What follows belongs to an exercise in optimizing a design on an open flow for small area; a production flow would make more cautious choices. Function was checked by simulation only, so behaviour that the tests miss may differ from the original. The series may have gaps, and a smaller design here may also do less where the tests do not look. Power figures rest on the tool's default switching activity, not on a simulated workload. The flow treats the clock pin as an ideal source, which a real chip does not have.

## run.sh

```bash
#!/bin/bash
# synth_recipe.tcl (not shown) runs the flow's synth.tcl, then flattens the netlist and writes it again
# the make line also repeats each setting of config.mk as NAME=value (left out here)
make -C /OpenROAD-flow-scripts/flow DESIGN_CONFIG=/design/flow/config.mk WORK_HOME=/design/flow/orfs CLKGATE_MAP_FILE= SYNTH_SCRIPT=/design/flow/synth_recipe.tcl finish
```

## config.mk

```make
export PLATFORM = sky130hd
export DESIGN_NAME = ddr_memory_rtl
export DESIGN_NICKNAME = ddr_memory_rtl
export VERILOG_FILES = /design/flow/design.v
export SDC_FILE = /design/flow/constraint.sdc
export NUM_CORES = 4
export LEC_CHECK = 0
export CAP_MARGIN = 20
export CORE_MARGIN = 2
export CORE_UTILIZATION = 40
export SLEW_MARGIN = 20
```

## constraint.sdc

```tcl
create_clock -name core_clock -period 4.0 [get_ports {clk}]
set_input_delay 0.8000 -clock core_clock [delete_from_list [all_inputs] [get_ports {clk}]]
set_output_delay 0.8000 -clock core_clock [all_outputs]
set_load 0.01 [all_outputs]
```

## design.v

```verilog
module ddr_memory_rtl #(
    parameter ADDR_WIDTH = 4,
    parameter DATA_WIDTH = 32,
    parameter MEM_SIZE   = 16
) (
    input  logic                  clk,
    input  logic                  reset,
    input  logic                  wr,        
    input  logic                  rd,        
    input  logic [ADDR_WIDTH-1:0] addr,      
    input  logic [DATA_WIDTH-1:0] wdata,     
    output logic [DATA_WIDTH-1:0] rdata,     
    output logic                  response
);
  logic [DATA_WIDTH-1:0] mem[0:MEM_SIZE-1];
  logic [DATA_WIDTH-1:0] data_out;
  logic out_enable;
  assign rdata = out_enable ? data_out : '0;
  always_ff @(posedge clk or posedge reset) begin
    if (reset) begin
      for (int i = 0; i < MEM_SIZE; i++) mem[i] <= '0;
      response <= 0;
    end else if (wr) begin
      mem[addr] <= wdata;
      response  <= 1;
    end else begin
      response <= 0;
    end
  end
  always_ff @(posedge clk) begin
    if (rd) begin
      data_out   <= mem[addr];
      out_enable <= 1;
    end else begin
      out_enable <= 0;
    end
  end
endmodule
```

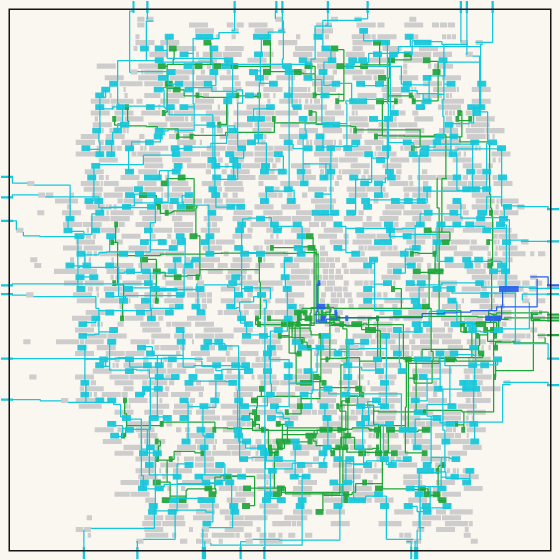
Figure 1: run 1, I/O nets highlighted.
addr: drawn in green, bits 4, direction input, edge east, end cells 191, buffers 10, wire 3,810 µm. wdata: drawn in cyan, bits 32, direction input, edge 10 north, 9 south, 7 west, 6 east, end cells 512, buffers 32, wire 7,150 µm. wr: drawn in blue, bits 1, direction input, edge east, end cells 8, buffers 2, wire 184 µm.
number of ports placed on the die boundary: 73
IO Port Bufs: 72

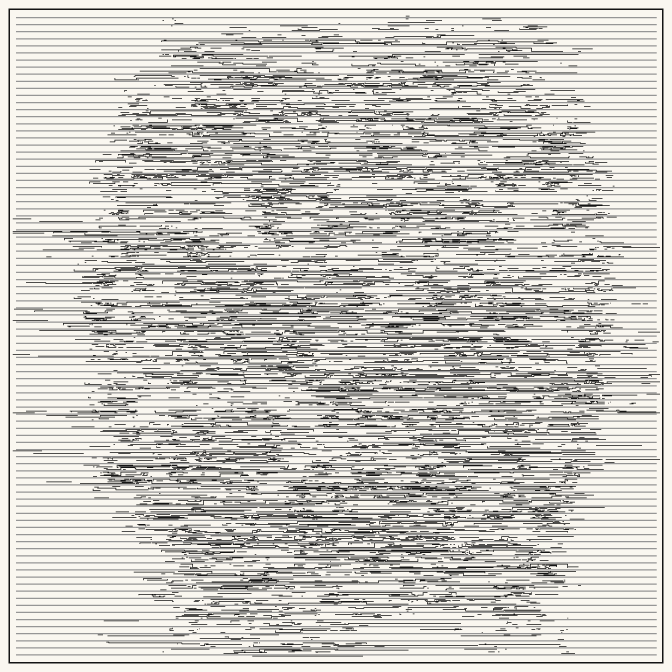
Figure 2: run 1, M1 wires.
Supply wires on this layer in gray.
The layer holds 45% of the routed length. The wires run mostly horizontal. The layer carries 30.6 mm of wire.
routed wire length: 68,700 µm
overall via count from detail_route: 15,700
met1 track utilization from global routing: 30.5%

==> flow_metrics.tcl, run 1 <==
set metrics [dict create \
    status "timing/DRC/antenna clean" \
    series_of_cell_instances_along_the_critical_path "and2_1 > clkdlybuf4s50_1" \
    grt_max_degree 103 \
    cts_repair_resize_count 0 \
    top_usage_layer "met2" \
    drive_gt1_share_pct 36.0 \
    worst_slew_pin_slew_ns 1.10 \
    critPathTopFamily "flip-flops" \
    slew_headroom_pct 27.0 \
    final.hold.worst_slack_ns 0.480 \
    synth_top_family_by_area "multiplexers" \
    peakVddDrop_mv 0.318 \
    dominant-cell-class "registers" \
    die_width_um 250 \
    postSynth.asyncResetShare_pct 94.0 \
    crit_path_start "out_enable" \
    antenna_cells 4 \
    syn_avg_cell_area_um2 13.3 \
    timing.reg2reg.worst_path_depth 5 \
    cp.buffers_inverters 1 \
    hold_class "register to register" \
    cts.repair_timing.setup_buffer_count 0 \
    post_synth_and_or_nand_nor_area_fraction_pct 3.41 \
    path_clk_slew_ns 0.06 \
    cts-buffers-inserted 57 \
    wl_met2_um 31700 \
    yosys-top-cells-count "513 x sky130_fd_sc_hd__dfrtp_1, 487 x sky130_fd_sc_hd__mux2_2, 115 x sky130_fd_sc_hd__a21oi_1" \
    number_of_design_rule_violations_left_by_the_first_detailed_router_iteration 1078 \
    clkSinkCount 546 \
    htree_levels 2 \
    min-delay-start "mem[2][31]" \
    setup_viol 0 \
    met1_length_um 30600 \
    worst_path_maximum_fanout 34 \
    syn-instance-count 1825 \
    finalCriticalPeriod_ns 3.36 \
    detailroute.wirelength.met3_um 4170 \
    gr-total-overflow 0 \
    max_cap_violations 0 \
    cts_tree "yes" \
    floorplan.initialDensity_pct 40.3 \
    cp_num_cells 2 \
    cts-hold-fix-buffers 0 \
    clock_tree.root_cell "sky130_fd_sc_hd__clkbuf_16" \
    highest-signal-layer "met5" \
    row_count 90 \
    synth_top_cells_by_area "sky130_fd_sc_hd__dfrtp_1 53%, sky130_fd_sc_hd__mux2_2 23%, sky130_fd_sc_hd__edfxtp_1 4.0%, sky130_fd_sc_hd__a22oi_1 3.0%, sky130_fd_sc_hd__a21oi_1 2.4%" \
    synth_enable_flop_cells 32 \
    timing.critical_path.to "rdata[4]" \
    synth-warning-count 2 \
    multi_input_gate_share_of_total_cell_area_pct 34.6 \
    data_path_buffer_share_of_cell_area_in_the_final_layout_pct 5.31 \
    timing.final.crit_share_pct 84.0 \
    timing.setup.critical_path_class "register to primary output" \
    finalHoldViolations 0 \
    design.final.nets 1923 \
    num-clock-buffers 92 \
    ant_nets 0 \
    synth.mux.area_fraction_pct 26.2 \
    req_time_crit_path_ns 3.20 \
    synthDominantCellAreaShare_pct 52.9 \
    first_global_vias 16500 \
    fillers 5295 \
    seq_area_um2 13800 \
    layout.cells.most_common_list "513 x sky130_fd_sc_hd__dfrtp_1, 487 x sky130_fd_sc_hd__mux2_2, 115 x sky130_fd_sc_hd__a21oi_1" \
    capturing_point_of_the_worst_reg2reg_path "data_out[10]" \
    cell_area_after_synthesis_um2 24300 \
    drc_errors 0 \
    clock_path_buffers 3 \
    critical_path.max_stage_delay_ns 0.96 \
    vias_per_cell 5.80 \
    n_sequential_cell 546 \
    seq_share_pct 49.3 \
    clock_area_share_pct 6.83 \
    wire_length_of_the_first_global_routing_pass_um 105000 \
    min_delay_worst_endpoint "mem[2][31]" \
    design.die.area_um2 62700 \
    reported_leakage_power_nw 11.8 \
    place.gp.congestion 0.804 \
    dpl.hpwl_um 42100 \
    die_height_um 250 \
    yosys.cell_count.top_type "sky130_fd_sc_hd__dfrtp_1" \
    synth_xor_area_share_pct 0 \
    final-max-slew-violation-count 0 \
    synth.lib_cells_used.distinct 43 \
    setup_tns_ns 0 \
    arrival_ns 2.56 \
    startpoint_type "register" \
    synth.net_count 1865 \
    hold_path_depth 1 \
    achievable-frequency_ghz 0.298 \
    postSynth.topFlopCell "sky130_fd_sc_hd__dfrtp_1" \
    num-multi-input-gates 1093 \
    nNonClkBuffers 157 \
    core_um2 60200 \
    area.growth.synth_to_final_pct 15.4 \
    rsz0062_at_grt "false" \
    synth_seq_area_share_pct 56.9 \
    synth_compound_gate_area_share_pct 9.88 \
    synthAdderAreaFrac_pct 0 \
    setup_slack_of_the_most_critical_reg_to_reg_path_ns 2.15 \
    pwr_dens_nw_per_um2 541 \
    critPathSlowestCell "sky130_fd_sc_hd__dfxtp_2" \
    startpoint_of_the_most_critical_register_to_register_path "mem[10][10]" \
    use_met2_pct 35.0 \
]
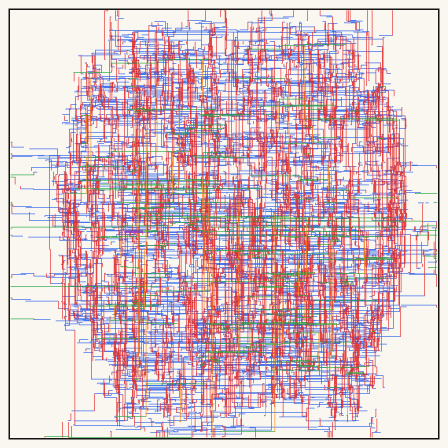
Figure 3: run 1, signal wires by layer.
M5: drawn in purple, wire length 9.20 µm. M4: drawn in orange, wire length 2,170 µm. M2: drawn in red, wire length 31.7 mm. M1: drawn in blue, wire length 30.6 mm. M3: drawn in green, wire length 4,170 µm.
global-route usage over all layers: 22.1%
WL per Instance: 25.3 µm

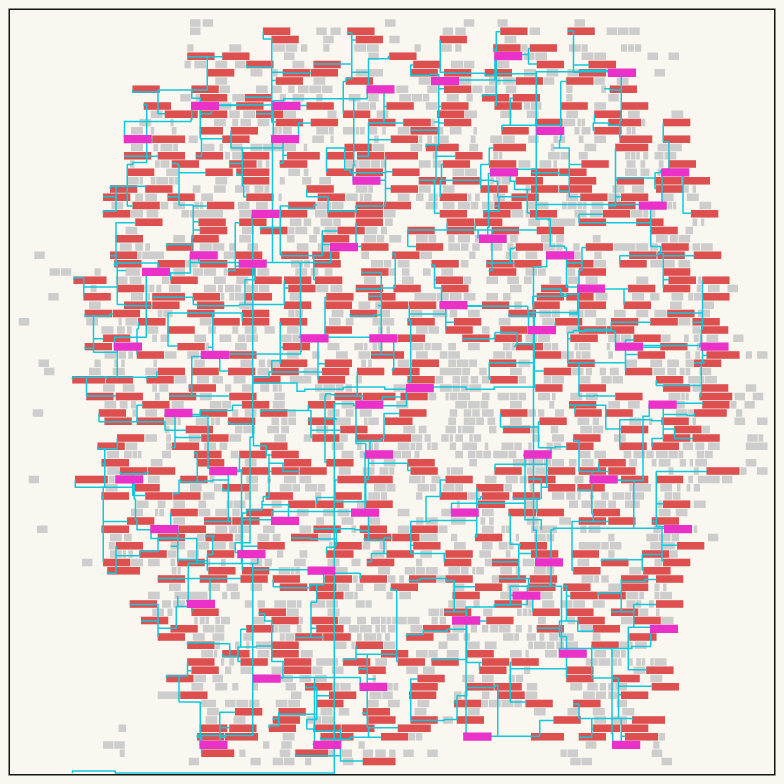
Figure 4: run 1, clock distribution.
clock-net drivers: drawn in magenta, count 57. flip-flops: drawn in red, count 546. clock wires: drawn in cyan, length 6,800 µm.
Position of the flops: all over the die. There are 58 routed clock nets.
insertion delay to the later sink of the worst-skew pair: 0.62 ns
worst clock skew on the final layout: 0.0127 ns
clock share of power: 35.4%

[run 1: power by group]
| group | leakage (nW) | switching [mW] | internal (mW) |
|---|---|---|---|
| logic | 4.26 | 1.01 | 1.30 |
| clock network | 0.951 | 2.18 | 3.18 |
| registers | 6.62 | 0.631 | 6.85 |
| total | 11.8 | 3.82 | 11.3 |
[run 1: worst reg2reg max path, delay by kind of cell (launching register included)]
kind | cells | cell delay (ns)
compound gates | 3 | 0.80
flops | 1 | 0.37
mux | 1 | 0.30
simple gates | 1 | 0.14
[run 1: through the flow]
stage / utilization, % / setup slack, ns / instance area (µm²) / instances / total power, mW
after detailed placement: 43.3 / 0.302 / 26100 / 2606 / 9.90
final: 46.5 / 0.641 / 28000 / 2716 / 15.2
after floorplan: - / -3.77 / 24300 / 1825 / 9.13
after global routing: 46.5 / 0.537 / 28000 / 2713 / 15.9
after global placement: 43.3 / 0.292 / 26100 / 2606 / 9.74
after CTS: 46.5 / 0.601 / 28000 / 2712 / 15.3
[run 1: state kept, by name (all words and copies together), names as in the netlist]
| name | count |
|---|---|
| data_out | 32 |
| mem | 512 |
| out_enable | 1 |
| response | 1 |
--- run 2 (diff from run 1) ---
==> design.v (replaced) <==
module ddr_memory_rtl #(
    parameter ADDR_WIDTH = 4,
    parameter DATA_WIDTH = 32,
    parameter MEM_SIZE   = 16
) (
    input  logic                  clk,
    input  logic                  reset,
    input  logic                  wr,        
    input  logic                  rd,        
    input  logic [ADDR_WIDTH-1:0] addr,      
    input  logic [DATA_WIDTH-1:0] wdata,     
    output logic [DATA_WIDTH-1:0] rdata,     
    output logic                  response
);
  logic [DATA_WIDTH-1:0] mem[0:MEM_SIZE-1];
  logic [MEM_SIZE-1:0]   valid;
  logic [DATA_WIDTH-1:0] rd_next;
  always_ff @(posedge clk or posedge reset) begin
    if (reset) begin
      valid    <= '0;
      response <= 1'b0;
    end else begin
      if (wr) valid[addr] <= 1'b1;
      response <= wr;
    end
  end
  always_ff @(posedge clk) begin
    if (wr) mem[addr] <= wdata;
  end
  always_comb begin
    rd_next = '0;
    for (int i = 0; i < MEM_SIZE; i++)
      if (rd && valid[i] && addr == i) rd_next = rd_next | mem[i];
  end
  always_ff @(posedge clk) begin
    rdata <= rd_next;
  end
endmodule
--- a/config.mk
+++ b/config.mk
@@ -5,7 +5,9 @@
 export SDC_FILE = /design/flow/constraint.sdc
 export NUM_CORES = 4
 export LEC_CHECK = 0
+export ABC_AREA = 1
 export CAP_MARGIN = 20
 export CORE_MARGIN = 2
 export CORE_UTILIZATION = 40
+export CTS_BUF_LIST = sky130_fd_sc_hd__clkbuf_4
 export SLEW_MARGIN = 20
==> flow_metrics.tcl, run 2 <==
set metrics [dict create \
    die_width_um 245 \
    synth_compound_gate_area_share_pct 0.508 \
    synth.net_count 2051 \
    cts_repair_resize_count 0 \
    gr-total-overflow 0 \
    largest_register_ffs 512 \
    final.hold.worst_slack_ns 0.252 \
    wire_length_of_the_first_global_routing_pass_um 97300 \
    synth.mux.area_fraction_pct 0 \
    rsz0062_at_grt "false" \
    power_drawn_by_the_combinational_cells_uw 987 \
    ant_nets 0 \
    die_height_um 245 \
    reported_leakage_power_nw 10.6 \
    top_level_ports 73 \
    worst_slew_pin_slew_ns 0.982 \
    cell_area_after_synthesis_um2 23200 \
    clock_share_of_power_pct 41.6 \
    grt_max_degree 67 \
    power.sequential.total_mw 6.66 \
    yosys-top-cells-count "512 x sky130_fd_sc_hd__edfxtp_1, 298 x sky130_fd_sc_hd__inv_1, 243 x sky130_fd_sc_hd__nand2_1" \
    place.gp.congestion 0.805 \
    achievable-frequency_ghz 0.365 \
    timing.final.crit_share_pct 68.6 \
    power.share.combinational_pct 7.5 \
    cts_tree "yes" \
    clock_path_buffers 3 \
    post_synth_and_or_nand_nor_area_fraction_pct 20.3 \
    cts-hold-fix-buffers 0 \
    synthDominantCellAreaShare_pct 66.4 \
    synth.lib_cells_used.distinct 24 \
    number_of_design_rule_violations_left_by_the_first_detailed_router_iteration 1346 \
    hold_class "primary input to asynchronous set/reset pin" \
    placed_cells_incl_taps 2793 \
    internal-power_mw 9.94 \
    startpoint_type "register" \
    arrival_ns 1.94 \
    finalCriticalPeriod_ns 2.74 \
    clock_tree.root_cell "sky130_fd_sc_hd__clkbuf_4" \
    slew_headroom_pct 34.6 \
    cp.buffers_inverters 1 \
    setup_viol 0 \
    fin_worst_skew_ns 0.0601 \
    dpl.hpwl_um 37500 \
    maxPowerGroup "sequential cells" \
    peakVddDrop_mv 0.269 \
    finalHoldViolations 0 \
    critical_path.max_stage_delay_ns 0.57 \
    pwr_dens_nw_per_um2 483 \
    area.growth.synth_to_final_pct 17.0 \
    swShare_pct 24.1 \
    first_global_vias 16200 \
    critPathSlowestCell "sky130_fd_sc_hd__clkdlybuf4s50_1" \
    synth_seq_area_share_pct 71.0 \
    final-max-slew-violation-count 0 \
    status "timing/DRC/antenna clean" \
    synth_xor_area_share_pct 0.0702 \
    synth_enable_flop_cells 512 \
    cts-buffers-inserted 149 \
    core_um2 57500 \
    post_route_cell_area_um2 27100 \
    cell_area_reported_after_detailed_placement_um2 25000 \
    power_clock_mw 5.44 \
    synth_top_family_by_area "simple AND/OR/NAND/NOR gates" \
    finalWorstSetupSlack_ns 1.26 \
    synth-warning-count 1 \
]
[run 2: final timing paths]
check	startpoint	end	slack, ns	depth (start not counted)
worst min register to register	valid[5]	valid[5]	0.48	1
max in group asynchronous	reset	valid[15]	3.29	2
worst max register to register	valid[9]	rdata[31]	2.15	9
min in group core_clock	valid[5]	valid[5]	0.48	1
worst min-delay path	reset	response	0.25	2
worst max-delay path	rdata[12]	rdata[12]	1.26	1
[run 2: cell type report]
| class | count | area (µm²) | share of cell area [%] |
|---|---|---|---|
| sequential | 561 | 16400 | 60.7 |
| clock buffer | 233 | 1750 | 6.45 |
| inverter | 313 | 1170 | 4.34 |
| multi-input combinational | 1013 | 5010 | 18.5 |
| clock inverter | 37 | 338 | 1.25 |
| tap | 765 | 957 | 3.53 |
| antenna | 1 | 2.50 | 0.00923 |
| timing repair buffer | 141 | 1430 | 5.26 |
[run 2: metal layers]
layer  routed length (µm)  share of wire [%]
met1                26000                 40
met2                32000                 49
met3                 4640                7.1
met4                 2200                3.4
met5                    0                  0
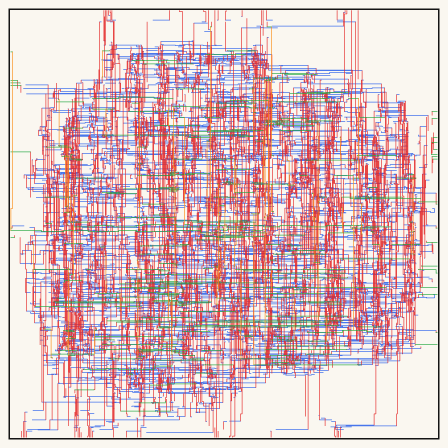
Figure 5: run 2, signal wires by layer.
M2: drawn in red, wire length 32.0 mm. M1: drawn in blue, wire length 26.0 mm. M4: drawn in orange, wire length 2,200 µm. M3: drawn in green, wire length 4,640 µm.
overall via count from detail_route: 16,000
WL per Instance: 21.2 µm
global-route usage over all layers: 22.0%
routed wire length: 64,900 µm

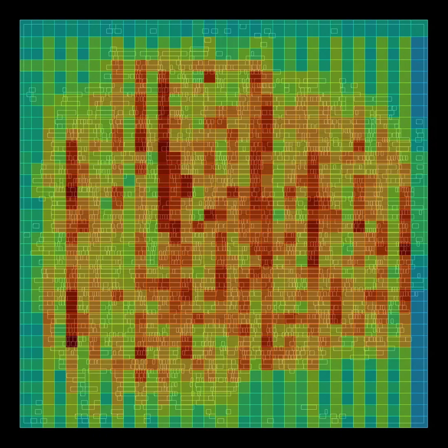
Figure 6: run 2, congestion heat map.
most used routing layer: met2
met1 track utilization from global routing: 27.0%

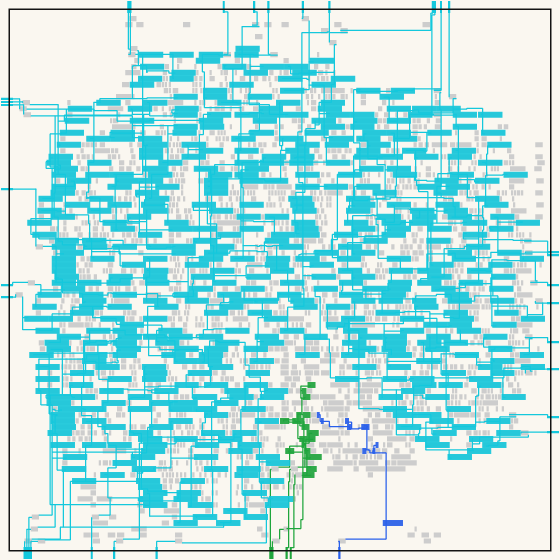
Figure 7: run 2, I/O nets highlighted.
addr: drawn in green, bits 4, direction input, edge south, end cells 21, buffers 5, wire 316 µm. wr: drawn in blue, bits 1, direction input, edge south, end cells 10, buffers 1, wire 123 µm. wdata: drawn in cyan, bits 32, direction input, edge 11 north, 8 east, 7 south, 6 west, end cells 512, buffers 32, wire 8,340 µm.

--- run 3 (diff from run 2) ---
--- a/config.mk
+++ b/config.mk
@@ -5,9 +5,7 @@
 export SDC_FILE = /design/flow/constraint.sdc
 export NUM_CORES = 4
 export LEC_CHECK = 0
-export ABC_AREA = 1
 export CAP_MARGIN = 20
 export CORE_MARGIN = 2
 export CORE_UTILIZATION = 40
-export CTS_BUF_LIST = sky130_fd_sc_hd__clkbuf_4
 export SLEW_MARGIN = 20
==> flow_metrics.tcl, run 3 <==
set metrics [dict create \
    status "timing/DRC/antenna clean" \
    seq_area_um2 16400 \
    critical_path.max_stage_delay_ns 0.71 \
    n_tap_cell 672 \
    seq_power_share_pct 54.3 \
    worst_slew_pin_slew_ns 0.868 \
    timing.setup.critical_path_class "primary input to register" \
    yosys.cell_count.top_type "sky130_fd_sc_hd__edfxtp_1" \
    synth_enable_flop_cells 512 \
    dominant-cell-class "registers" \
    row_count 82 \
    design.die.area_um2 52700 \
    first_global_vias 10800 \
    post_route_cell_area_um2 23900 \
    drc_errors 0 \
    post_synth_and_or_nand_nor_area_fraction_pct 3.15 \
    min-delay-start "mem[15][0]" \
    slew_headroom_pct 42.0 \
    synth_top_cells_by_area "sky130_fd_sc_hd__edfxtp_1 76%, sky130_fd_sc_hd__a22o_1 5.2%, sky130_fd_sc_hd__a221oi_2 4.1%, sky130_fd_sc_hd__dfxtp_1 3.1%, sky130_fd_sc_hd__a221oi_1 2.8%" \
    final_core_util_pct 47.7 \
    req_time_crit_path_ns 4.53 \
    cp.buffers_inverters 2 \
    data_path_buffer_share_of_cell_area_in_the_final_layout_pct 5.03 \
    finish.cell_count_without_fillers 1851 \
    cts.repair_timing.setup_buffer_count 0 \
    layout.cells.most_common_list "512 x sky130_fd_sc_hd__edfxtp_1, 121 x sky130_fd_sc_hd__a22o_1, 72 x sky130_fd_sc_hd__clkdlybuf4s50_1" \
    arrival_ns 3.32 \
    cp_num_cells 7 \
    capturing_point_of_the_worst_reg2reg_path "rdata[29]" \
    internal-power_mw 9.73 \
    postSynth.asyncResetShare_pct 3.03 \
    hold_path_depth 2 \
    largest_register_ffs 512 \
    swShare_pct 20.7 \
    place.gp.congestion 0.823 \
    floorplan.initialDensity_pct 40.6 \
    startpoint_of_the_most_critical_register_to_register_path "valid[13]" \
    setup_tns_ns 0 \
    clock_tree.root_cell "sky130_fd_sc_hd__clkbuf_16" \
    num-clock-buffers 77 \
    final.hold.worst_slack_ns 0.466 \
    die_width_um 230 \
    setup_viol 0 \
    synth_top_family_by_area "compound AO/OA/AOI/OAI gates" \
    dpl.hpwl_um 25800 \
    yosys-top-cells-count "512 x sky130_fd_sc_hd__edfxtp_1, 121 x sky130_fd_sc_hd__a22o_1, 66 x sky130_fd_sc_hd__a221oi_1" \
    cts_tree "yes" \
    pwr_dens_nw_per_um2 513 \
    postSynth.topFlopCell "sky130_fd_sc_hd__edfxtp_1" \
    synth.net_count 1069 \
    finalHoldViolations 0 \
    peakVddDrop_mv 0.343 \
    cts_repair_resize_count 0 \
    nNonClkBuffers 113 \
    drive_gt1_share_pct 18.4 \
    final-max-slew-violation-count 0 \
    design.final.nets 1177 \
    timing.reg2reg.worst_path_depth 6 \
    path_clk_slew_ns 0.06 \
    series_of_cell_instances_along_the_critical_path "clkdlybuf4s50_1 > ha_1 > and2_1 > and4_2 > buf_4 > a221oi_1 > nand4_1" \
    synth_xor_area_share_pct 0 \
    clkSinkCount 561 \
    cell_area_reported_after_detailed_placement_um2 22100 \
    power_drawn_by_the_combinational_cells_uw 511 \
    top_level_ports 73 \
    multi_input_gate_share_of_total_cell_area_pct 15.1 \
    hold_class "register to register" \
    n_sequential_cell 561 \
    clock_area_share_pct 7.53 \
    seq_share_pct 68.7 \
    setup_slack_of_the_most_critical_reg_to_reg_path_ns 2.12 \
    layout_top_registers "mem x512, rdata x32, valid x16" \
    min_delay_worst_endpoint "rdata[0]" \
    rsz0062_at_grt "false" \
    finalCriticalPeriod_ns 2.79 \
    reported_leakage_power_nw 7.56 \
    p_total_mw 12.3 \
    synthAdderAreaFrac_pct 0.308 \
    critPathTopFamily "buffers and inverters" \
    synth.lib_cells_used.distinct 46 \
    total_switching_power_mw 2.54 \
    vias_per_cell 5.68 \
    power.share.combinational_pct 4.2 \
    critPathSlowestCell "sky130_fd_sc_hd__and4_2" \
    area.growth.synth_to_final_pct 17.6 \
    placed_cells_incl_taps 1746 \
    gr-total-overflow 0 \
    clock_path_buffers 3 \
    wire_length_of_the_first_global_routing_pass_um 72900 \
    number_of_design_rule_violations_left_by_the_first_detailed_router_iteration 1027 \
    crit_path_start "addr[1]" \
    inv_count 5 \
    core_um2 50200 \
    fillers 4087 \
    htree_levels 2 \
]
==> run 3: changes by cell type after synthesis, moves of 20 or more <==
| cell | delta |
|---|---|
| sky130_fd_sc_hd__nor3_1 | -168 |
| sky130_fd_sc_hd__inv_1 | -293 |
| sky130_fd_sc_hd__nor2_1 | -178 |
| sky130_fd_sc_hd__nand2_1 | -227 |
| sky130_fd_sc_hd__a221oi_2 | +56 |
| sky130_fd_sc_hd__nand3_1 | -161 |
| sky130_fd_sc_hd__buf_4 | -20 |
| sky130_fd_sc_hd__a22o_1 | +121 |
| sky130_fd_sc_hd__buf_2 | -42 |
| sky130_fd_sc_hd__nand4_1 | -159 |
| sky130_fd_sc_hd__a221oi_1 | +66 |
==> run 3: logic make-up (layout without fill, tap and decap cells) <==
family                     count (synthesis)  count (layout)
buffers and inverters                     68             222
AOI/OAI and AO/OA                        278             278
and+or+nand+nor                          112             112
other                                      0               1
DFF                                      561             561
adders and majority gates                  5               5
==> run 3: metal layers <==
metal,global-route usage [%],vias to the layer above,share of wire [%]
li1,-,4592,-
met1,26.6,5507,44
met2,29.9,330,47
met3,2.93,82,5.6
met4,6.41,0,2.6
met5,0,-,0
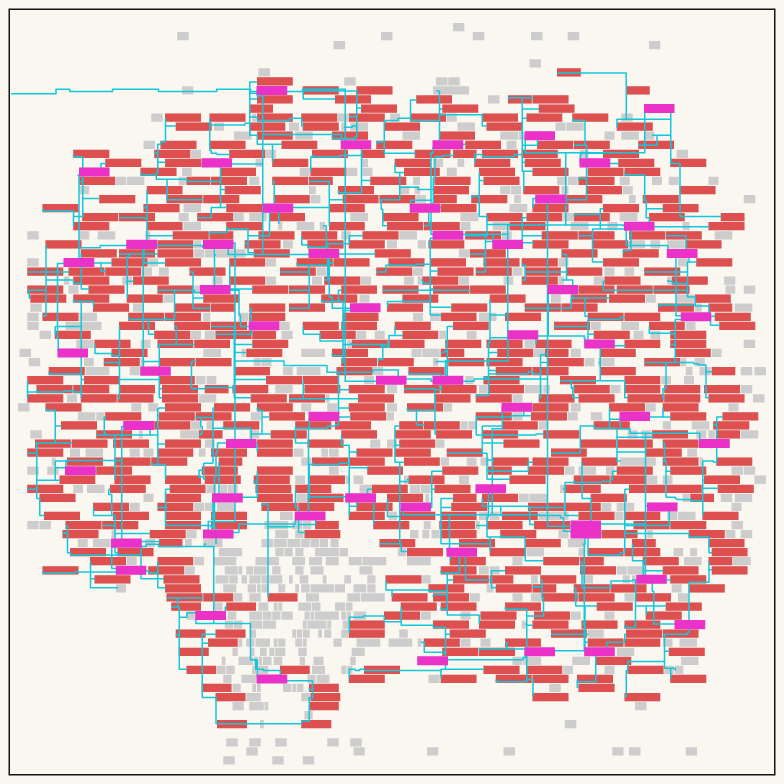
Figure 8: run 3, clock distribution.
clock-net drivers: drawn in magenta, count 56. flip-flops: drawn in red, count 561. clock wires: drawn in cyan, length 6,200 µm.
There are 57 routed clock nets.
worst clock skew on the final layout: 0.0224 ns
insertion delay to the later sink of the worst-skew pair: 0.60 ns
power consumed by the clock network: 5.09 mW
clock share of power: 41.5%

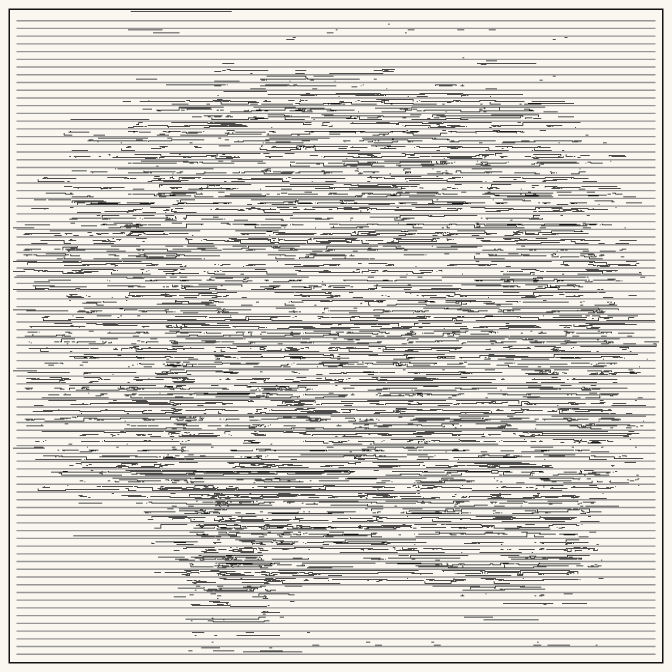
Figure 9: run 3, M1 wires.
Supply wires on this layer in gray.
1,120 nets have wire on it. The wires run mostly horizontal. The layer carries 21.7 mm of wire. The longest straight run is 67.2 µm. The layer holds 44% of the routed length.
overall via count from detail_route: 10,500
met1 track utilization from global routing: 26.6%
routed wire length: 49,000 µm

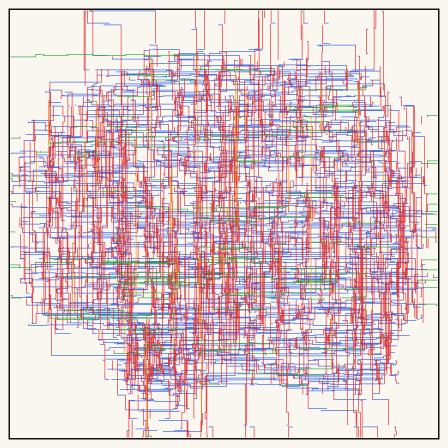
Figure 10: run 3, signal wires by layer.
M4: drawn in orange, wire length 1,290 µm. M2: drawn in red, wire length 23.2 mm. M1: drawn in blue, wire length 21.7 mm. M3: drawn in green, wire length 2,760 µm.
WL per Instance: 26.4 µm
global-route usage over all layers: 18.9%

--- run 4 (diff from run 3) ---
--- a/config.mk
+++ b/config.mk
@@ -7,5 +7,5 @@
 export LEC_CHECK = 0
 export CAP_MARGIN = 20
 export CORE_MARGIN = 2
-export CORE_UTILIZATION = 40
+export CORE_UTILIZATION = 60
 export SLEW_MARGIN = 20
==> flow_metrics.tcl, run 4 <==
set metrics [dict create \
    status "timing/DRC/antenna clean" \
    seq_share_pct 69.8 \
    worst_path_maximum_fanout 32 \
    multi_input_gate_share_of_total_cell_area_pct 15.3 \
    setup_viol 0 \
    total_switching_power_mw 2.45 \
    slew_headroom_pct 26.2 \
    setup_tns_ns 0 \
    arrival_ns 3.32 \
    clkSinkCount 561 \
    power_drawn_by_the_combinational_cells_uw 510 \
    cts_repair_resize_count 0 \
    clock_tree.root_cell "sky130_fd_sc_hd__clkbuf_16" \
    timing.setup.critical_path_class "primary input to register" \
    cell_area_after_synthesis_um2 20300 \
    largest_register_ffs 512 \
    power.sequential.total_mw 6.65 \
    top_usage_layer "met2" \
    number_of_design_rule_violations_left_by_the_first_detailed_router_iteration 891 \
    floorplan.initialDensity_pct 60.8 \
    req_time_crit_path_ns 4.50 \
    dominant-cell-class "registers" \
    achievable-frequency_ghz 0.354 \
    reported_leakage_power_nw 7.51 \
    vias_per_cell 6.49 \
    yosys-top-cells-count "512 x sky130_fd_sc_hd__edfxtp_1, 121 x sky130_fd_sc_hd__a22o_1, 66 x sky130_fd_sc_hd__a221oi_1" \
    yosys.cell_count.top_type "sky130_fd_sc_hd__edfxtp_1" \
    seq_area_um2 16400 \
    synthAdderAreaFrac_pct 0.308 \
    drive_gt1_share_pct 17.2 \
    clock_share_of_power_pct 41.1 \
    postSynth.asyncResetShare_pct 3.03 \
    worst_slew_pin_slew_ns 1.11 \
    synth.net_count 1069 \
    cp.buffers_inverters 1 \
    gr-total-overflow 0 \
    postSynth.topFlopCell "sky130_fd_sc_hd__edfxtp_1" \
    num-clock-buffers 80 \
    place.gp.congestion 0.829 \
    startpoint_type "primary input" \
    drc_errors 0 \
    cts.repair_timing.setup_buffer_count 0 \
    first_global_vias 10600 \
    n_sequential_cell 561 \
    top_level_ports 73 \
    hold_class "register to register" \
    max_cap_violations 0 \
    fillers 2117 \
    clock_area_share_pct 7.42 \
    rsz0062_at_grt "false" \
    min_delay_worst_endpoint "valid[3]" \
    row_count 67 \
    inv_count 5 \
    peakVddDrop_mv 0.378 \
    internal-power_mw 9.71 \
    synth_seq_area_share_pct 80.8 \
    synth.lib_cells_used.distinct 46 \
    placed_cells_incl_taps 1521 \
    data_path_buffer_share_of_cell_area_in_the_final_layout_pct 5.02 \
    synth_xor_area_share_pct 0 \
    cts-buffers-inserted 54 \
    area.growth.synth_to_final_pct 15.8 \
    die_height_um 188 \
    critPathSlowestCell "sky130_fd_sc_hd__and3_2" \
    critPathTopFamily "simple AND/OR/NAND/NOR gates" \
    htree_levels 2 \
    grt_max_degree 33 \
    min-delay-start "valid[3]" \
    design.final.nets 1174 \
    capturing_point_of_the_worst_reg2reg_path "rdata[2]" \
    setup_slack_of_the_most_critical_reg_to_reg_path_ns 2.17 \
    use_met2_pct 44.9 \
    clock_latency_ns 0.58 \
    finalCriticalPeriod_ns 2.82 \
    cts-hold-fix-buffers 0 \
    largest-register "mem" \
    hold_path_depth 1 \
]
==> run 4: worst max-delay path by stage <==
stage / start / to / slack [ns] / cells past startpoint
final: addr[1] / rdata[25] / 1.18 / 7
after global routing: addr[0] / rdata[18] / 0.97 / 8
after CTS: addr[3] / rdata[25] / 1.19 / 6
after detailed placement: addr[3] / rdata[22] / 0.60 / 6
after global placement: addr[3] / mem[6][26] / 0.61 / 5
after floorplan: addr[0] / mem[12][0] / 0.69 / 5
==> run 4: layer usage <==
metal	wire, µm	vias up
met5	13	-
met4	877	2
met3	3430	71
met2	23400	426
met1	20100	5459
li1	-	4575
==> run 4: metrics by stage <==
step	power, mW	util, %	worst slack (ns)	hold slack, ns	cell area (µm²)
6_report	12.2	70.4	1.18	0.475	23600
3_3_place_gp	7.27	65.2	0.612	0.452	21800
5_1_grt	12.5	70.4	0.967	0.489	23600
3_5_place_dp	7.29	65.2	0.600	0.458	21800
4_1_cts	12.2	70.4	1.19	0.474	23600
2_1_floorplan	6.98	-	0.687	0.432	20300
==> run 4: kinds of logic after synthesis <==
group / after synthesis
AND/OR/NAND/NOR: 112
buffers and inverters: 68
adder cells (fa/ha/maj): 5
AO/OA/AOI/OAI: 278
flip-flops: 561
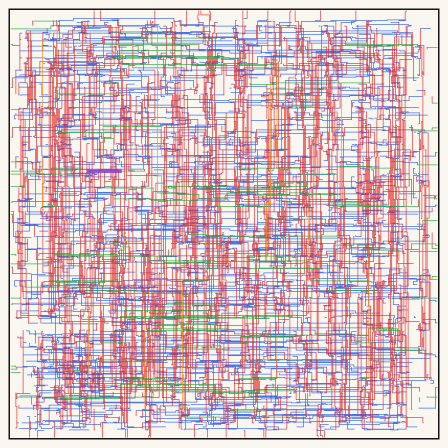
Figure 11: run 4, signal wires by layer.
M5: drawn in purple, wire length 13.8 µm. M3: drawn in green, wire length 3,430 µm. M4: drawn in orange, wire length 877 µm. M1: drawn in blue, wire length 20.1 mm. M2: drawn in red, wire length 23.4 mm.
WL per Instance: 29.5 µm
routed wire length: 47,900 µm
overall via count from detail_route: 10,500
global-route usage over all layers: 27.6%

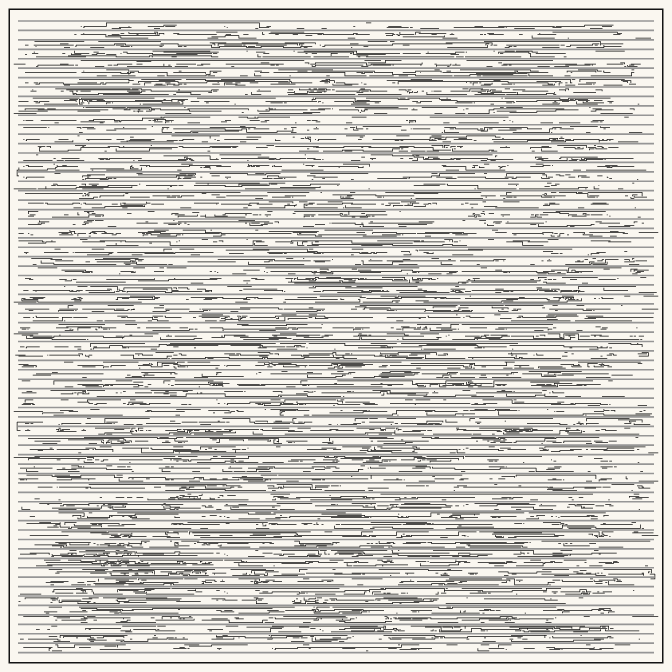
Figure 12: run 4, M1 wires.
Supply wires on this layer in gray.
1,120 nets have wire on it. The layer carries 20.1 mm of wire.
met1 track utilization from global routing: 39.8%

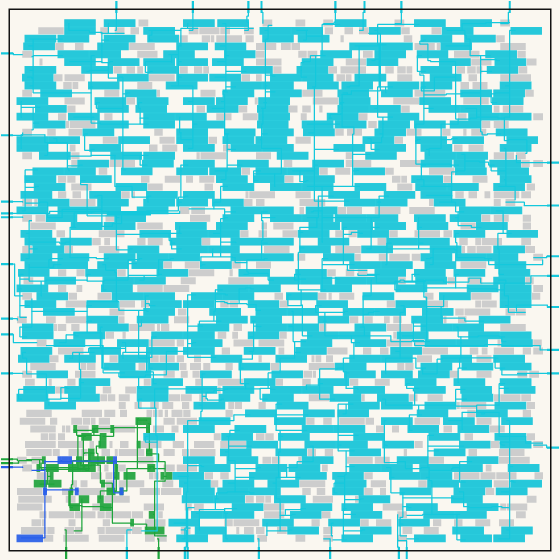
Figure 13: run 4, I/O nets highlighted.
addr: drawn in green, bits 4, direction input, edge 2 west, 2 south, end cells 43, buffers 4, wire 438 µm. wdata: drawn in cyan, bits 32, direction input, edge 9 west, 8 east, 8 north, 7 south, end cells 512, buffers 32, wire 5,070 µm. wr: drawn in blue, bits 1, direction input, edge west, end cells 8, buffers 1, wire 98.0 µm.

--- run 5 (diff from run 4) ---
--- a/config.mk
+++ b/config.mk
@@ -7,5 +7,7 @@
 export LEC_CHECK = 0
 export CAP_MARGIN = 20
 export CORE_MARGIN = 2
-export CORE_UTILIZATION = 60
+export CORE_UTILIZATION = 40
+export CTS_BUF_LIST = sky130_fd_sc_hd__clkbuf_8
+export CTS_CLUSTER_SIZE = 20
 export SLEW_MARGIN = 20
==> flow_metrics.tcl, run 5 <==
set metrics [dict create \
    status "timing/DRC/antenna clean" \
    detailroute.wirelength.met3_um 2840 \
    clock_share_of_power_pct 38.2 \
    min-delay-start "mem[15][5]" \
    cell_area_after_synthesis_um2 20300 \
    cts_tree "yes" \
    row_count 82 \
    seq_power_share_pct 57.4 \
    final-max-slew-violation-count 0 \
    cts.repair_timing.setup_buffer_count 0 \
    synth-warning-count 1 \
    setup_viol 0 \
    largest-register "mem" \
    critical_path.max_stage_delay_ns 0.70 \
    die_width_um 230 \
    design.final.nets 1211 \
    arrival_ns 3.31 \
    yosys-top-cells-count "512 x sky130_fd_sc_hd__edfxtp_1, 121 x sky130_fd_sc_hd__a22o_1, 66 x sky130_fd_sc_hd__a221oi_1" \
    critPathSlowestCell "sky130_fd_sc_hd__and4_2" \
    pre_cts_ws_ns 0.627 \
    fin_worst_skew_ns 0.0321 \
    power.sequential.total_mw 6.67 \
    clkSinkCount 561 \
    clock_tree.root_cell "sky130_fd_sc_hd__clkbuf_8" \
    syn_avg_cell_area_um2 19.9 \
    finalHoldViolations 0 \
    synth.net_count 1069 \
    wl_met2_um 23500 \
    synth_enable_flop_cells 512 \
    final_core_util_pct 47.3 \
    max_cap_violations 0 \
    syn-instance-count 1024 \
    wire_length_of_the_first_global_routing_pass_um 73200 \
    postSynth.topFlopCell "sky130_fd_sc_hd__edfxtp_1" \
    placed_cells_incl_taps 1746 \
    floorplan.initialDensity_pct 40.6 \
    timing.setup.critical_path_class "primary input to register" \
    postSynth.asyncResetShare_pct 3.03 \
    power_clock_mw 4.44 \
    antenna_violations_before_repair 1 \
    min_delay_worst_endpoint "rdata[5]" \
    drc_errors 0 \
    dpl.hpwl_um 25800 \
    power_drawn_by_the_combinational_cells_uw 511 \
    use_met2_pct 30.1 \
    ant_nets 0 \
    maxPowerGroup "sequential cells" \
    internal-power_mw 9.05 \
    startpoint_of_the_most_critical_register_to_register_path "valid[13]" \
    place.gp.congestion 0.823 \
    timing.final.crit_share_pct 68.1 \
    worst_setup_end_kind "register" \
    finalWorstSetupSlack_ns 1.28 \
    cp.buffers_inverters 2 \
    top_level_ports 73 \
    worst_path_maximum_fanout 20 \
    cell_area_reported_after_detailed_placement_um2 22100 \
    power.share.combinational_pct 4.4 \
    top_usage_layer "met2" \
    rsz0062_at_grt "false" \
    yosys.cell_count.top_type "sky130_fd_sc_hd__edfxtp_1" \
    timing.reg2reg.worst_path_depth 6 \
    design.die.area_um2 52700 \
    peakVddDrop_mv 0.294 \
    swShare_pct 22.1 \
    gr-total-overflow 0 \
    layout.cells.most_common_list "512 x sky130_fd_sc_hd__edfxtp_1, 121 x sky130_fd_sc_hd__a22o_1, 94 x sky130_fd_sc_hd__clkbuf_8" \
    vias_per_cell 5.60 \
    achievable-frequency_ghz 0.367 \
    cts-hold-fix-buffers 0 \
    largest_register_ffs 512 \
    slew_headroom_pct 42.1 \
    post_route_cell_area_um2 23800 \
    startpoint_type "primary input" \
    synthDominantCellAreaShare_pct 75.6 \
    crit_path_start "addr[1]" \
    capturing_point_of_the_worst_reg2reg_path "rdata[29]" \
    critPathTopFamily "buffers and inverters" \
    path_clk_slew_ns 0.06 \
    htree_levels 3 \
    clock_path_buffers 3 \
    clock_latency_ns 0.66 \
    hold_path_depth 2 \
    leading_cell_type_in_the_layout_fill_and_taps_excluded "sky130_fd_sc_hd__edfxtp_1" \
    req_time_crit_path_ns 4.59 \
    final.hold.worst_slack_ns 0.468 \
    reported_leakage_power_nw 7.64 \
    synth.lib_cells_used.distinct 46 \
    cts-buffers-inserted 90 \
    core_um2 50200 \
    series_of_cell_instances_along_the_critical_path "clkdlybuf4s50_1 > ha_1 > and2_1 > and4_2 > buf_4 > a221oi_1 > nand4_1" \
    synth-seq-cells 561 \
    number_of_design_rule_violations_left_by_the_first_detailed_router_iteration 972 \
    p_total_mw 11.6 \
    synth_top_cells_by_area "sky130_fd_sc_hd__edfxtp_1 76%, sky130_fd_sc_hd__a22o_1 5.2%, sky130_fd_sc_hd__a221oi_2 4.1%, sky130_fd_sc_hd__dfxtp_1 3.1%, sky130_fd_sc_hd__a221oi_1 2.8%" \
    area.growth.synth_to_final_pct 16.8 \
    portBuffers 72 \
    met1_length_um 21900 \
    cts_repair_resize_count 0 \
    global_route.usage.met3_pct 4.05 \
    layout_top_registers "mem x512, rdata x32, valid x16" \
    total_switching_power_mw 2.56 \
    highest-signal-layer "met4" \
    synth_area_leader_cell "sky130_fd_sc_hd__edfxtp_1" \
    worst_slew_pin_slew_ns 0.867 \
    pwr_dens_nw_per_um2 489 \
    hold_class "register to register" \
    synth_seq_area_share_pct 80.8 \
    grt_max_degree 33 \
    finish.cell_count_without_fillers 1910 \
    die_height_um 230 \
    setup_tns_ns 0 \
    first_global_vias 11000 \
    setup_slack_of_the_most_critical_reg_to_reg_path_ns 2.10 \
    drive_gt1_share_pct 20.1 \
    finalCriticalPeriod_ns 2.72 \
    detail_route.first_pass.iterations 5 \
]
[run 5: worst reg2reg max path: stages, from the launching register on]
cell and delay, ns:
sky130_fd_sc_hd__dfrtp_1 0.35, sky130_fd_sc_hd__nand3_1 0.14, sky130_fd_sc_hd__nor2_4 0.70, sky130_fd_sc_hd__buf_4 0.33, sky130_fd_sc_hd__a22o_1 0.17, sky130_fd_sc_hd__a221oi_2 0.04, sky130_fd_sc_hd__nand4_1 0.11
[run 5: kinds of logic (layout without fill, tap and decap cells)]
kind of cell    count (synthesis)  count (layout)  synth area share, %
buf+inv                        68             281                 2.29
other cells                     0               1                    0
fa+ha+maj                       5               5                0.308
compound gates                278             278                 13.4
simple gates                  112             112                 3.15
flops                         561             561                 80.8
[run 5: how the worst max path moves through the flow]
stage                       to  cells past startpoint
detailed placement    rdata[2]                      8
finish                rdata[9]                      7
global route          rdata[2]                      8
floorplan           mem[12][0]                      5
CTS                   rdata[2]                      8
global placement      rdata[1]                      8
[run 5: final cells by class]
class	instances	area, µm²
Timing Repair Buffer	113	1200
Tap cell	672	841
Clock buffer	94	1290
Inverter	5	18.8
Sequential cell	561	16400
Fill cell	4150	26400
Clock inverter	69	338
Multi-Input combinational cell	395	3610
Antenna cell	1	2.50
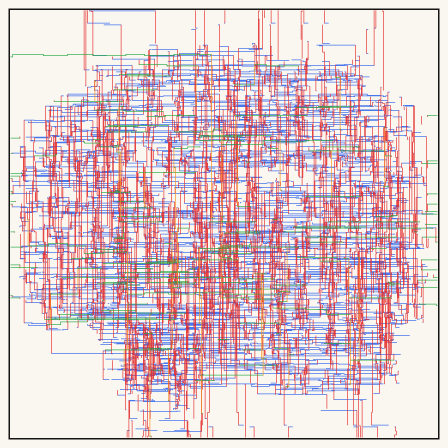
Figure 14: run 5, signal wires by layer.
M1: drawn in blue, wire length 21.9 mm. M3: drawn in green, wire length 2,840 µm. M4: drawn in orange, wire length 1,190 µm. M2: drawn in red, wire length 23.5 mm.
routed wire length: 49,400 µm
overall via count from detail_route: 10,700
WL per Instance: 25.9 µm
global-route usage over all layers: 19.1%

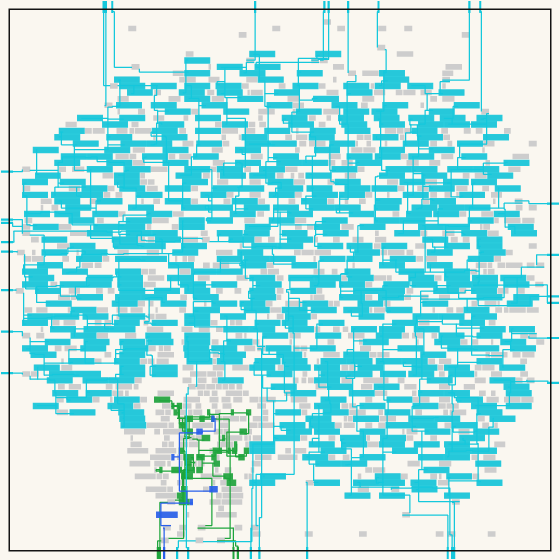
Figure 15: run 5, I/O nets highlighted.
wr: drawn in blue, bits 1, direction input, edge south, end cells 8, buffers 1, wire 107 µm. addr: drawn in green, bits 4, direction input, edge south, end cells 43, buffers 6, wire 529 µm. wdata: drawn in cyan, bits 32, direction input, edge 10 north, 8 south, 8 west, 6 east, end cells 512, buffers 32, wire 5,660 µm.

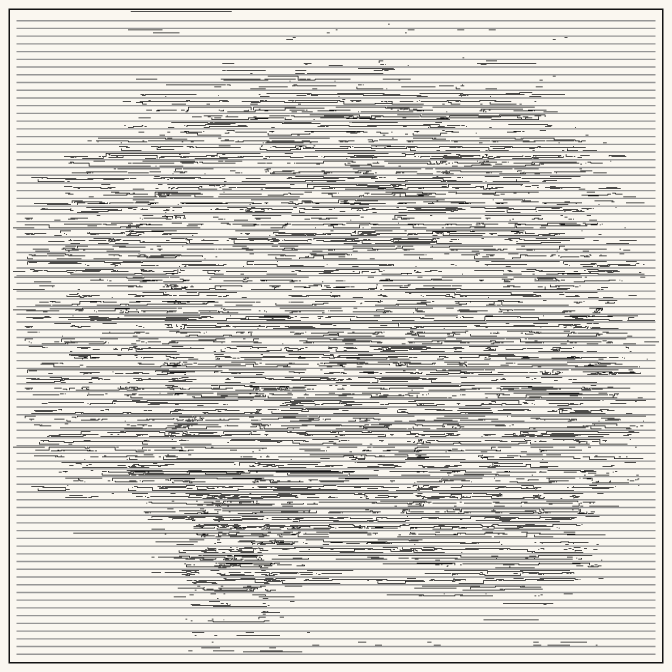
Figure 16: run 5, M1 wires.
Supply wires on this layer in gray.
1,152 nets have wire on it. The longest straight run is 81.4 µm. The layer holds 44% of the routed length.
met1 track utilization from global routing: 26.3%

--- run 6 (diff from run 5) ---
--- a/config.mk
+++ b/config.mk
@@ -7,7 +7,8 @@
 export LEC_CHECK = 0
 export CAP_MARGIN = 20
 export CORE_MARGIN = 2
-export CORE_UTILIZATION = 40
-export CTS_BUF_LIST = sky130_fd_sc_hd__clkbuf_8
-export CTS_CLUSTER_SIZE = 20
+export CORE_UTILIZATION = 60
+export CTS_BUF_LIST = sky130_fd_sc_hd__clkbuf_16
+export CTS_CLUSTER_DIAMETER = 60
+export CTS_CLUSTER_SIZE = 34
 export SLEW_MARGIN = 20
==> flow_metrics.tcl, run 6 <==
set metrics [dict create \
    status "timing/DRC/antenna clean" \
    min-delay-start "valid[3]" \
    clock_path_buffers 3 \
    layout.cells.most_common_list "512 x sky130_fd_sc_hd__edfxtp_1, 121 x sky130_fd_sc_hd__a22o_1, 72 x sky130_fd_sc_hd__clkdlybuf4s50_1" \
    cts_repair_resize_count 0 \
    gr-total-overflow 0 \
    seq_power_share_pct 59.0 \
    hold_class "register to register" \
    largest-register "mem" \
    leading_cell_type_in_the_layout_fill_and_taps_excluded "sky130_fd_sc_hd__edfxtp_1" \
    rsz0062_at_grt "false" \
    startpoint_type "primary input" \
    portBuffers 72 \
    die_height_um 188 \
    core_um2 33400 \
    min_delay_worst_endpoint "valid[3]" \
    post_route_cell_area_um2 23100 \
    clock_tree.root_cell "sky130_fd_sc_hd__clkbuf_16" \
    cts.repair_timing.setup_buffer_count 0 \
    power_clock_mw 4.11 \
    series_of_cell_instances_along_the_critical_path "clkdlybuf4s50_1 > ha_1 > and2_1 > and3_2 > a22o_1 > a221oi_1 > nand4_1" \
    placed_cells_incl_taps 1521 \
    swShare_pct 21.5 \
    fin_worst_skew_ns 0.0237 \
    path_clk_slew_ns 0.08 \
    yosys.cell_count.top_type "sky130_fd_sc_hd__edfxtp_1" \
    finalWorstSetupSlack_ns 1.14 \
    finish.cell_count_without_fillers 1586 \
    grt_max_degree 33 \
    maxPowerGroup "sequential cells" \
    synth-seq-cells 561 \
    layout_top_registers "mem x512, rdata x32, valid x16" \
    ant_nets 0 \
    pre_cts_ws_ns 0.600 \
    vias_per_cell 6.60 \
    cp.buffers_inverters 1 \
    top_usage_layer "met2" \
    synth_seq_area_share_pct 80.8 \
    row_count 67 \
    timing.critical_path.to "rdata[26]" \
    grt.total_usage_pct 27.4 \
    power_drawn_by_the_combinational_cells_uw 510 \
    synth_area_leader_cell "sky130_fd_sc_hd__edfxtp_1" \
    cts-buffers-inserted 37 \
    cell_area_reported_after_detailed_placement_um2 21800 \
    cell_area_after_synthesis_um2 20300 \
    timing.setup.critical_path_class "primary input to register" \
    design.die.area_um2 35400 \
    cp_num_cells 7 \
    critical_path.max_stage_delay_ns 0.95 \
    synth_enable_flop_cells 512 \
    internal-power_mw 8.84 \
    synth.net_count 1069 \
    pwr_dens_nw_per_um2 487 \
    largest_register_ffs 512 \
    top_level_ports 73 \
    postSynth.topFlopCell "sky130_fd_sc_hd__edfxtp_1" \
    global_route.usage.met3_pct 3.35 \
    capturing_point_of_the_worst_reg2reg_path "rdata[10]" \
    critPathSlowestCell "sky130_fd_sc_hd__and3_2" \
    htree_levels 2 \
    final.hold.worst_slack_ns 0.478 \
    worst_setup_end_kind "register" \
    first_global_vias 10400 \
    power.sequential.total_mw 6.64 \
    hold_path_depth 1 \
    setup_viol 0 \
    postSynth.asyncResetShare_pct 3.03 \
    dpl.hpwl_um 24000 \
    detail_route.wirelength_um 47600 \
    synth.lib_cells_used.distinct 46 \
    p_total_mw 11.3 \
    achievable-frequency_ghz 0.350 \
    synthDominantCellAreaShare_pct 75.6 \
    timing.reg2reg.worst_path_depth 4 \
    crit_path_start "addr[1]" \
    timing.final.crit_share_pct 71.5 \
    synth_top_cells_by_area "sky130_fd_sc_hd__edfxtp_1 76%, sky130_fd_sc_hd__a22o_1 5.2%, sky130_fd_sc_hd__a221oi_2 4.1%, sky130_fd_sc_hd__dfxtp_1 3.1%, sky130_fd_sc_hd__a221oi_1 2.8%" \
    worst_path_maximum_fanout 32 \
    die_width_um 188 \
    final-max-slew-violation-count 0 \
    clock_latency_ns 0.55 \
    area.growth.synth_to_final_pct 13.6 \
    design.final.nets 1157 \
    wire_length_of_the_first_global_routing_pass_um 69400 \
    clock_share_of_power_pct 36.5 \
    startpoint_of_the_most_critical_register_to_register_path "valid[2]" \
    syn_avg_cell_area_um2 19.9 \
    number_of_design_rule_violations_left_by_the_first_detailed_router_iteration 1084 \
    arrival_ns 3.33 \
    place.gp.congestion 0.829 \
    max_cap_violations 0 \
    critPathTopFamily "simple AND/OR/NAND/NOR gates" \
    antenna_violations_before_repair 1 \
    use_met2_pct 44.9 \
    drive_gt1_share_pct 16.9 \
    yosys-top-cells-count "512 x sky130_fd_sc_hd__edfxtp_1, 121 x sky130_fd_sc_hd__a22o_1, 66 x sky130_fd_sc_hd__a221oi_1" \
    drc_errors 0 \
    detail_route.first_pass.iterations 5 \
]
==> run 6: cell count changes in the layout (fill, tap and decap cells not counted), sizes merged <==
cell,change
clkbuf,-57
clkinv,-26
inv,-19
diode,-1
clkinvlp,+1
buf,-1
bufinv,+3
==> run 6: cells by family (layout without fill, tap and decap cells) <==
family	Yosys count	in the layout	share of synthesized area, %
AND/OR/NAND/NOR	112	112	3.15
adder cells (fa/ha/maj)	5	5	0.308
AO/OA/AOI/OAI	278	278	13.4
flip-flops	561	561	80.8
buffers and inverters	68	182	2.29
==> run 6: per-layer routing <==
| layer | vias up | wire (µm) |
|---|---|---|
| met5 | - | 13 |
| met4 | 2 | 908 |
| met3 | 70 | 3000 |
| met2 | 404 | 23300 |
| met1 | 5471 | 20300 |
| li1 | 4519 | - |
==> run 6: layout make-up <==
cell class / instances / area [µm²] / area share (%)
Clock inverter: 28 / 373 / 1.61
Timing Repair Buffer: 112 / 1180 / 5.12
Tap cell: 448 / 561 / 2.43
Clock buffer: 37 / 926 / 4.01
Multi-Input combinational cell: 395 / 3610 / 15.6
Inverter: 5 / 18.8 / 0.0812
Sequential cell: 561 / 16400 / 71.1
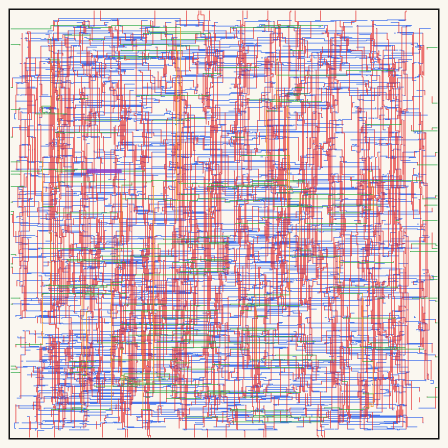
Figure 17: run 6, signal wires by layer.
M1: drawn in blue, wire length 20.3 mm. M5: drawn in purple, wire length 13.8 µm. M3: drawn in green, wire length 3,000 µm. M4: drawn in orange, wire length 908 µm. M2: drawn in red, wire length 23.3 mm.
WL per Instance: 30.0 µm
overall via count from detail_route: 10,500

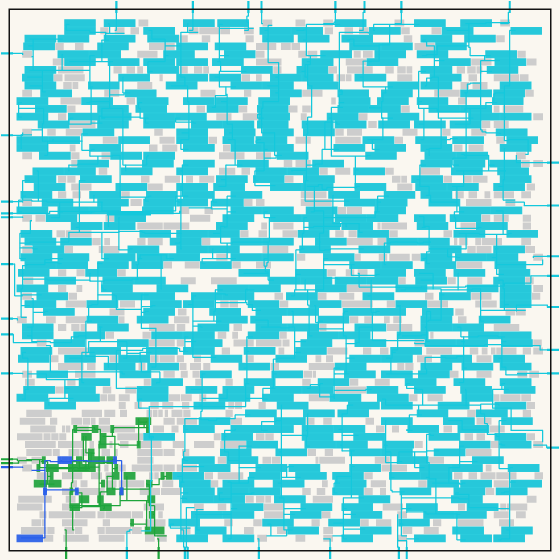
Figure 18: run 6, I/O nets highlighted.
wr: drawn in blue, bits 1, direction input, edge west, end cells 8, buffers 1, wire 96.5 µm. wdata: drawn in cyan, bits 32, direction input, edge 9 west, 8 east, 8 north, 7 south, end cells 512, buffers 32, wire 5,070 µm. addr: drawn in green, bits 4, direction input, edge 2 west, 2 south, end cells 43, buffers 4, wire 420 µm.

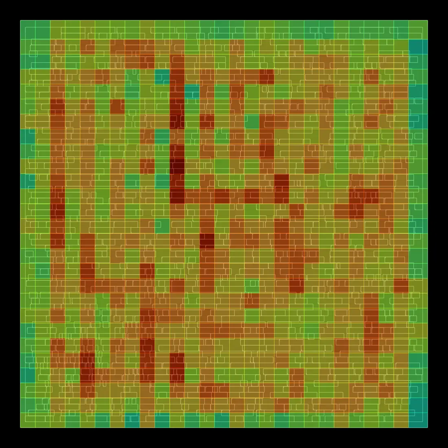
Figure 19: run 6, congestion heat map.
post-layout utilization of the core: 69.1%
met1 track utilization from global routing: 40.4%

--- run 7 (diff from run 6) ---
--- a/config.mk
+++ b/config.mk
@@ -9,6 +9,5 @@
 export CORE_MARGIN = 2
 export CORE_UTILIZATION = 60
 export CTS_BUF_LIST = sky130_fd_sc_hd__clkbuf_16
-export CTS_CLUSTER_DIAMETER = 60
-export CTS_CLUSTER_SIZE = 34
+export CTS_CLUSTER_SIZE = 25
 export SLEW_MARGIN = 20
==> flow_metrics.tcl, run 7 <==
set metrics [dict create \
    status "timing/DRC/antenna clean" \
    largest-register "mem" \
    path_clk_slew_ns 0.06 \
    fillers 2126 \
    place.gp.congestion 0.829 \
    n_sequential_cell 561 \
    largest_register_ffs 512 \
    fin_worst_skew_ns 0.0194 \
    clkSinkCount 561 \
    max_cap_violations 0 \
    setup_viol 0 \
    final-max-slew-violation-count 0 \
    cell_area_reported_after_detailed_placement_um2 21800 \
    die_height_um 188 \
    htree_levels 2 \
    vias_per_cell 6.45 \
    dominant-cell-class "registers" \
    design.die.area_um2 35400 \
    clock_path_buffers 3 \
    nNonClkBuffers 112 \
    leading_cell_type_in_the_layout_fill_and_taps_excluded "sky130_fd_sc_hd__edfxtp_1" \
    gr-total-overflow 0 \
    first_global_vias 10600 \
    cts.repair_timing.setup_buffer_count 0 \
    timing.final.crit_share_pct 70.7 \
    clock_tree.root_cell "sky130_fd_sc_hd__clkbuf_16" \
    clock_area_share_pct 7.30 \
    syn_avg_cell_area_um2 19.9 \
    design.final.nets 1174 \
    critical_path.max_stage_delay_ns 0.95 \
    data_path_buffer_share_of_cell_area_in_the_final_layout_pct 5.03 \
    rsz0062_at_grt "false" \
    top_level_ports 73 \
    portBuffers 72 \
    synth-warning-count 1 \
    grt_max_degree 33 \
    dpl.hpwl_um 24000 \
    synth_seq_area_share_pct 80.8 \
    cts-buffers-inserted 54 \
    drc_errors 0 \
    area.growth.synth_to_final_pct 15.7 \
    post_route_cell_area_um2 23500 \
    finalHoldViolations 0 \
    antenna_cells 0 \
    floorplan.initialDensity_pct 60.8 \
    cts_repair_resize_count 0 \
    achievable-frequency_ghz 0.354 \
    swShare_pct 20.3 \
    syn-instance-count 1024 \
    wl_met2_um 23400 \
    die_width_um 188 \
    critPathSlowestCell "sky130_fd_sc_hd__clkdlybuf4s50_1" \
    worst_slew_pin_slew_ns 1.11 \
    peakVddDrop_mv 0.379 \
    detailroute.wirelength.met3_um 3320 \
    hold_class "register to register" \
    synth_top_cells_by_area "sky130_fd_sc_hd__edfxtp_1 76%, sky130_fd_sc_hd__a22o_1 5.2%, sky130_fd_sc_hd__a221oi_2 4.1%, sky130_fd_sc_hd__dfxtp_1 3.1%, sky130_fd_sc_hd__a221oi_1 2.8%" \
    number_of_design_rule_violations_left_by_the_first_detailed_router_iteration 974 \
    inv_count 5 \
    seq_power_share_pct 55.2 \
    arrival_ns 3.26 \
    cts_tree "yes" \
    antenna_violations_before_repair 1 \
    slew_headroom_pct 25.9 \
    pwr_dens_nw_per_um2 512 \
    postSynth.asyncResetShare_pct 3.03 \
    multi_input_gate_area_in_the_final_layout_um2 3610 \
    multi_input_gate_share_of_total_cell_area_pct 15.3 \
    req_time_crit_path_ns 4.43 \
    internal-power_mw 9.60 \
    total_switching_power_mw 2.44 \
    power.sequential.total_mw 6.65 \
    startpoint_type "primary input" \
    yosys.cell_count.top_type "sky130_fd_sc_hd__edfxtp_1" \
    seq_area_um2 16400 \
    synth-seq-cells 561 \
    yosys-top-cells-count "512 x sky130_fd_sc_hd__edfxtp_1, 121 x sky130_fd_sc_hd__a22o_1, 66 x sky130_fd_sc_hd__a221oi_1" \
    power.share.combinational_pct 4.2 \
    core_um2 33400 \
    reported_leakage_power_nw 7.58 \
    postSynth.topFlopCell "sky130_fd_sc_hd__edfxtp_1" \
    p_total_mw 12.0 \
    wire_length_of_the_first_global_routing_pass_um 69900 \
    synth_enable_flop_cells 512 \
    detail_route.first_pass.iterations 5 \
]
[run 7: cell counts after synthesis]
No cell type changed its count.
[run 7: final timing paths]
check	depth (start not counted)	endpoint	startpoint	slack (ns)
worst max-delay path	6	rdata[2]	addr[3]	1.17
worst min-delay path	1	valid[3]	valid[3]	0.47
worst max register to register	4	rdata[2]	valid[3]	2.16
worst min register to register	1	valid[3]	valid[3]	0.47
max in group asynchronous	2	valid[9]	reset	2.97
min in group asynchronous	2	valid[11]	reset	0.61
[run 7: kinds of logic (layout without fill, tap and decap cells)]
| group | after synthesis | in the layout | synth area share, % |
|---|---|---|---|
| buffers and inverters | 68 | 219 | 2.29 |
| AO/OA/AOI/OAI | 278 | 278 | 13.4 |
| AND/OR/NAND/NOR | 112 | 112 | 3.15 |
| adder cells (fa/ha/maj) | 5 | 5 | 0.308 |
| flip-flops | 561 | 561 | 80.8 |
[run 7: metrics by stage]
step	hold slack, ns	setup WS [ns]	cells
2_1_floorplan	0.432	0.687	1024
3_3_place_gp	0.452	0.612	1521
3_5_place_dp	0.458	0.600	1521
4_1_cts	0.474	1.19	1623
5_1_grt	0.489	0.968	1623
6_report	0.475	1.17	1623
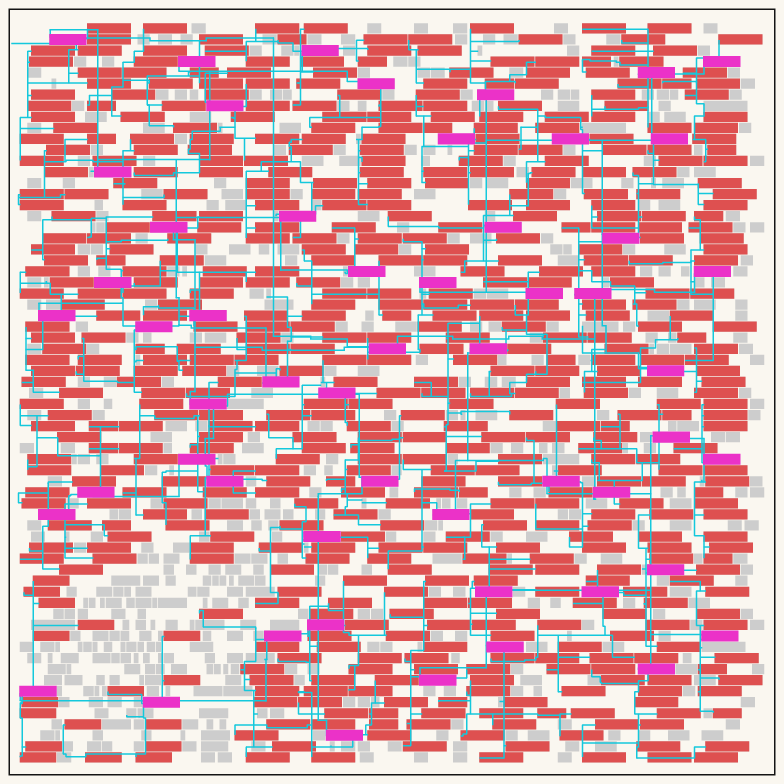
Figure 20: run 7, clock distribution.
clock wires: drawn in cyan, length 5,790 µm. clock-net drivers: drawn in magenta, count 54. flip-flops: drawn in red, count 561.
There are 55 routed clock nets. Position of the flops: all over the die.
clock share of power: 40.5%
power consumed by the clock network: 4.88 mW
insertion delay to the later sink of the worst-skew pair: 0.58 ns

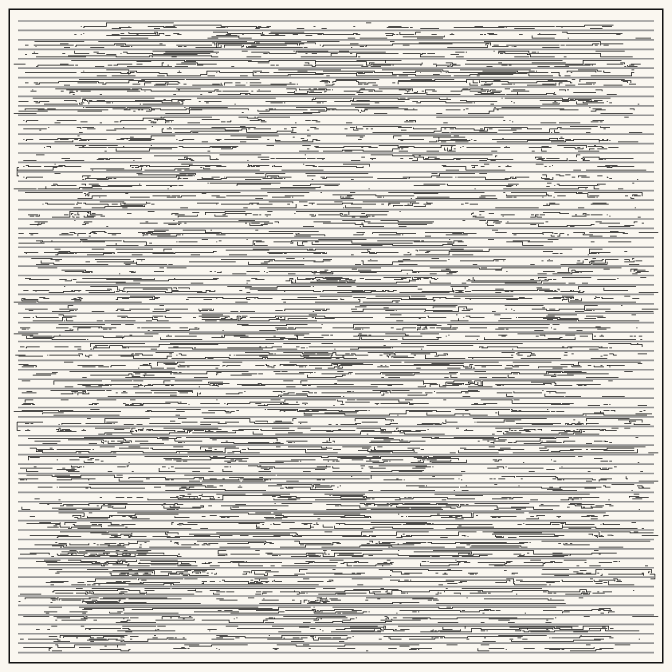
Figure 21: run 7, M1 wires.
Supply wires on this layer in gray.
The wires run mostly horizontal. The layer carries 20.1 mm of wire. The layer holds 42% of the routed length. 1,118 nets have wire on it. The longest straight run is 58.4 µm.
routed wire length: 47,800 µm
overall via count from detail_route: 10,500
met1 track utilization from global routing: 39.7%

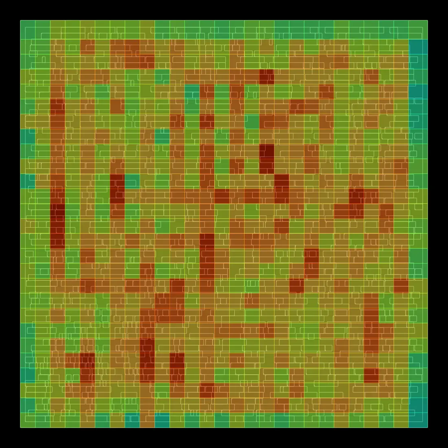
Figure 22: run 7, congestion heat map.
met2 global-route usage: 44.9%
global-route usage over all layers: 27.6%
met3 layer usage reported by global route: 4.77%
post-layout utilization of the core: 70.4%
WL per Instance: 29.4 µm

--- run 8 (diff from run 7) ---
--- a/config.mk
+++ b/config.mk
@@ -9,5 +9,6 @@
 export CORE_MARGIN = 2
 export CORE_UTILIZATION = 60
 export CTS_BUF_LIST = sky130_fd_sc_hd__clkbuf_16
-export CTS_CLUSTER_SIZE = 25
+export CTS_CLUSTER_DIAMETER = 100
+export CTS_CLUSTER_SIZE = 30
 export SLEW_MARGIN = 20
==> flow_metrics.tcl, run 8 <==
set metrics [dict create \
    status "timing/DRC/antenna clean" \
    floorplan.initialDensity_pct 60.8 \
    critical_path.max_stage_delay_ns 0.81 \
    synth_area_leader_cell "sky130_fd_sc_hd__edfxtp_1" \
    worst_path_maximum_fanout 24 \
    setup_tns_ns 0 \
    synth.mux.area_fraction_pct 0 \
    synth_xor_area_share_pct 0 \
    synthDominantCellAreaShare_pct 75.6 \
    cell_area_after_synthesis_um2 20300 \
    clock_latency_ns 0.57 \
    drc_errors 0 \
    cts-hold-fix-buffers 0 \
    n_tap_cell 448 \
    top_usage_layer "met2" \
    timing.setup.critical_path_class "primary input to register" \
    antenna_cells 0 \
    antenna_violations_before_repair 1 \
    final.hold.worst_slack_ns 0.488 \
    clock_tree.root_cell "sky130_fd_sc_hd__clkbuf_16" \
    ant_nets 0 \
    postSynth.topFlopCell "sky130_fd_sc_hd__edfxtp_1" \
    peakVddDrop_mv 0.400 \
    leading_cell_type_in_the_layout_fill_and_taps_excluded "sky130_fd_sc_hd__edfxtp_1" \
    post_synth_and_or_nand_nor_area_fraction_pct 3.15 \
    area.growth.synth_to_final_pct 10.4 \
    capturing_point_of_the_worst_reg2reg_path "rdata[10]" \
    multi_input_gate_area_in_the_final_layout_um2 3610 \
    finalHoldViolations 0 \
    nNonClkBuffers 112 \
    design.final.nets 1142 \
    pwr_dens_nw_per_um2 440 \
    row_count 67 \
    design.die.area_um2 35400 \
    syn_avg_cell_area_um2 19.9 \
    multi_input_gate_share_of_total_cell_area_pct 16.1 \
    die_height_um 188 \
    dpl.hpwl_um 24000 \
    seq_share_pct 73.2 \
    num-clock-buffers 23 \
    seq_area_um2 16400 \
    core_um2 33400 \
    final-max-slew-violation-count 0 \
    clkSinkCount 561 \
    layout_top_registers "mem x512, rdata x32, valid x16" \
    postSynth.asyncResetShare_pct 3.03 \
    top_level_ports 73 \
    syn-instance-count 1024 \
    global_route.usage.met3_pct 2.83 \
    synth_top_cells_by_area "sky130_fd_sc_hd__edfxtp_1 76%, sky130_fd_sc_hd__a22o_1 5.2%, sky130_fd_sc_hd__a221oi_2 4.1%, sky130_fd_sc_hd__dfxtp_1 3.1%, sky130_fd_sc_hd__a221oi_1 2.8%" \
    p_total_mw 9.87 \
    rsz0062_at_grt "false" \
    detail_route.first_pass.iterations 5 \
    largest_register_ffs 512 \
    startpoint_of_the_most_critical_register_to_register_path "valid[2]" \
    worst_slew_pin_slew_ns 1.13 \
    vias_per_cell 6.58 \
    timing.final.crit_share_pct 71.1 \
    synth_top_family_by_area "compound AO/OA/AOI/OAI gates" \
    detail_route.wl_per_cell_um 30.1 \
    series_of_cell_instances_along_the_critical_path "clkdlybuf4s50_1 > inv_1 > nand2_1 > nor2_4 > buf_4" \
    worst_setup_end_kind "register" \
    drive_gt1_share_pct 14.0 \
    num-multi-input-gates 395 \
    req_time_crit_path_ns 4.20 \
    achievable-frequency_ghz 0.351 \
    grt.total_usage_pct 26.9 \
    synthAdderAreaFrac_pct 0.308 \
    portBuffers 72 \
    cts_tree "yes" \
    min_delay_worst_endpoint "rdata[4]" \
    gr-total-overflow 0 \
    synth_compound_gate_area_share_pct 13.4 \
    reported_leakage_power_nw 7.05 \
    max_cap_violations 0 \
    htree_levels 1 \
    first_global_vias 10200 \
    cts_repair_resize_count 0 \
    met1_length_um 20200 \
    hold_class "register to register" \
    layout.cells.most_common_list "512 x sky130_fd_sc_hd__edfxtp_1, 121 x sky130_fd_sc_hd__a22o_1, 72 x sky130_fd_sc_hd__clkdlybuf4s50_1" \
    synth_seq_area_share_pct 80.8 \
    arrival_ns 3.04 \
    cts.repair_timing.setup_buffer_count 0 \
    wire_length_of_the_first_global_routing_pass_um 68400 \
    setup_slack_of_the_most_critical_reg_to_reg_path_ns 2.16 \
    synth.lib_cells_used.distinct 46 \
    die_width_um 188 \
    clock_path_buffers 3 \
    fillers 2230 \
    data_path_buffer_share_of_cell_area_in_the_final_layout_pct 5.27 \
    min-delay-start "mem[15][4]" \
    critPathSlowestCell "sky130_fd_sc_hd__clkdlybuf4s50_1" \
    number_of_design_rule_violations_left_by_the_first_detailed_router_iteration 974 \
    setup_viol 0 \
    detailroute.wirelength.met3_um 2790 \
]
-- run 8: stage by stage --
step / worst slack [ns] / std cells / instance area (µm²)
after detailed placement: 0.600 / 1521 / 21800
after global placement: 0.612 / 1521 / 21800
after global routing: 0.998 / 1561 / 22500
after floorplan: 0.687 / 1024 / 20300
final: 1.15 / 1561 / 22500
after CTS: 1.18 / 1561 / 22500
-- run 8: power breakdown --
group | leakage [nW] | switching [mW] | internal [mW]
registers | 5.07 | 0.0682 | 6.57
logic | 1.61 | 0.301 | 0.209
clock network | 0.369 | 1.66 | 1.06
-- run 8: how the worst max path moves through the flow --
| stage | start | to | slack, ns | cells after the start |
|---|---|---|---|---|
| floorplan | addr[0] | mem[12][0] | 0.69 | 5 |
| global placement | addr[3] | mem[6][26] | 0.61 | 5 |
| CTS | addr[3] | rdata[22] | 1.18 | 6 |
| global route | addr[3] | rdata[9] | 1.0 | 6 |
| finish | addr[3] | mem[4][29] | 1.15 | 5 |
| detailed placement | addr[3] | rdata[22] | 0.60 | 6 |
-- run 8: critical path, delay by kind of cell --
family | cells | cell delay (ns)
buf+inv | 3 | 1.58
simple gates | 2 | 0.64
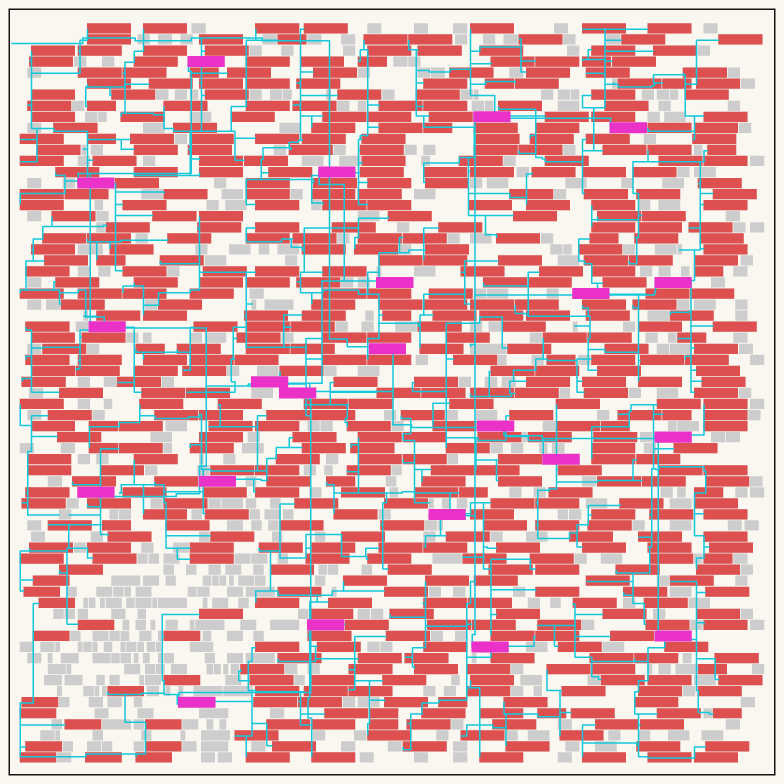
Figure 23: run 8, clock distribution.
clock wires: drawn in cyan, length 5,070 µm. clock-net drivers: drawn in magenta, count 22. flip-flops: drawn in red, count 561.
Position of the flops: all over the die.
clock share of power: 27.6%
worst clock skew on the final layout: 0.0293 ns
power consumed by the clock network: 2.72 mW

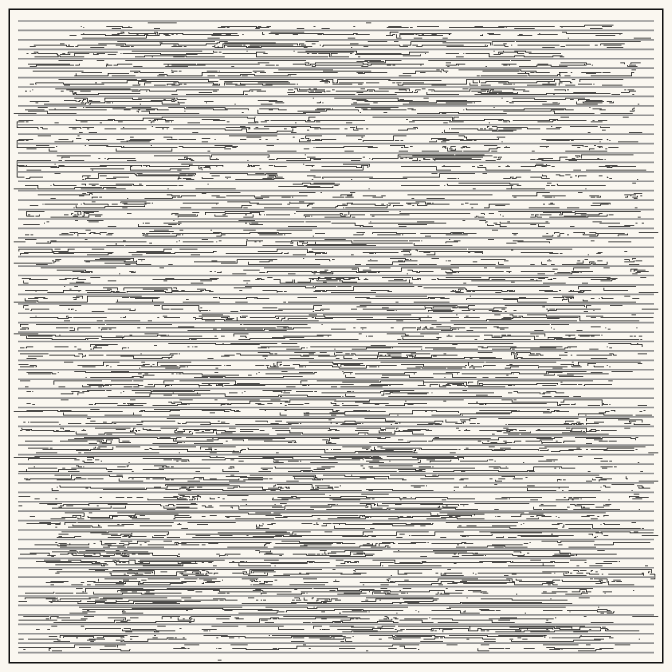
Figure 24: run 8, M1 wires.
Supply wires on this layer in gray.
The wires run mostly horizontal. 1,084 nets have wire on it. The layer holds 43% of the routed length. The longest straight run is 56.1 µm.
met1 track utilization from global routing: 39.9%
routed wire length: 46,900 µm
overall via count from detail_route: 10,300

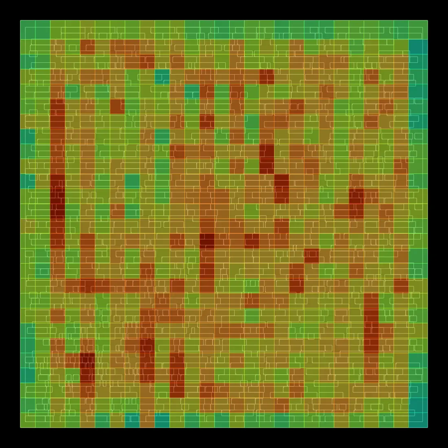
Figure 25: run 8, congestion heat map.
met2 global-route usage: 44.6%
post-layout utilization of the core: 67.1%

--- run 9 (diff from run 8) ---
--- a/design.v
+++ b/design.v
@@ -14,23 +14,32 @@
 );
   logic [DATA_WIDTH-1:0] mem[0:MEM_SIZE-1];
   logic [MEM_SIZE-1:0]   valid;
+  logic [MEM_SIZE-1:0]   we;
+  logic [MEM_SIZE-1:0]   sel;
   logic [DATA_WIDTH-1:0] rd_next;
+  always_comb begin
+    for (int i = 0; i < MEM_SIZE; i++) begin
+      we[i]  = wr && addr == ADDR_WIDTH'(i);
+      sel[i] = rd && valid[i] && addr == ADDR_WIDTH'(i);
+    end
+  end
   always_ff @(posedge clk or posedge reset) begin
     if (reset) begin
       valid    <= '0;
       response <= 1'b0;
     end else begin
-      if (wr) valid[addr] <= 1'b1;
+      valid    <= valid | we;
       response <= wr;
     end
   end
   always_ff @(posedge clk) begin
-    if (wr) mem[addr] <= wdata;
+    for (int i = 0; i < MEM_SIZE; i++)
+      if (we[i]) mem[i] <= wdata;
   end
   always_comb begin
     rd_next = '0;
     for (int i = 0; i < MEM_SIZE; i++)
-      if (rd && valid[i] && addr == i) rd_next = rd_next | mem[i];
+      rd_next = rd_next | (mem[i] & {DATA_WIDTH{sel[i]}});
   end
   always_ff @(posedge clk) begin
     rdata <= rd_next;
==> flow_metrics.tcl, run 9 <==
set metrics [dict create \
    cts-hold-fix-buffers 0 \
    pre_cts_ws_ns 0.626 \
    area.growth.synth_to_final_pct 10.7 \
    post_route_cell_area_um2 21800 \
    vias_per_cell 6.67 \
    synth-seq-cells 561 \
    timing.final.crit_share_pct 70.9 \
    core_um2 32500 \
    p_total_mw 9.81 \
    synth_compound_gate_area_share_pct 11.0 \
    drive_gt1_share_pct 10.5 \
    synth_seq_area_share_pct 83.3 \
    synth.lib_cells_used.distinct 34 \
    power_drawn_by_the_combinational_cells_uw 461 \
    floorplan.initialDensity_pct 60.8 \
    first_global_vias 10200 \
    cts_tree "yes" \
    finalHoldViolations 0 \
    peakVddDrop_mv 0.395 \
    maxPowerGroup "sequential cells" \
    htree_levels 1 \
    ant_nets 0 \
    row_count 66 \
    largest_register_ffs 512 \
    pwr_dens_nw_per_um2 449 \
    synth_xor_area_share_pct 0 \
    final-max-slew-violation-count 0 \
    series_of_cell_instances_along_the_critical_path "clkdlybuf4s50_1 > nor2_1 > and3_2 > buf_4 > a22o_1 > a221oi_1 > nand4_1" \
    clock_path_buffers 3 \
    place.gp.congestion 0.818 \
    synth_enable_flop_cells 512 \
    worst_slew_pin_slew_ns 0.953 \
    path_clk_slew_ns 0.11 \
    finish.cell_count_without_fillers 1541 \
    synth_top_family_by_area "compound AO/OA/AOI/OAI gates" \
    power.sequential.total_mw 6.63 \
    setup_viol 0 \
    total_switching_power_mw 1.99 \
    startpoint_type "primary input" \
    cell_area_after_synthesis_um2 19700 \
    final.hold.worst_slack_ns 0.469 \
    finalWorstSetupSlack_ns 1.16 \
    internal-power_mw 7.82 \
    req_time_crit_path_ns 4.50 \
    gr-total-overflow 0 \
    finalCriticalPeriod_ns 2.84 \
    achievable-frequency_ghz 0.353 \
    cell_area_reported_after_detailed_placement_um2 21200 \
    number_of_design_rule_violations_left_by_the_first_detailed_router_iteration 1228 \
    largest-register "mem" \
    clock_latency_ns 0.56 \
    yosys-top-cells-count "512 x sky130_fd_sc_hd__edfxtp_1, 113 x sky130_fd_sc_hd__a22o_1, 107 x sky130_fd_sc_hd__a221oi_1" \
    synthAdderAreaFrac_pct 0 \
    critical_path.max_stage_delay_ns 0.89 \
    rsz0062_at_grt "false" \
    swShare_pct 20.3 \
    top_usage_layer "met2" \
    placed_cells_incl_taps 1501 \
    cts_repair_resize_count 0 \
    synth.mux.area_fraction_pct 0 \
    cp.buffers_inverters 2 \
    postSynth.topFlopCell "sky130_fd_sc_hd__edfxtp_1" \
    detail_route.first_pass.iterations 5 \
    die_height_um 185 \
    power.share.combinational_pct 4.7 \
    postSynth.asyncResetShare_pct 3.03 \
    critPathTopFamily "simple AND/OR/NAND/NOR gates" \
    synth_area_leader_cell "sky130_fd_sc_hd__edfxtp_1" \
    critPathSlowestCell "sky130_fd_sc_hd__and3_2" \
    die_width_um 185 \
    antenna_cells 0 \
    synth-warning-count 2 \
    clock_tree.root_cell "sky130_fd_sc_hd__clkbuf_16" \
    syn_avg_cell_area_um2 19.5 \
    status "timing/DRC/antenna clean" \
    drc_errors 0 \
    synth.net_count 1050 \
    portBuffers 72 \
]
## run 9: layer usage
layer  wire length [µm]  up-vias
li1                   -     4404
met1              19600     5339
met2              22000      461
met3               3270       70
met4               1050        0
met5                  0        -
## run 9: worst reg2reg max path, cell delays in order, from the launching register on
cell	delay, ns
sky130_fd_sc_hd__dfrtp_1	0.41
sky130_fd_sc_hd__and3_2	0.49
sky130_fd_sc_hd__a22oi_1	0.32
sky130_fd_sc_hd__nand2_1	0.08
sky130_fd_sc_hd__or4_1	0.58
## run 9: worst paths after layout
path                              to      from  cells after the start  slack, ns
max                         rdata[3]   addr[1]                      7       1.16
min                         valid[1]  valid[1]                      1       0.47
max reg2reg                 rdata[5]  valid[3]                      4       1.99
min reg2reg                 valid[1]  valid[1]                      1       0.47
max in group asynchronous  valid[14]     reset                      2       2.92
min in group asynchronous   response     reset                      2       0.63
## run 9: layout make-up
type	instances	area (µm²)
Fill cell	2194	10600
Inverter	1	3.75
Tap cell	442	553
Multi-Input combinational cell	384	3080
Sequential cell	561	16400
Clock buffer	23	576
Clock inverter	17	71.3
Timing Repair Buffer	113	1120
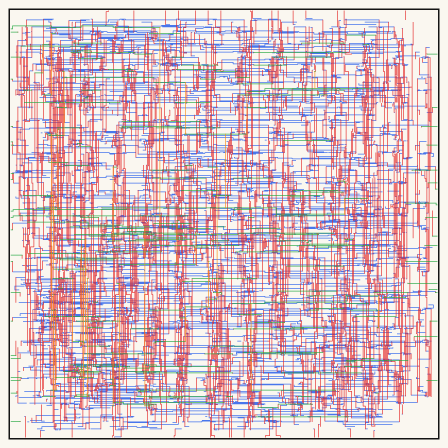
Figure 26: run 9, signal wires by layer.
M1: drawn in blue, wire length 19,600 µm. M2: drawn in red, wire length 22.0 mm. M4: drawn in orange, wire length 1,050 µm. M3: drawn in green, wire length 3,270 µm.
global-route usage over all layers: 27.5%
overall via count from detail_route: 10,300

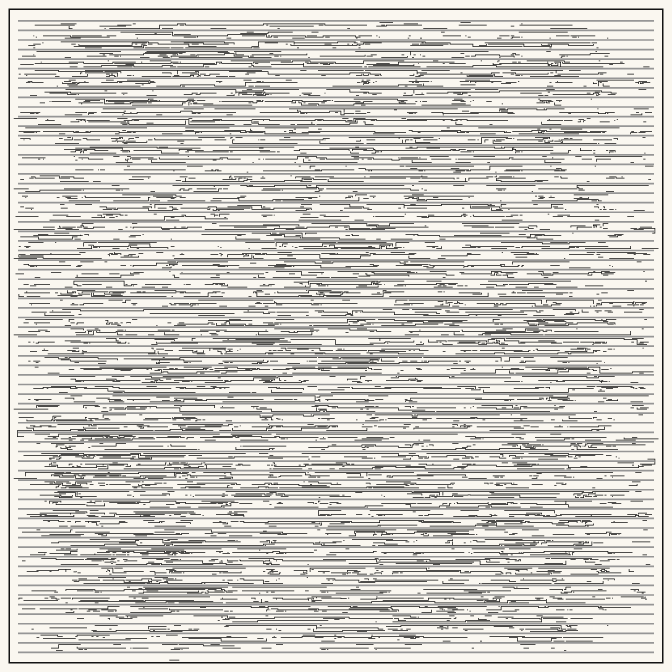
Figure 27: run 9, M1 wires.
Supply wires on this layer in gray.
The longest straight run is 57.5 µm. The layer carries 19,600 µm of wire. 1,076 nets have wire on it.
routed wire length: 45,900 µm
met1 track utilization from global routing: 40.7%

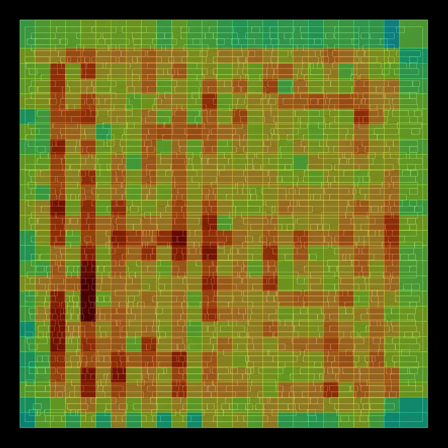
Figure 28: run 9, congestion heat map.
WL per Instance: 29.8 µm
post-layout utilization of the core: 67.3%
met2 global-route usage: 44.4%
met3 layer usage reported by global route: 3.48%

--- run 10 (diff from run 9) ---
--- a/design.v
+++ b/design.v
@@ -38,8 +38,9 @@
   end
   always_comb begin
     rd_next = '0;
-    for (int i = 0; i < MEM_SIZE; i++)
-      rd_next = rd_next | (mem[i] & {DATA_WIDTH{sel[i]}});
+    for (int k = 0; k < 5; k++)
+      rd_next = rd_next | ((mem[3*k] & {DATA_WIDTH{sel[3*k]}}) | (mem[3*k+1] & {DATA_WIDTH{sel[3*k+1]}}) | (mem[3*k+2] & {DATA_WIDTH{sel[3*k+2]}}));
+    rd_next = rd_next | (mem[15] & {DATA_WIDTH{sel[15]}});
   end
   always_ff @(posedge clk) begin
     rdata <= rd_next;
==> flow/run.sh (new file) <==
#!/bin/bash
# Standard layout, with the port buffers built from the smallest buffer cell and
# the clock tree built without dummy balancing loads.
set -euo pipefail
export BUFFER_PORTS_ARGS="-buffer_cell sky130_fd_sc_hd__buf_1"
export CTS_ARGS="-sink_clustering_enable -repair_clock_nets -buf_list sky130_fd_sc_hd__clkbuf_16 -sink_clustering_size 30 -sink_clustering_max_diameter 100 -dont_use_dummy_load"
bash standard.sh > standard_flow.log 2>&1
==> standard.sh (new file) <==
#!/bin/bash
# synth_recipe.tcl (not shown) runs the flow's synth.tcl, then flattens the netlist and writes it again
# the make line also repeats each setting of config.mk as NAME=value (left out here)
make -C /OpenROAD-flow-scripts/flow DESIGN_CONFIG=/design/flow/config.mk WORK_HOME=/design/flow/orfs CLKGATE_MAP_FILE= SYNTH_SCRIPT=/design/flow/synth_recipe.tcl "${@:-finish}"
--- a/config.mk
+++ b/config.mk
@@ -5,10 +5,10 @@
 export SDC_FILE = /design/flow/constraint.sdc
 export NUM_CORES = 4
 export LEC_CHECK = 0
-export CAP_MARGIN = 20
+export CAP_MARGIN = 0
 export CORE_MARGIN = 2
 export CORE_UTILIZATION = 60
 export CTS_BUF_LIST = sky130_fd_sc_hd__clkbuf_16
 export CTS_CLUSTER_DIAMETER = 100
 export CTS_CLUSTER_SIZE = 30
-export SLEW_MARGIN = 20
+export SLEW_MARGIN = 0
removed: run.sh
==> flow_metrics.tcl, run 10 <==
set metrics [dict create \
    clock_latency_ns 0.56 \
    timing.reg2reg.worst_path_depth 4 \
    die_height_um 185 \
    dpl.hpwl_um 23600 \
    highest-signal-layer "met5" \
    cts-hold-fix-buffers 0 \
    antenna_violations_before_repair 3 \
    critPathSlowestCell "sky130_fd_sc_hd__and3_2" \
    peakVddDrop_mv 0.390 \
    synth.lib_cells_used.distinct 29 \
    yosys.cell_count.top_type "sky130_fd_sc_hd__edfxtp_1" \
    clock_tree.root_cell "sky130_fd_sc_hd__clkbuf_16" \
    p_total_mw 9.60 \
    setup_viol 0 \
    design.final.nets 1094 \
    clkSinkCount 561 \
    postSynth.asyncResetShare_pct 3.03 \
    fillers 2249 \
    synth_top_cells_by_area "sky130_fd_sc_hd__edfxtp_1 78%, sky130_fd_sc_hd__a22o_1 5.8%, sky130_fd_sc_hd__a221oi_1 5.0%, sky130_fd_sc_hd__dfxtp_1 3.3%, sky130_fd_sc_hd__dfrtp_1 2.2%" \
    pre_cts_ws_ns 1.12 \
    wl_met2_um 22400 \
    path_clk_slew_ns 0.11 \
    worst_setup_end_kind "register" \
    number_of_design_rule_violations_left_by_the_first_detailed_router_iteration 871 \
    met1_length_um 19100 \
    leading_cell_type_in_the_layout_fill_and_taps_excluded "sky130_fd_sc_hd__edfxtp_1" \
    first_global_vias 9828 \
    timing.final.crit_share_pct 59.1 \
    portBuffers 72 \
    wire_length_of_the_first_global_routing_pass_um 64900 \
    post_route_cell_area_um2 21200 \
    synth-warning-count 2 \
    syn-instance-count 994 \
    slew_headroom_pct 30.5 \
    largest_register_ffs 512 \
    cts_repair_resize_count 0 \
    clock_path_buffers 3 \
    cts-buffers-inserted 22 \
    area.growth.synth_to_final_pct 7.74 \
    core_um2 32400 \
    placed_cells_incl_taps 1472 \
    yosys-top-cells-count "512 x sky130_fd_sc_hd__edfxtp_1, 130 x sky130_fd_sc_hd__a22o_1, 113 x sky130_fd_sc_hd__a221oi_1" \
    die_width_um 185 \
    layout.cells.most_common_list "512 x sky130_fd_sc_hd__edfxtp_1, 130 x sky130_fd_sc_hd__a22o_1, 113 x sky130_fd_sc_hd__a221oi_1" \
    cts.repair_timing.setup_buffer_count 0 \
    achievable-frequency_ghz 0.423 \
    floorplan.initialDensity_pct 60.7 \
    grt_max_degree 34 \
    rsz0062_at_grt "false" \
    cell_area_after_synthesis_um2 19600 \
    synth_enable_flop_cells 512 \
    critPathTopFamily "simple AND/OR/NAND/NOR gates" \
    final_core_util_pct 65.4 \
    layout_top_registers "mem x512, rdata x32, valid x16" \
    critical_path.max_stage_delay_ns 0.93 \
    syn_avg_cell_area_um2 19.8 \
    cts_tree "yes" \
    reported_leakage_power_nw 6.54 \
    crit_path_start "addr[1]" \
    design.die.area_um2 34200 \
    finalWorstSetupSlack_ns 1.64 \
    detail_route.first_pass.iterations 5 \
    htree_levels 1 \
    gr-total-overflow 0 \
    timing.setup.critical_path_class "primary input to register" \
    final.hold.worst_slack_ns 0.306 \
    timing.critical_path.to "rdata[18]" \
    multi_input_gate_area_in_the_final_layout_um2 3020 \
    final-max-slew-violation-count 0 \
    status "timing/DRC/antenna clean" \
    worst_slew_pin_slew_ns 1.04 \
    hold_class "primary input to asynchronous set/reset pin" \
    detailroute.wirelength.met3_um 2240 \
    pwr_dens_nw_per_um2 454 \
    arrival_ns 2.86 \
    row_count 66 \
    cell_area_reported_after_detailed_placement_um2 20600 \
    finalCriticalPeriod_ns 2.36 \
    startpoint_type "primary input" \
    drive_gt1_share_pct 9.60 \
    max_cap_violations 0 \
    synth_seq_area_share_pct 83.7 \
    top_level_ports 73 \
    startpoint_of_the_most_critical_register_to_register_path "valid[13]" \
    synth.net_count 1034 \
    finish.cell_count_without_fillers 1495 \
    ant_nets 0 \
    seq_area_um2 16400 \
    fin_worst_skew_ns 0.0187 \
    finalHoldViolations 0 \
    capturing_point_of_the_worst_reg2reg_path "rdata[16]" \
    drc_errors 0 \
    synth_area_leader_cell "sky130_fd_sc_hd__edfxtp_1" \
    largest-register "mem" \
    setup_slack_of_the_most_critical_reg_to_reg_path_ns 2.01 \
    series_of_cell_instances_along_the_critical_path "buf_1 > nor2b_1 > and3_2 > a22o_1 > a221oi_1 > nand4_1" \
    req_time_crit_path_ns 4.49 \
    synthDominantCellAreaShare_pct 78.3 \
    vias_per_cell 6.69 \
    cp.buffers_inverters 1 \
]
[run 10: changes by cell type in the layout (fill, tap and decap cells not counted), sizes merged, moves of 12 or more]
cell,before,now
a22o,113,130
nor2,13,25
clkdlybuf4s50,72,0
inv,18,1
buf,41,99
a22oi,25,10
[run 10: final cells by class]
class	instances	area share, %
Antenna cell	1	0.0118
Inverter	1	0.0177
Timing Repair Buffer	99	2.77
Sequential cell	561	77.7
Tap cell	442	2.61
Multi-Input combinational cell	369	14.3
Clock buffer	22	2.60
[run 10: metal layers]
layer  vias to the layer above  track usage (%)
met4                         2             8.76
met2                       364             44.7
met1                      5264             37.0
met3                        80             2.95
li1                       4292                -
met5                         -                0
[run 10: report_power, final]
group | internal, mW | switching (mW) | total (mW) | leakage [nW]
Combinational | 0.114 | 0.267 | 0.380 | 1.21
Sequential | 6.57 | 0.0584 | 6.62 | 5.06
Clock | 0.997 | 1.60 | 2.60 | 0.271
[run 10: cells by family (layout without fill, tap and decap cells)]
kind of cell	after synthesis	after routing	synth area share, %
compound gates	254	254	11.3
buf+inv	64	122	1.63
flops	561	561	83.7
other cells	0	1	0
simple gates	115	115	3.34
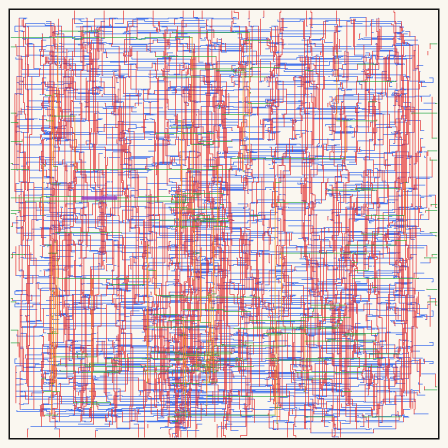
Figure 29: run 10, signal wires by layer.
M4: drawn in orange, wire length 1,310 µm. M2: drawn in red, wire length 22.4 mm. M1: drawn in blue, wire length 19,100 µm. M5: drawn in purple, wire length 13.8 µm. M3: drawn in green, wire length 2,240 µm.
WL per Instance: 30.2 µm
overall via count from detail_route: 10,000
global-route usage over all layers: 26.6%

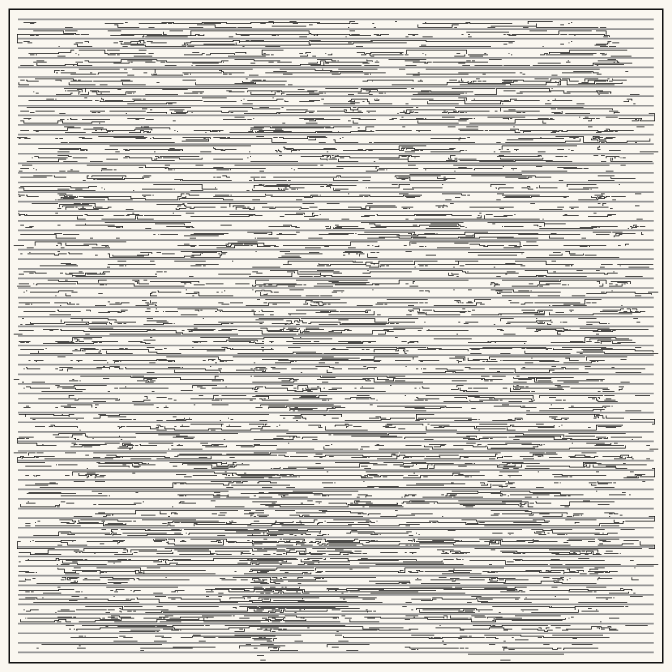
Figure 30: run 10, M1 wires.
Supply wires on this layer in gray.
The longest straight run is 60.7 µm. The wires run mostly horizontal.
routed wire length: 45,100 µm
met1 track utilization from global routing: 37.0%

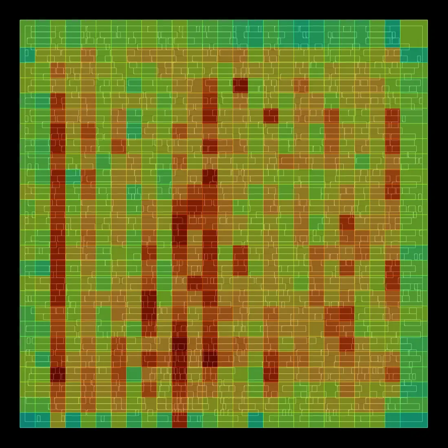
Figure 31: run 10, congestion heat map.
met2 global-route usage: 44.7%
met3 layer usage reported by global route: 2.95%

--- run 11 (diff from run 10) ---
--- a/config.mk
+++ b/config.mk
@@ -7,7 +7,7 @@
 export LEC_CHECK = 0
 export CAP_MARGIN = 0
 export CORE_MARGIN = 2
-export CORE_UTILIZATION = 60
+export CORE_UTILIZATION = 75
 export CTS_BUF_LIST = sky130_fd_sc_hd__clkbuf_16
 export CTS_CLUSTER_DIAMETER = 100
 export CTS_CLUSTER_SIZE = 30
==> flow_metrics.tcl, run 11 <==
set metrics [dict create \
    timing.critical_path.to "rdata[0]" \
    global_route.usage.met3_pct 5.39 \
    drive_gt1_share_pct 9.43 \
    largest-register "mem" \
    crit_path_start "addr[1]" \
    startpoint_type "primary input" \
    synth_enable_flop_cells 512 \
    postSynth.topFlopCell "sky130_fd_sc_hd__edfxtp_1" \
    antenna_violations_before_repair 1 \
    clock_path_buffers 3 \
    cts_repair_resize_count 0 \
    die_height_um 166 \
    core_um2 25900 \
    status "timing/DRC/antenna clean" \
    synth_area_leader_cell "sky130_fd_sc_hd__edfxtp_1" \
    peakVddDrop_mv 0.550 \
    capturing_point_of_the_worst_reg2reg_path "rdata[13]" \
    ant_nets 0 \
    hold_class "primary input to asynchronous set/reset pin" \
    reported_leakage_power_nw 6.51 \
    setup_slack_of_the_most_critical_reg_to_reg_path_ns 1.90 \
    vias_per_cell 7.42 \
    leading_cell_type_in_the_layout_fill_and_taps_excluded "sky130_fd_sc_hd__edfxtp_1" \
    drc_errors 0 \
    detailroute.wirelength.met3_um 4610 \
    total_switching_power_mw 1.89 \
    design.die.area_um2 27500 \
    area.growth.synth_to_final_pct 6.59 \
    synth.net_count 1034 \
    yosys-top-cells-count "512 x sky130_fd_sc_hd__edfxtp_1, 130 x sky130_fd_sc_hd__a22o_1, 113 x sky130_fd_sc_hd__a221oi_1" \
    design.final.nets 1092 \
    synth_seq_area_share_pct 83.7 \
    wl_met2_um 21800 \
    power.share.combinational_pct 4.0 \
    worst_setup_end_kind "register" \
    synth_top_family_by_area "compound AO/OA/AOI/OAI gates" \
    syn-instance-count 994 \
    top_level_ports 73 \
    place.gp.congestion 0.801 \
    path_clk_slew_ns 0.11 \
    synthDominantCellAreaShare_pct 78.3 \
    synth_xor_area_share_pct 0 \
    synth.mux.area_fraction_pct 0 \
    max_cap_violations 0 \
    synthAdderAreaFrac_pct 0 \
    placed_cells_incl_taps 1363 \
    worst_path_maximum_fanout 31 \
    synth-warning-count 2 \
    synth_compound_gate_area_share_pct 11.3 \
    highest-signal-layer "met5" \
    clkSinkCount 561 \
    use_met2_pct 53.5 \
    first_global_vias 10100 \
    detail_route.first_pass.iterations 6 \
    cell_area_reported_after_detailed_placement_um2 20400 \
    synth.lib_cells_used.distinct 29 \
    synth-seq-cells 561 \
    postSynth.asyncResetShare_pct 3.03 \
    timing.reg2reg.worst_path_depth 6 \
    rsz0062_at_grt "false" \
    htree_levels 1 \
    grt_max_degree 34 \
    dpl.hpwl_um 23000 \
    final-max-slew-violation-count 0 \
    achievable-frequency_ghz 0.405 \
    post_route_cell_area_um2 20900 \
    layout_top_registers "mem x512, rdata x32, valid x16" \
    gr-total-overflow 0 \
    seq_power_share_pct 69.3 \
    row_count 59 \
    cts-buffers-inserted 22 \
    final_core_util_pct 80.8 \
    worst_slew_pin_slew_ns 1.07 \
    clock_share_of_power_pct 26.8 \
    cts-hold-fix-buffers 0 \
    internal-power_mw 7.67 \
    antenna_cells 0 \
]
[run 11: power groups by stage]
stage          registers (mW)  clock network, mW  logic, mW
6_report                 6.63               2.56      0.378
5_1_grt                  6.64               2.74      0.406
4_1_cts                  6.62               2.55      0.375
3_5_place_dp             6.76                  0      0.375
3_3_place_gp             6.75                  0      0.361
2_1_floorplan            6.76                  0      0.159
[run 11: area by class of cell]
cell class,count,area [µm²]
clock buffer,22,551
fill,1263,4980
inverter,1,3.75
multi-input combinational,369,3020
sequential,561,16400
tap,335,419
timing repair buffer,97,495
[run 11: stage by stage]
stage                     hold WS (ns)  worst slack, ns
after CTS                        0.300             1.58
after detailed placement         0.445             1.01
after global placement           0.443             1.08
after global routing             0.354             1.45
final                            0.302             1.53
after floorplan                  0.430            0.886
[run 11: worst max-delay path, stage by stage]
cell and delay, ns:
sky130_fd_sc_hd__buf_1 0.21, sky130_fd_sc_hd__nor2b_1 0.43, sky130_fd_sc_hd__and3_2 1.00, sky130_fd_sc_hd__a221oi_1 0.30
sky130_fd_sc_hd__nand4_1 0.18
[run 11: cells by family after synthesis]
group           count (synthesis)
flops                         561
buf+inv                        64
simple gates                  115
compound gates                254
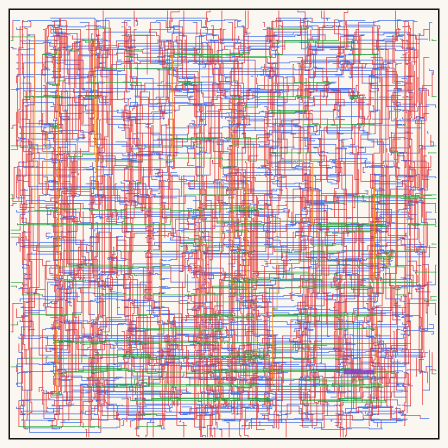
Figure 32: run 11, signal wires by layer.
M2: drawn in red, wire length 21.8 mm. M3: drawn in green, wire length 4,610 µm. M1: drawn in blue, wire length 16,000 µm. M4: drawn in orange, wire length 1,390 µm. M5: drawn in purple, wire length 10.1 µm.
WL per Instance: 31.6 µm
global-route usage over all layers: 32.2%
overall via count from detail_route: 10,300

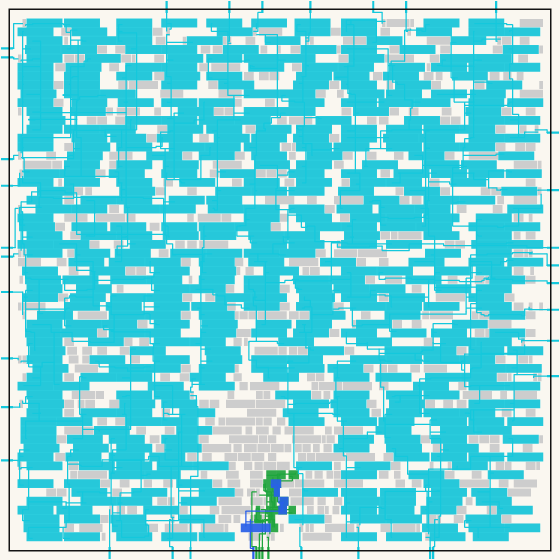
Figure 33: run 11, I/O nets highlighted.
wdata: drawn in cyan, bits 32, direction input, edge 10 west, 8 east, 7 south, 7 north, end cells 512, buffers 32, wire 4,860 µm. addr: drawn in green, bits 4, direction input, edge south, end cells 17, buffers 4, wire 183 µm. wr: drawn in blue, bits 1, direction input, edge south, end cells 5, buffers 1, wire 40.2 µm.

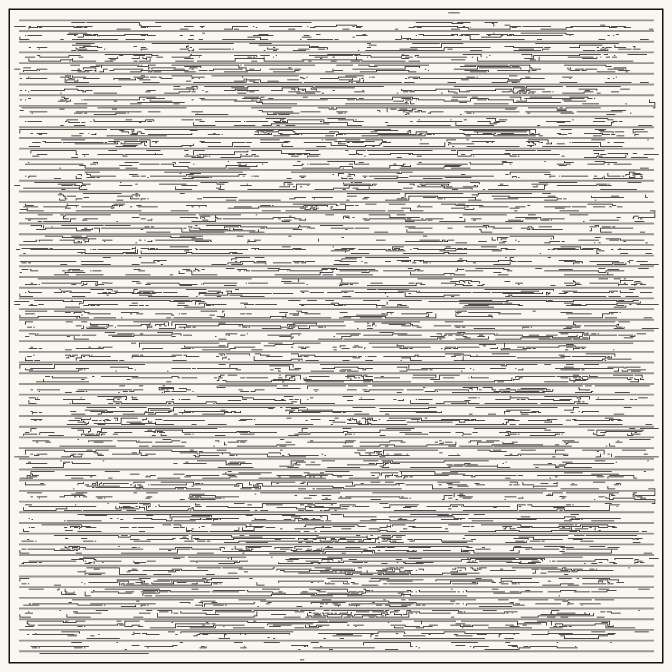
Figure 34: run 11, M1 wires.
Supply wires on this layer in gray.
The layer carries 16,000 µm of wire. 1,040 nets have wire on it. The wires run mostly horizontal.
routed wire length: 43,800 µm
met1 track utilization from global routing: 44.7%

--- run 12 (diff from run 11) ---
--- a/config.mk
+++ b/config.mk
@@ -11,4 +11,5 @@
 export CTS_BUF_LIST = sky130_fd_sc_hd__clkbuf_16
 export CTS_CLUSTER_DIAMETER = 100
 export CTS_CLUSTER_SIZE = 30
+export GPL_TIMING_DRIVEN = 0
 export SLEW_MARGIN = 0
==> flow_metrics.tcl, run 12 <==
set metrics [dict create \
    pre_cts_ws_ns 0.687 \
    area.growth.synth_to_final_pct 8.67 \
    detail_route.first_pass.iterations 5 \
    yosys.cell_count.top_type "sky130_fd_sc_hd__edfxtp_1" \
    synthDominantCellAreaShare_pct 78.3 \
    largest-register "mem" \
    drc_errors 0 \
    number_of_design_rule_violations_left_by_the_first_detailed_router_iteration 1407 \
    synth_enable_flop_cells 512 \
    arrival_ns 3.34 \
    floorplan.initialDensity_pct 75.8 \
    n_sequential_cell 561 \
    worst_setup_end_kind "register" \
    placed_cells_incl_taps 1417 \
    post_route_cell_area_um2 21300 \
    postSynth.topFlopCell "sky130_fd_sc_hd__edfxtp_1" \
    cts_repair_resize_count 0 \
    pwr_dens_nw_per_um2 449 \
    seq_share_pct 77.0 \
    place.gp.congestion 0.882 \
    post_synth_and_or_nand_nor_area_fraction_pct 3.34 \
    ant_nets 0 \
    synth.mux.area_fraction_pct 0 \
    startpoint_type "primary input" \
    layout.cells.most_common_list "512 x sky130_fd_sc_hd__edfxtp_1, 130 x sky130_fd_sc_hd__a22o_1, 113 x sky130_fd_sc_hd__a221oi_1" \
    design.final.nets 1146 \
    finalHoldViolations 0 \
    multi_input_gate_area_in_the_final_layout_um2 3000 \
    worst_slew_pin_slew_ns 1.05 \
    postSynth.asyncResetShare_pct 3.03 \
    cp.buffers_inverters 3 \
    path_common_cell "sky130_fd_sc_hd__clkbuf_1" \
    timing.critical_path.to "rdata[7]" \
    synth_area_leader_cell "sky130_fd_sc_hd__edfxtp_1" \
    cts-hold-fix-buffers 0 \
    seq_area_um2 16400 \
    die_height_um 166 \
    cp_num_cells 7 \
    setup_slack_of_the_most_critical_reg_to_reg_path_ns 1.70 \
    series_of_cell_instances_along_the_critical_path "buf_1 > nor3b_1 > and3_1 > clkbuf_1 > clkbuf_1 > a221oi_1 > nand4_1" \
    req_time_crit_path_ns 4.50 \
    max_cap_violations 0 \
    cts_tree "yes" \
    capturing_point_of_the_worst_reg2reg_path "rdata[2]" \
    core_um2 25900 \
    timing.reg2reg.worst_path_depth 6 \
    setup_tns_ns 0 \
    timing.setup.critical_path_class "primary input to register" \
    leading_cell_type_in_the_layout_fill_and_taps_excluded "sky130_fd_sc_hd__edfxtp_1" \
    vias_per_cell 7.45 \
    finalCriticalPeriod_ns 2.84 \
    antenna_violations_before_repair 0 \
    slew_headroom_pct 30.1 \
    critPathSlowestCell "sky130_fd_sc_hd__clkbuf_1" \
    largest_register_ffs 512 \
    antenna_cells 0 \
    path_clk_slew_ns 0.12 \
    num-multi-input-gates 369 \
    row_count 59 \
    n_tap_cell 335 \
    worst_path_maximum_fanout 10 \
    detail_route.wl_per_cell_um 33.1 \
    synth_top_family_by_area "compound AO/OA/AOI/OAI gates" \
    grt_max_degree 31 \
    rsz0062_at_grt "false" \
    synth-seq-cells 561 \
    data_path_buffer_share_of_cell_area_in_the_final_layout_pct 4.36 \
    synth.net_count 1034 \
    hold_class "primary input to asynchronous set/reset pin" \
    inv_count 1 \
    synth.lib_cells_used.distinct 29 \
    wire_length_of_the_first_global_routing_pass_um 68400 \
    synth_top_cells_by_area "sky130_fd_sc_hd__edfxtp_1 78%, sky130_fd_sc_hd__a22o_1 5.8%, sky130_fd_sc_hd__a221oi_1 5.0%, sky130_fd_sc_hd__dfxtp_1 3.3%, sky130_fd_sc_hd__dfrtp_1 2.2%" \
    grt.total_usage_pct 34.9 \
    drive_gt1_share_pct 9.42 \
    layout_top_registers "mem x512, rdata x32, valid x16" \
    finish.cell_count_without_fillers 1439 \
    critical_path.max_stage_delay_ns 0.81 \
    timing.final.crit_share_pct 71.0 \
    dominant-cell-class "registers" \
    htree_levels 1 \
    p_total_mw 9.59 \
    first_global_vias 10700 \
    critPathTopFamily "buffers and inverters" \
    synth_xor_area_share_pct 0 \
    cell_area_after_synthesis_um2 19600 \
    synth_compound_gate_area_share_pct 11.3 \
    clkSinkCount 561 \
    syn_avg_cell_area_um2 19.8 \
    crit_path_start "addr[2]" \
    fillers 1255 \
    cts-buffers-inserted 22 \
    finalWorstSetupSlack_ns 1.16 \
    final.hold.worst_slack_ns 0.310 \
    gr-total-overflow 0 \
    num-clock-buffers 22 \
    cts.repair_timing.setup_buffer_count 0 \
    clock_area_share_pct 2.58 \
    syn-instance-count 994 \
    setup_viol 0 \
    die_width_um 166 \
    yosys-top-cells-count "512 x sky130_fd_sc_hd__edfxtp_1, 130 x sky130_fd_sc_hd__a22o_1, 113 x sky130_fd_sc_hd__a221oi_1" \
    synthAdderAreaFrac_pct 0 \
    final_core_util_pct 82.4 \
    cell_area_reported_after_detailed_placement_um2 20800 \
    final-max-slew-violation-count 0 \
    multi_input_gate_share_of_total_cell_area_pct 14.1 \
    synth_seq_area_share_pct 83.7 \
    design.die.area_um2 27500 \
    clock_path_buffers 3 \
    synth-warning-count 2 \
    portBuffers 72 \
    dpl.hpwl_um 28600 \
    achievable-frequency_ghz 0.352 \
    reported_leakage_power_nw 6.72 \
    peakVddDrop_mv 0.412 \
    nNonClkBuffers 151 \
    top_level_ports 73 \
    clock_tree.root_cell "sky130_fd_sc_hd__clkbuf_16" \
    startpoint_of_the_most_critical_register_to_register_path "valid[15]" \
    status "timing/DRC/antenna clean" \
]
-- run 12: cell types whose count changed in the layout (fill, tap and decap cells not counted) --
cell and delta:
sky130_fd_sc_hd__nor2_1 +1, sky130_fd_sc_hd__clkbuf_1 +32, sky130_fd_sc_hd__and3_2 -14, sky130_fd_sc_hd__buf_6 +7, sky130_fd_sc_hd__and3_1 +14, sky130_fd_sc_hd__buf_12 +10
sky130_fd_sc_hd__buf_16 +3, sky130_fd_sc_hd__buf_2 +22, sky130_fd_sc_hd__buf_4 -22, sky130_fd_sc_hd__buf_1 +2, sky130_fd_sc_hd__nor2_4 -1
-- run 12: routing by layer --
| layer | up-vias | share of wire, % | track usage, % |
|---|---|---|---|
| met3 | 173 | 11 | 6.27 |
| met1 | 5362 | 35 | 46.3 |
| met5 | - | 0 | 0 |
| met2 | 793 | 49 | 58.1 |
| met4 | 0 | 4.9 | 15.2 |
| li1 | 4398 | - | - |
-- run 12: report_power, final --
part,total (mW),leakage (nW),internal [mW],switching (mW)
combinational,0.404,1.39,0.122,0.282
sequential,6.62,5.06,6.57,0.0565
clock,2.56,0.271,0.994,1.57
-- run 12: cells by family after synthesis --
kind of cell / Yosys count
simple gates: 115
buf+inv: 64
flops: 561
compound gates: 254
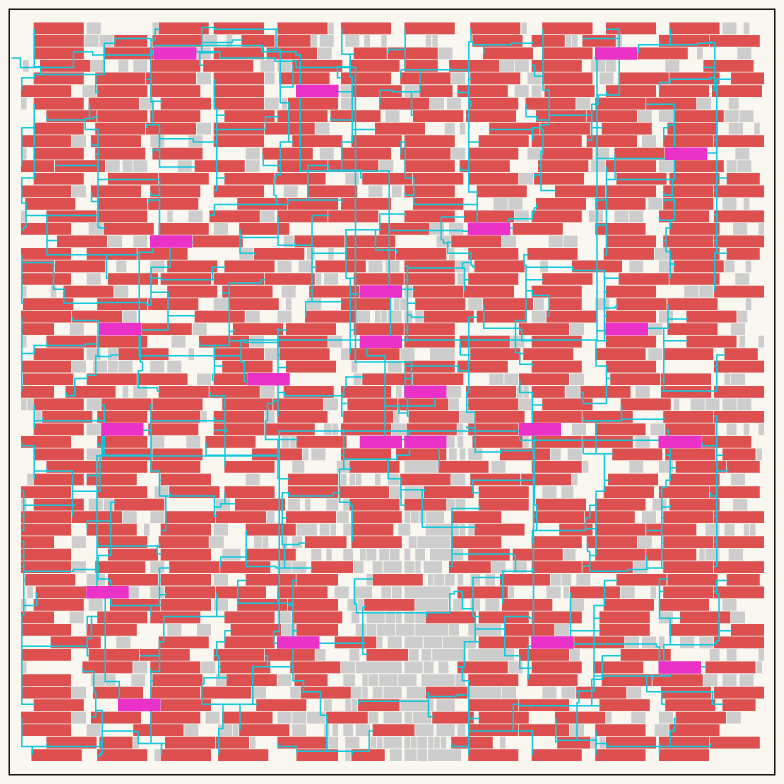
Figure 35: run 12, clock distribution.
clock-net drivers: drawn in magenta, count 22. flip-flops: drawn in red, count 561. clock wires: drawn in cyan, length 4,540 µm.
Position of the flops: all over the die. There are 23 routed clock nets.
insertion delay to the later sink of the worst-skew pair: 0.55 ns
power consumed by the clock network: 2.56 mW
clock share of power: 26.7%
worst clock skew on the final layout: 0.0353 ns

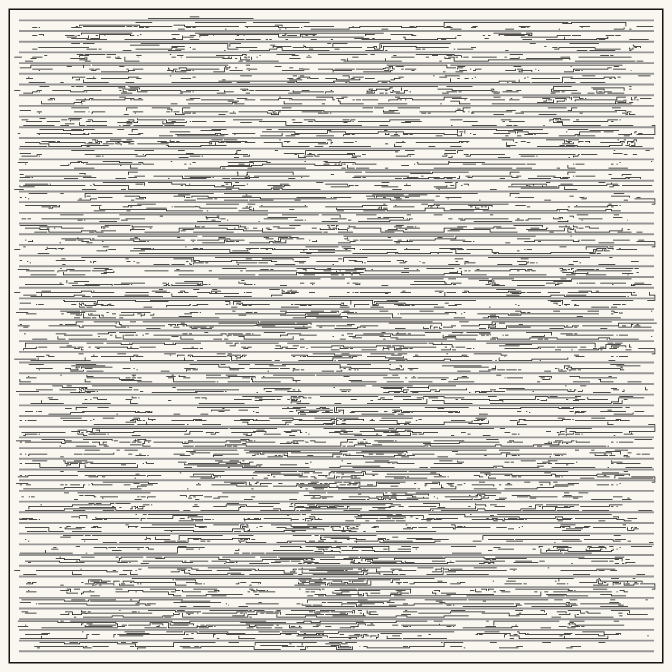
Figure 36: run 12, M1 wires.
Supply wires on this layer in gray.
The layer carries 16,500 µm of wire. The wires run mostly horizontal.
overall via count from detail_route: 10,700
routed wire length: 47,600 µm
met1 track utilization from global routing: 46.3%

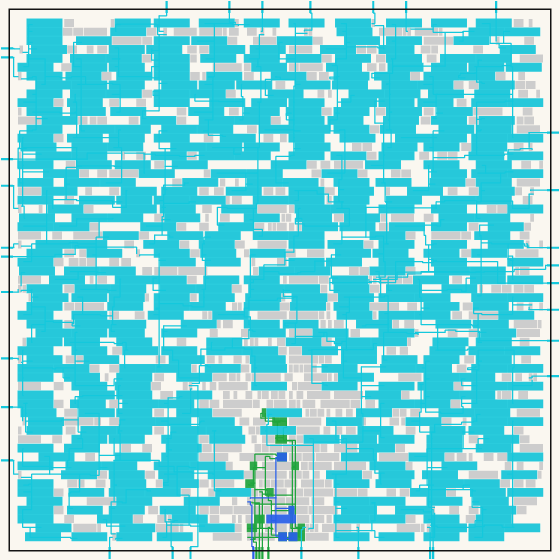
Figure 37: run 12, I/O nets highlighted.
wr: drawn in blue, bits 1, direction input, edge south, end cells 5, buffers 1, wire 62.2 µm. addr: drawn in green, bits 4, direction input, edge south, end cells 17, buffers 4, wire 315 µm. wdata: drawn in cyan, bits 32, direction input, edge 10 west, 8 east, 7 south, 7 north, end cells 512, buffers 32, wire 4,480 µm.


==> screenshots <==
Congestion heat map.
Plate I
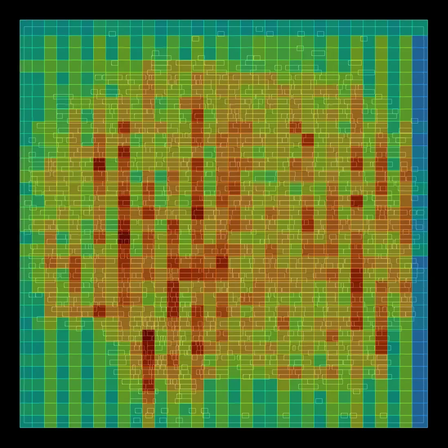
Plate II
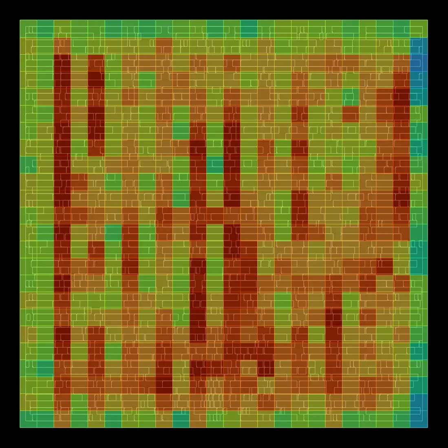
Plate III
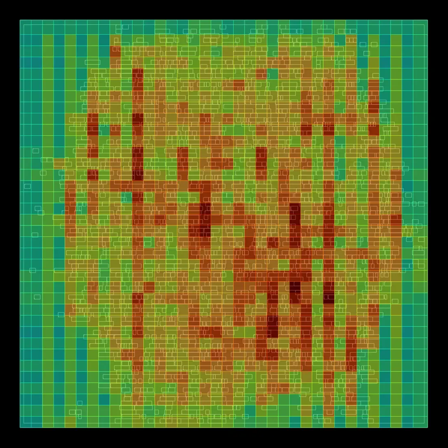
Plate IV
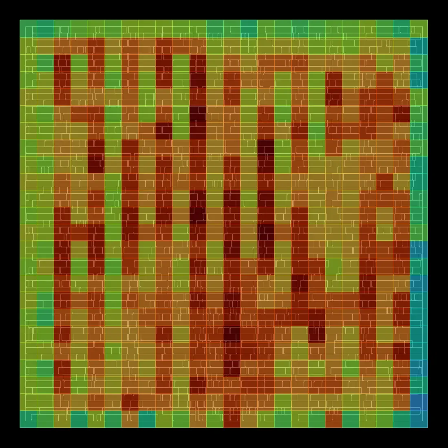
Plate V
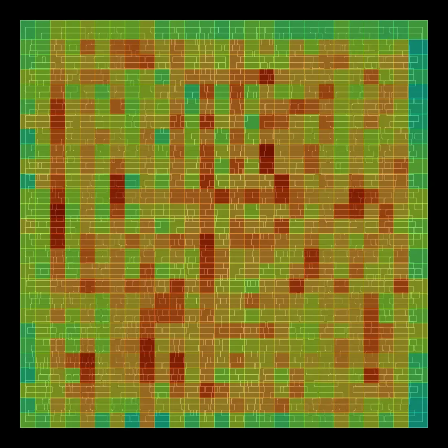
- lowest track usage: Plate I
For run 3, see Plate I.
For run 1, see Plate III.
For run 11, see Plate II.
For run 4, see Plate V.
For run 12, see Plate IV.


==> layout pictures side by side <==
Clock distribution.
picture 1
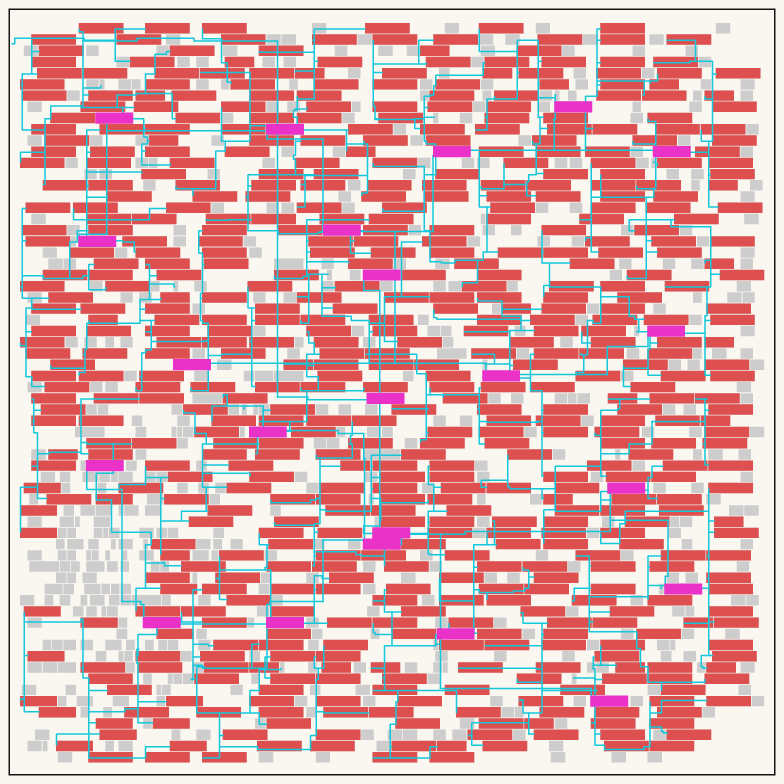
picture 2
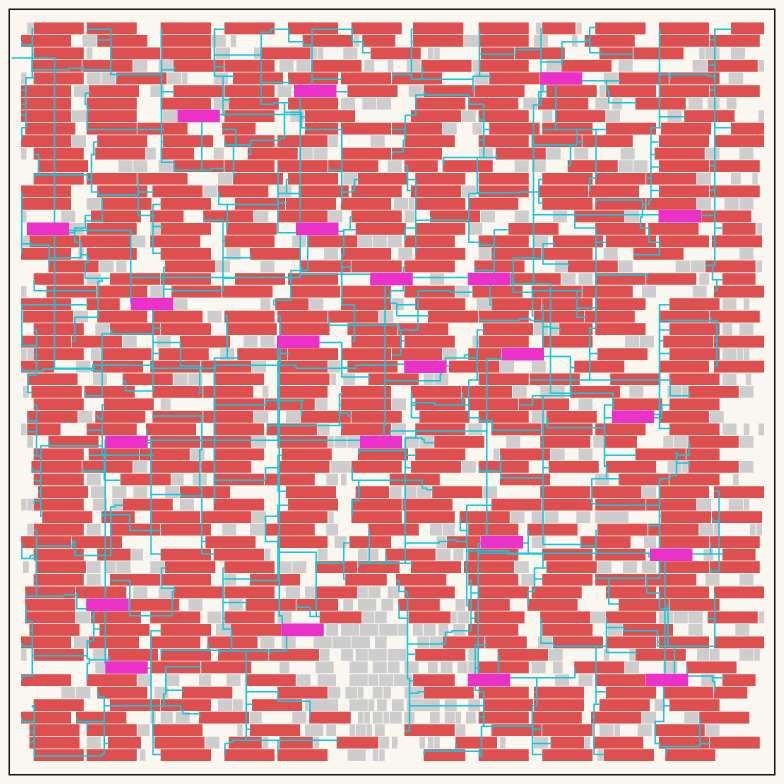
picture 3
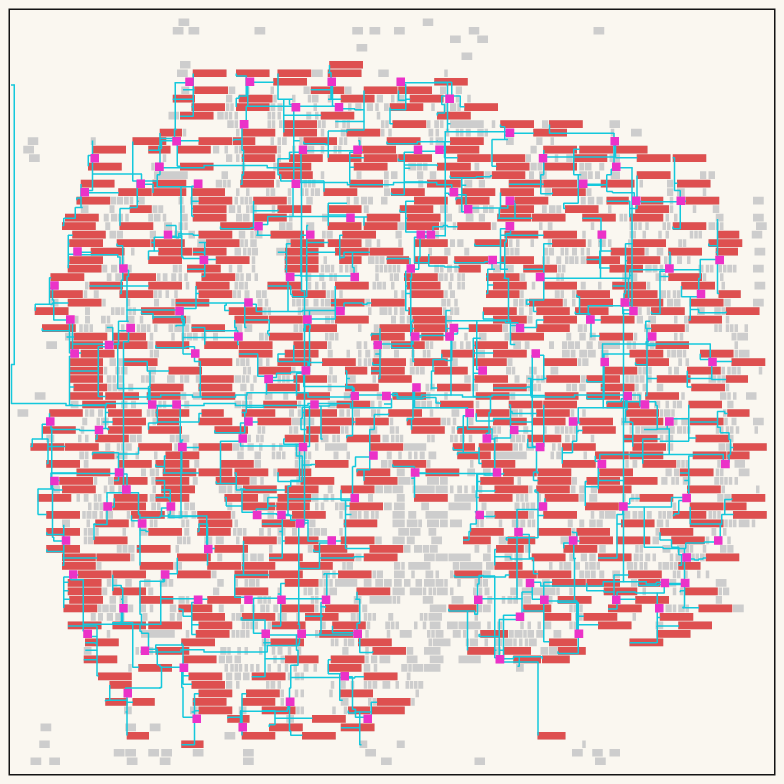
picture 4
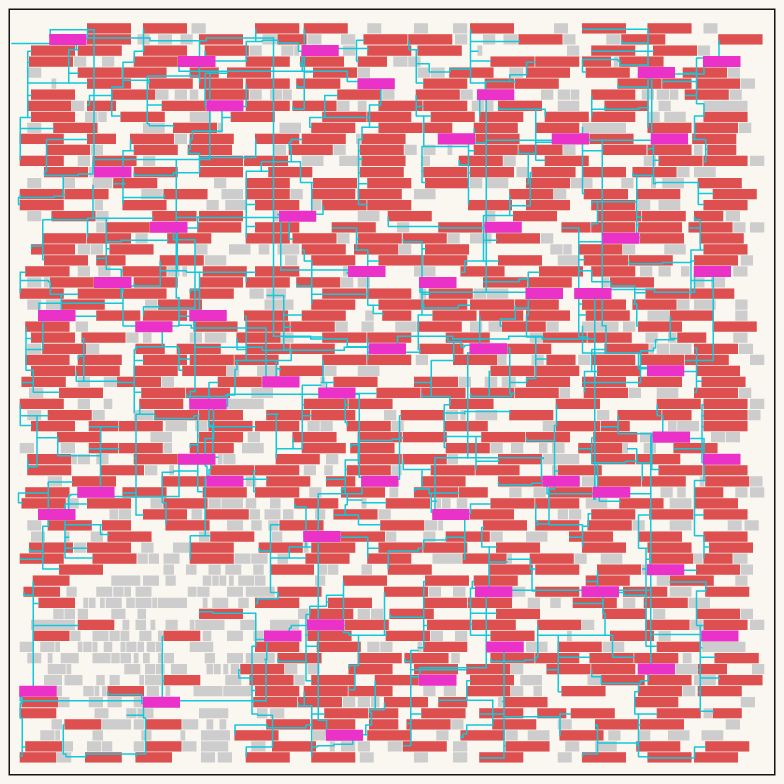
picture 5
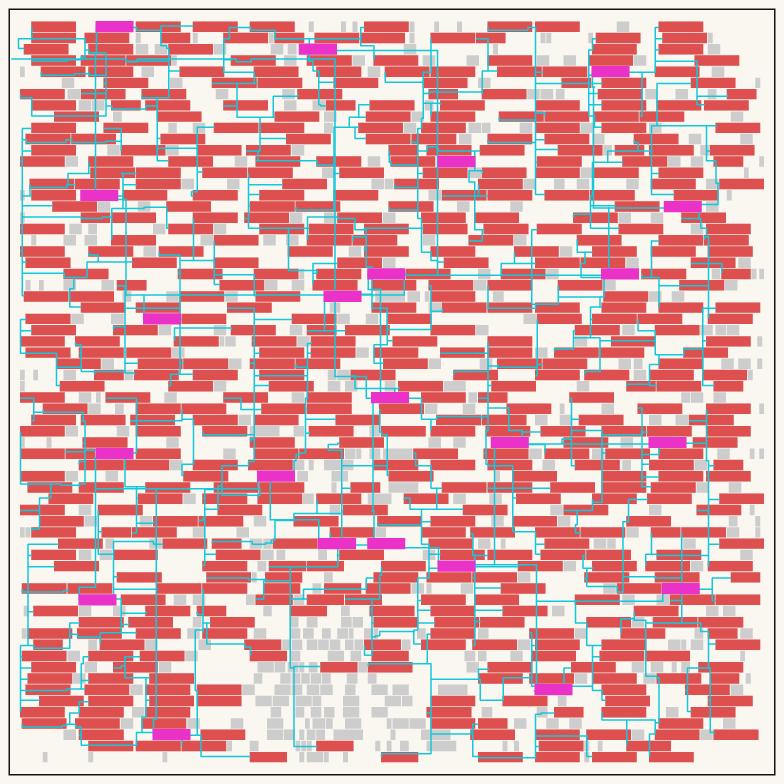
picture 6
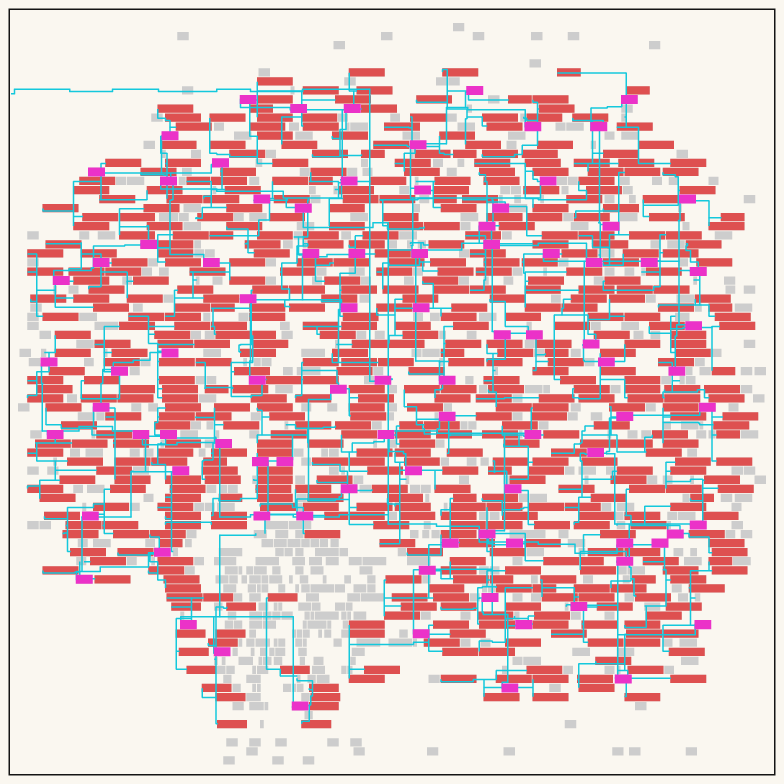
picture 4 -> run 4
picture 6 -> run 5
picture 5 -> run 10
picture 2 -> run 11
picture 3 -> run 2
picture 1 -> run 9

Key to picture 4:
flip-flops: drawn in red, count 561. clock wires: drawn in cyan, length 5,790 µm. clock-net drivers: drawn in magenta, count 54.
There are 55 routed clock nets. Position of the flops: all over the die.

what the ideal ports hide:
The flow's constraints put no driver on any port. The routed layouts listed below were extracted and timed again, unchanged, in two steps.
Step 1 assumes that a clkbuf_16 drives the clock port and a buf_2 every other input.
Step 2 adds t to the input delays and takes it off the output delays; t is the mean of the earliest and latest rising clock arrival at the registers after step 1. Input paths then give back, and output paths get back, about the clock's delay inside the block.
Slacks: no drivers / after step 1 / after step 2; pairs: no drivers / after step 1.
| run | t (ns) | slack for setup (ns) | hold WS [ns] | pins driven straight from the clock port |
|---|---|---|---|---|
| run 1 | 0.667 | 0.641 / 0.583 / 0.246 | 0.480 / 0.480 / 0.480 | 1 |
| run 2 | 0.992 | 1.258 / 1.205 / 0.636 | 0.252 / 0.219 / 0.475 | 1 |
| run 3 | 0.641 | 1.210 / 1.242 / 0.601 | 0.466 / 0.466 / 0.466 | 1 |
| run 4 | 0.621 | 1.179 / 1.203 / 0.582 | 0.475 / 0.475 / 0.475 | 1 |
| run 5 | 0.695 | 1.275 / 1.302 / 0.608 | 0.468 / 0.468 / 0.468 | 1 |
| run 6 | 0.587 | 1.139 / 1.165 / 0.578 | 0.478 / 0.478 / 0.478 | 1 |
| run 7 | 0.620 | 1.172 / 1.198 / 0.578 | 0.475 / 0.475 / 0.475 | 1 |
| run 8 | 0.609 | 1.155 / 1.182 / 0.574 | 0.488 / 0.488 / 0.488 | 1 |
| run 9 | 0.611 | 1.163 / 1.195 / 0.584 | 0.469 / 0.469 / 0.469 | 1 |
| run 10 | 0.603 | 1.637 / 1.657 / 1.054 | 0.306 / 0.276 / 0.463 | 1 |
| run 11 | 0.595 | 1.528 / 1.552 / 0.958 | 0.302 / 0.274 / 0.463 | 1 |
| run 12 | 0.592 | 1.159 / 1.191 / 0.599 | 0.310 / 0.276 / 0.472 | 1 |
After both steps setup and hold are still met in every run listed. For run 5, which loses most, drivers alone change the setup slack by +0.027 ns; drivers and shift together by -0.667 ns.
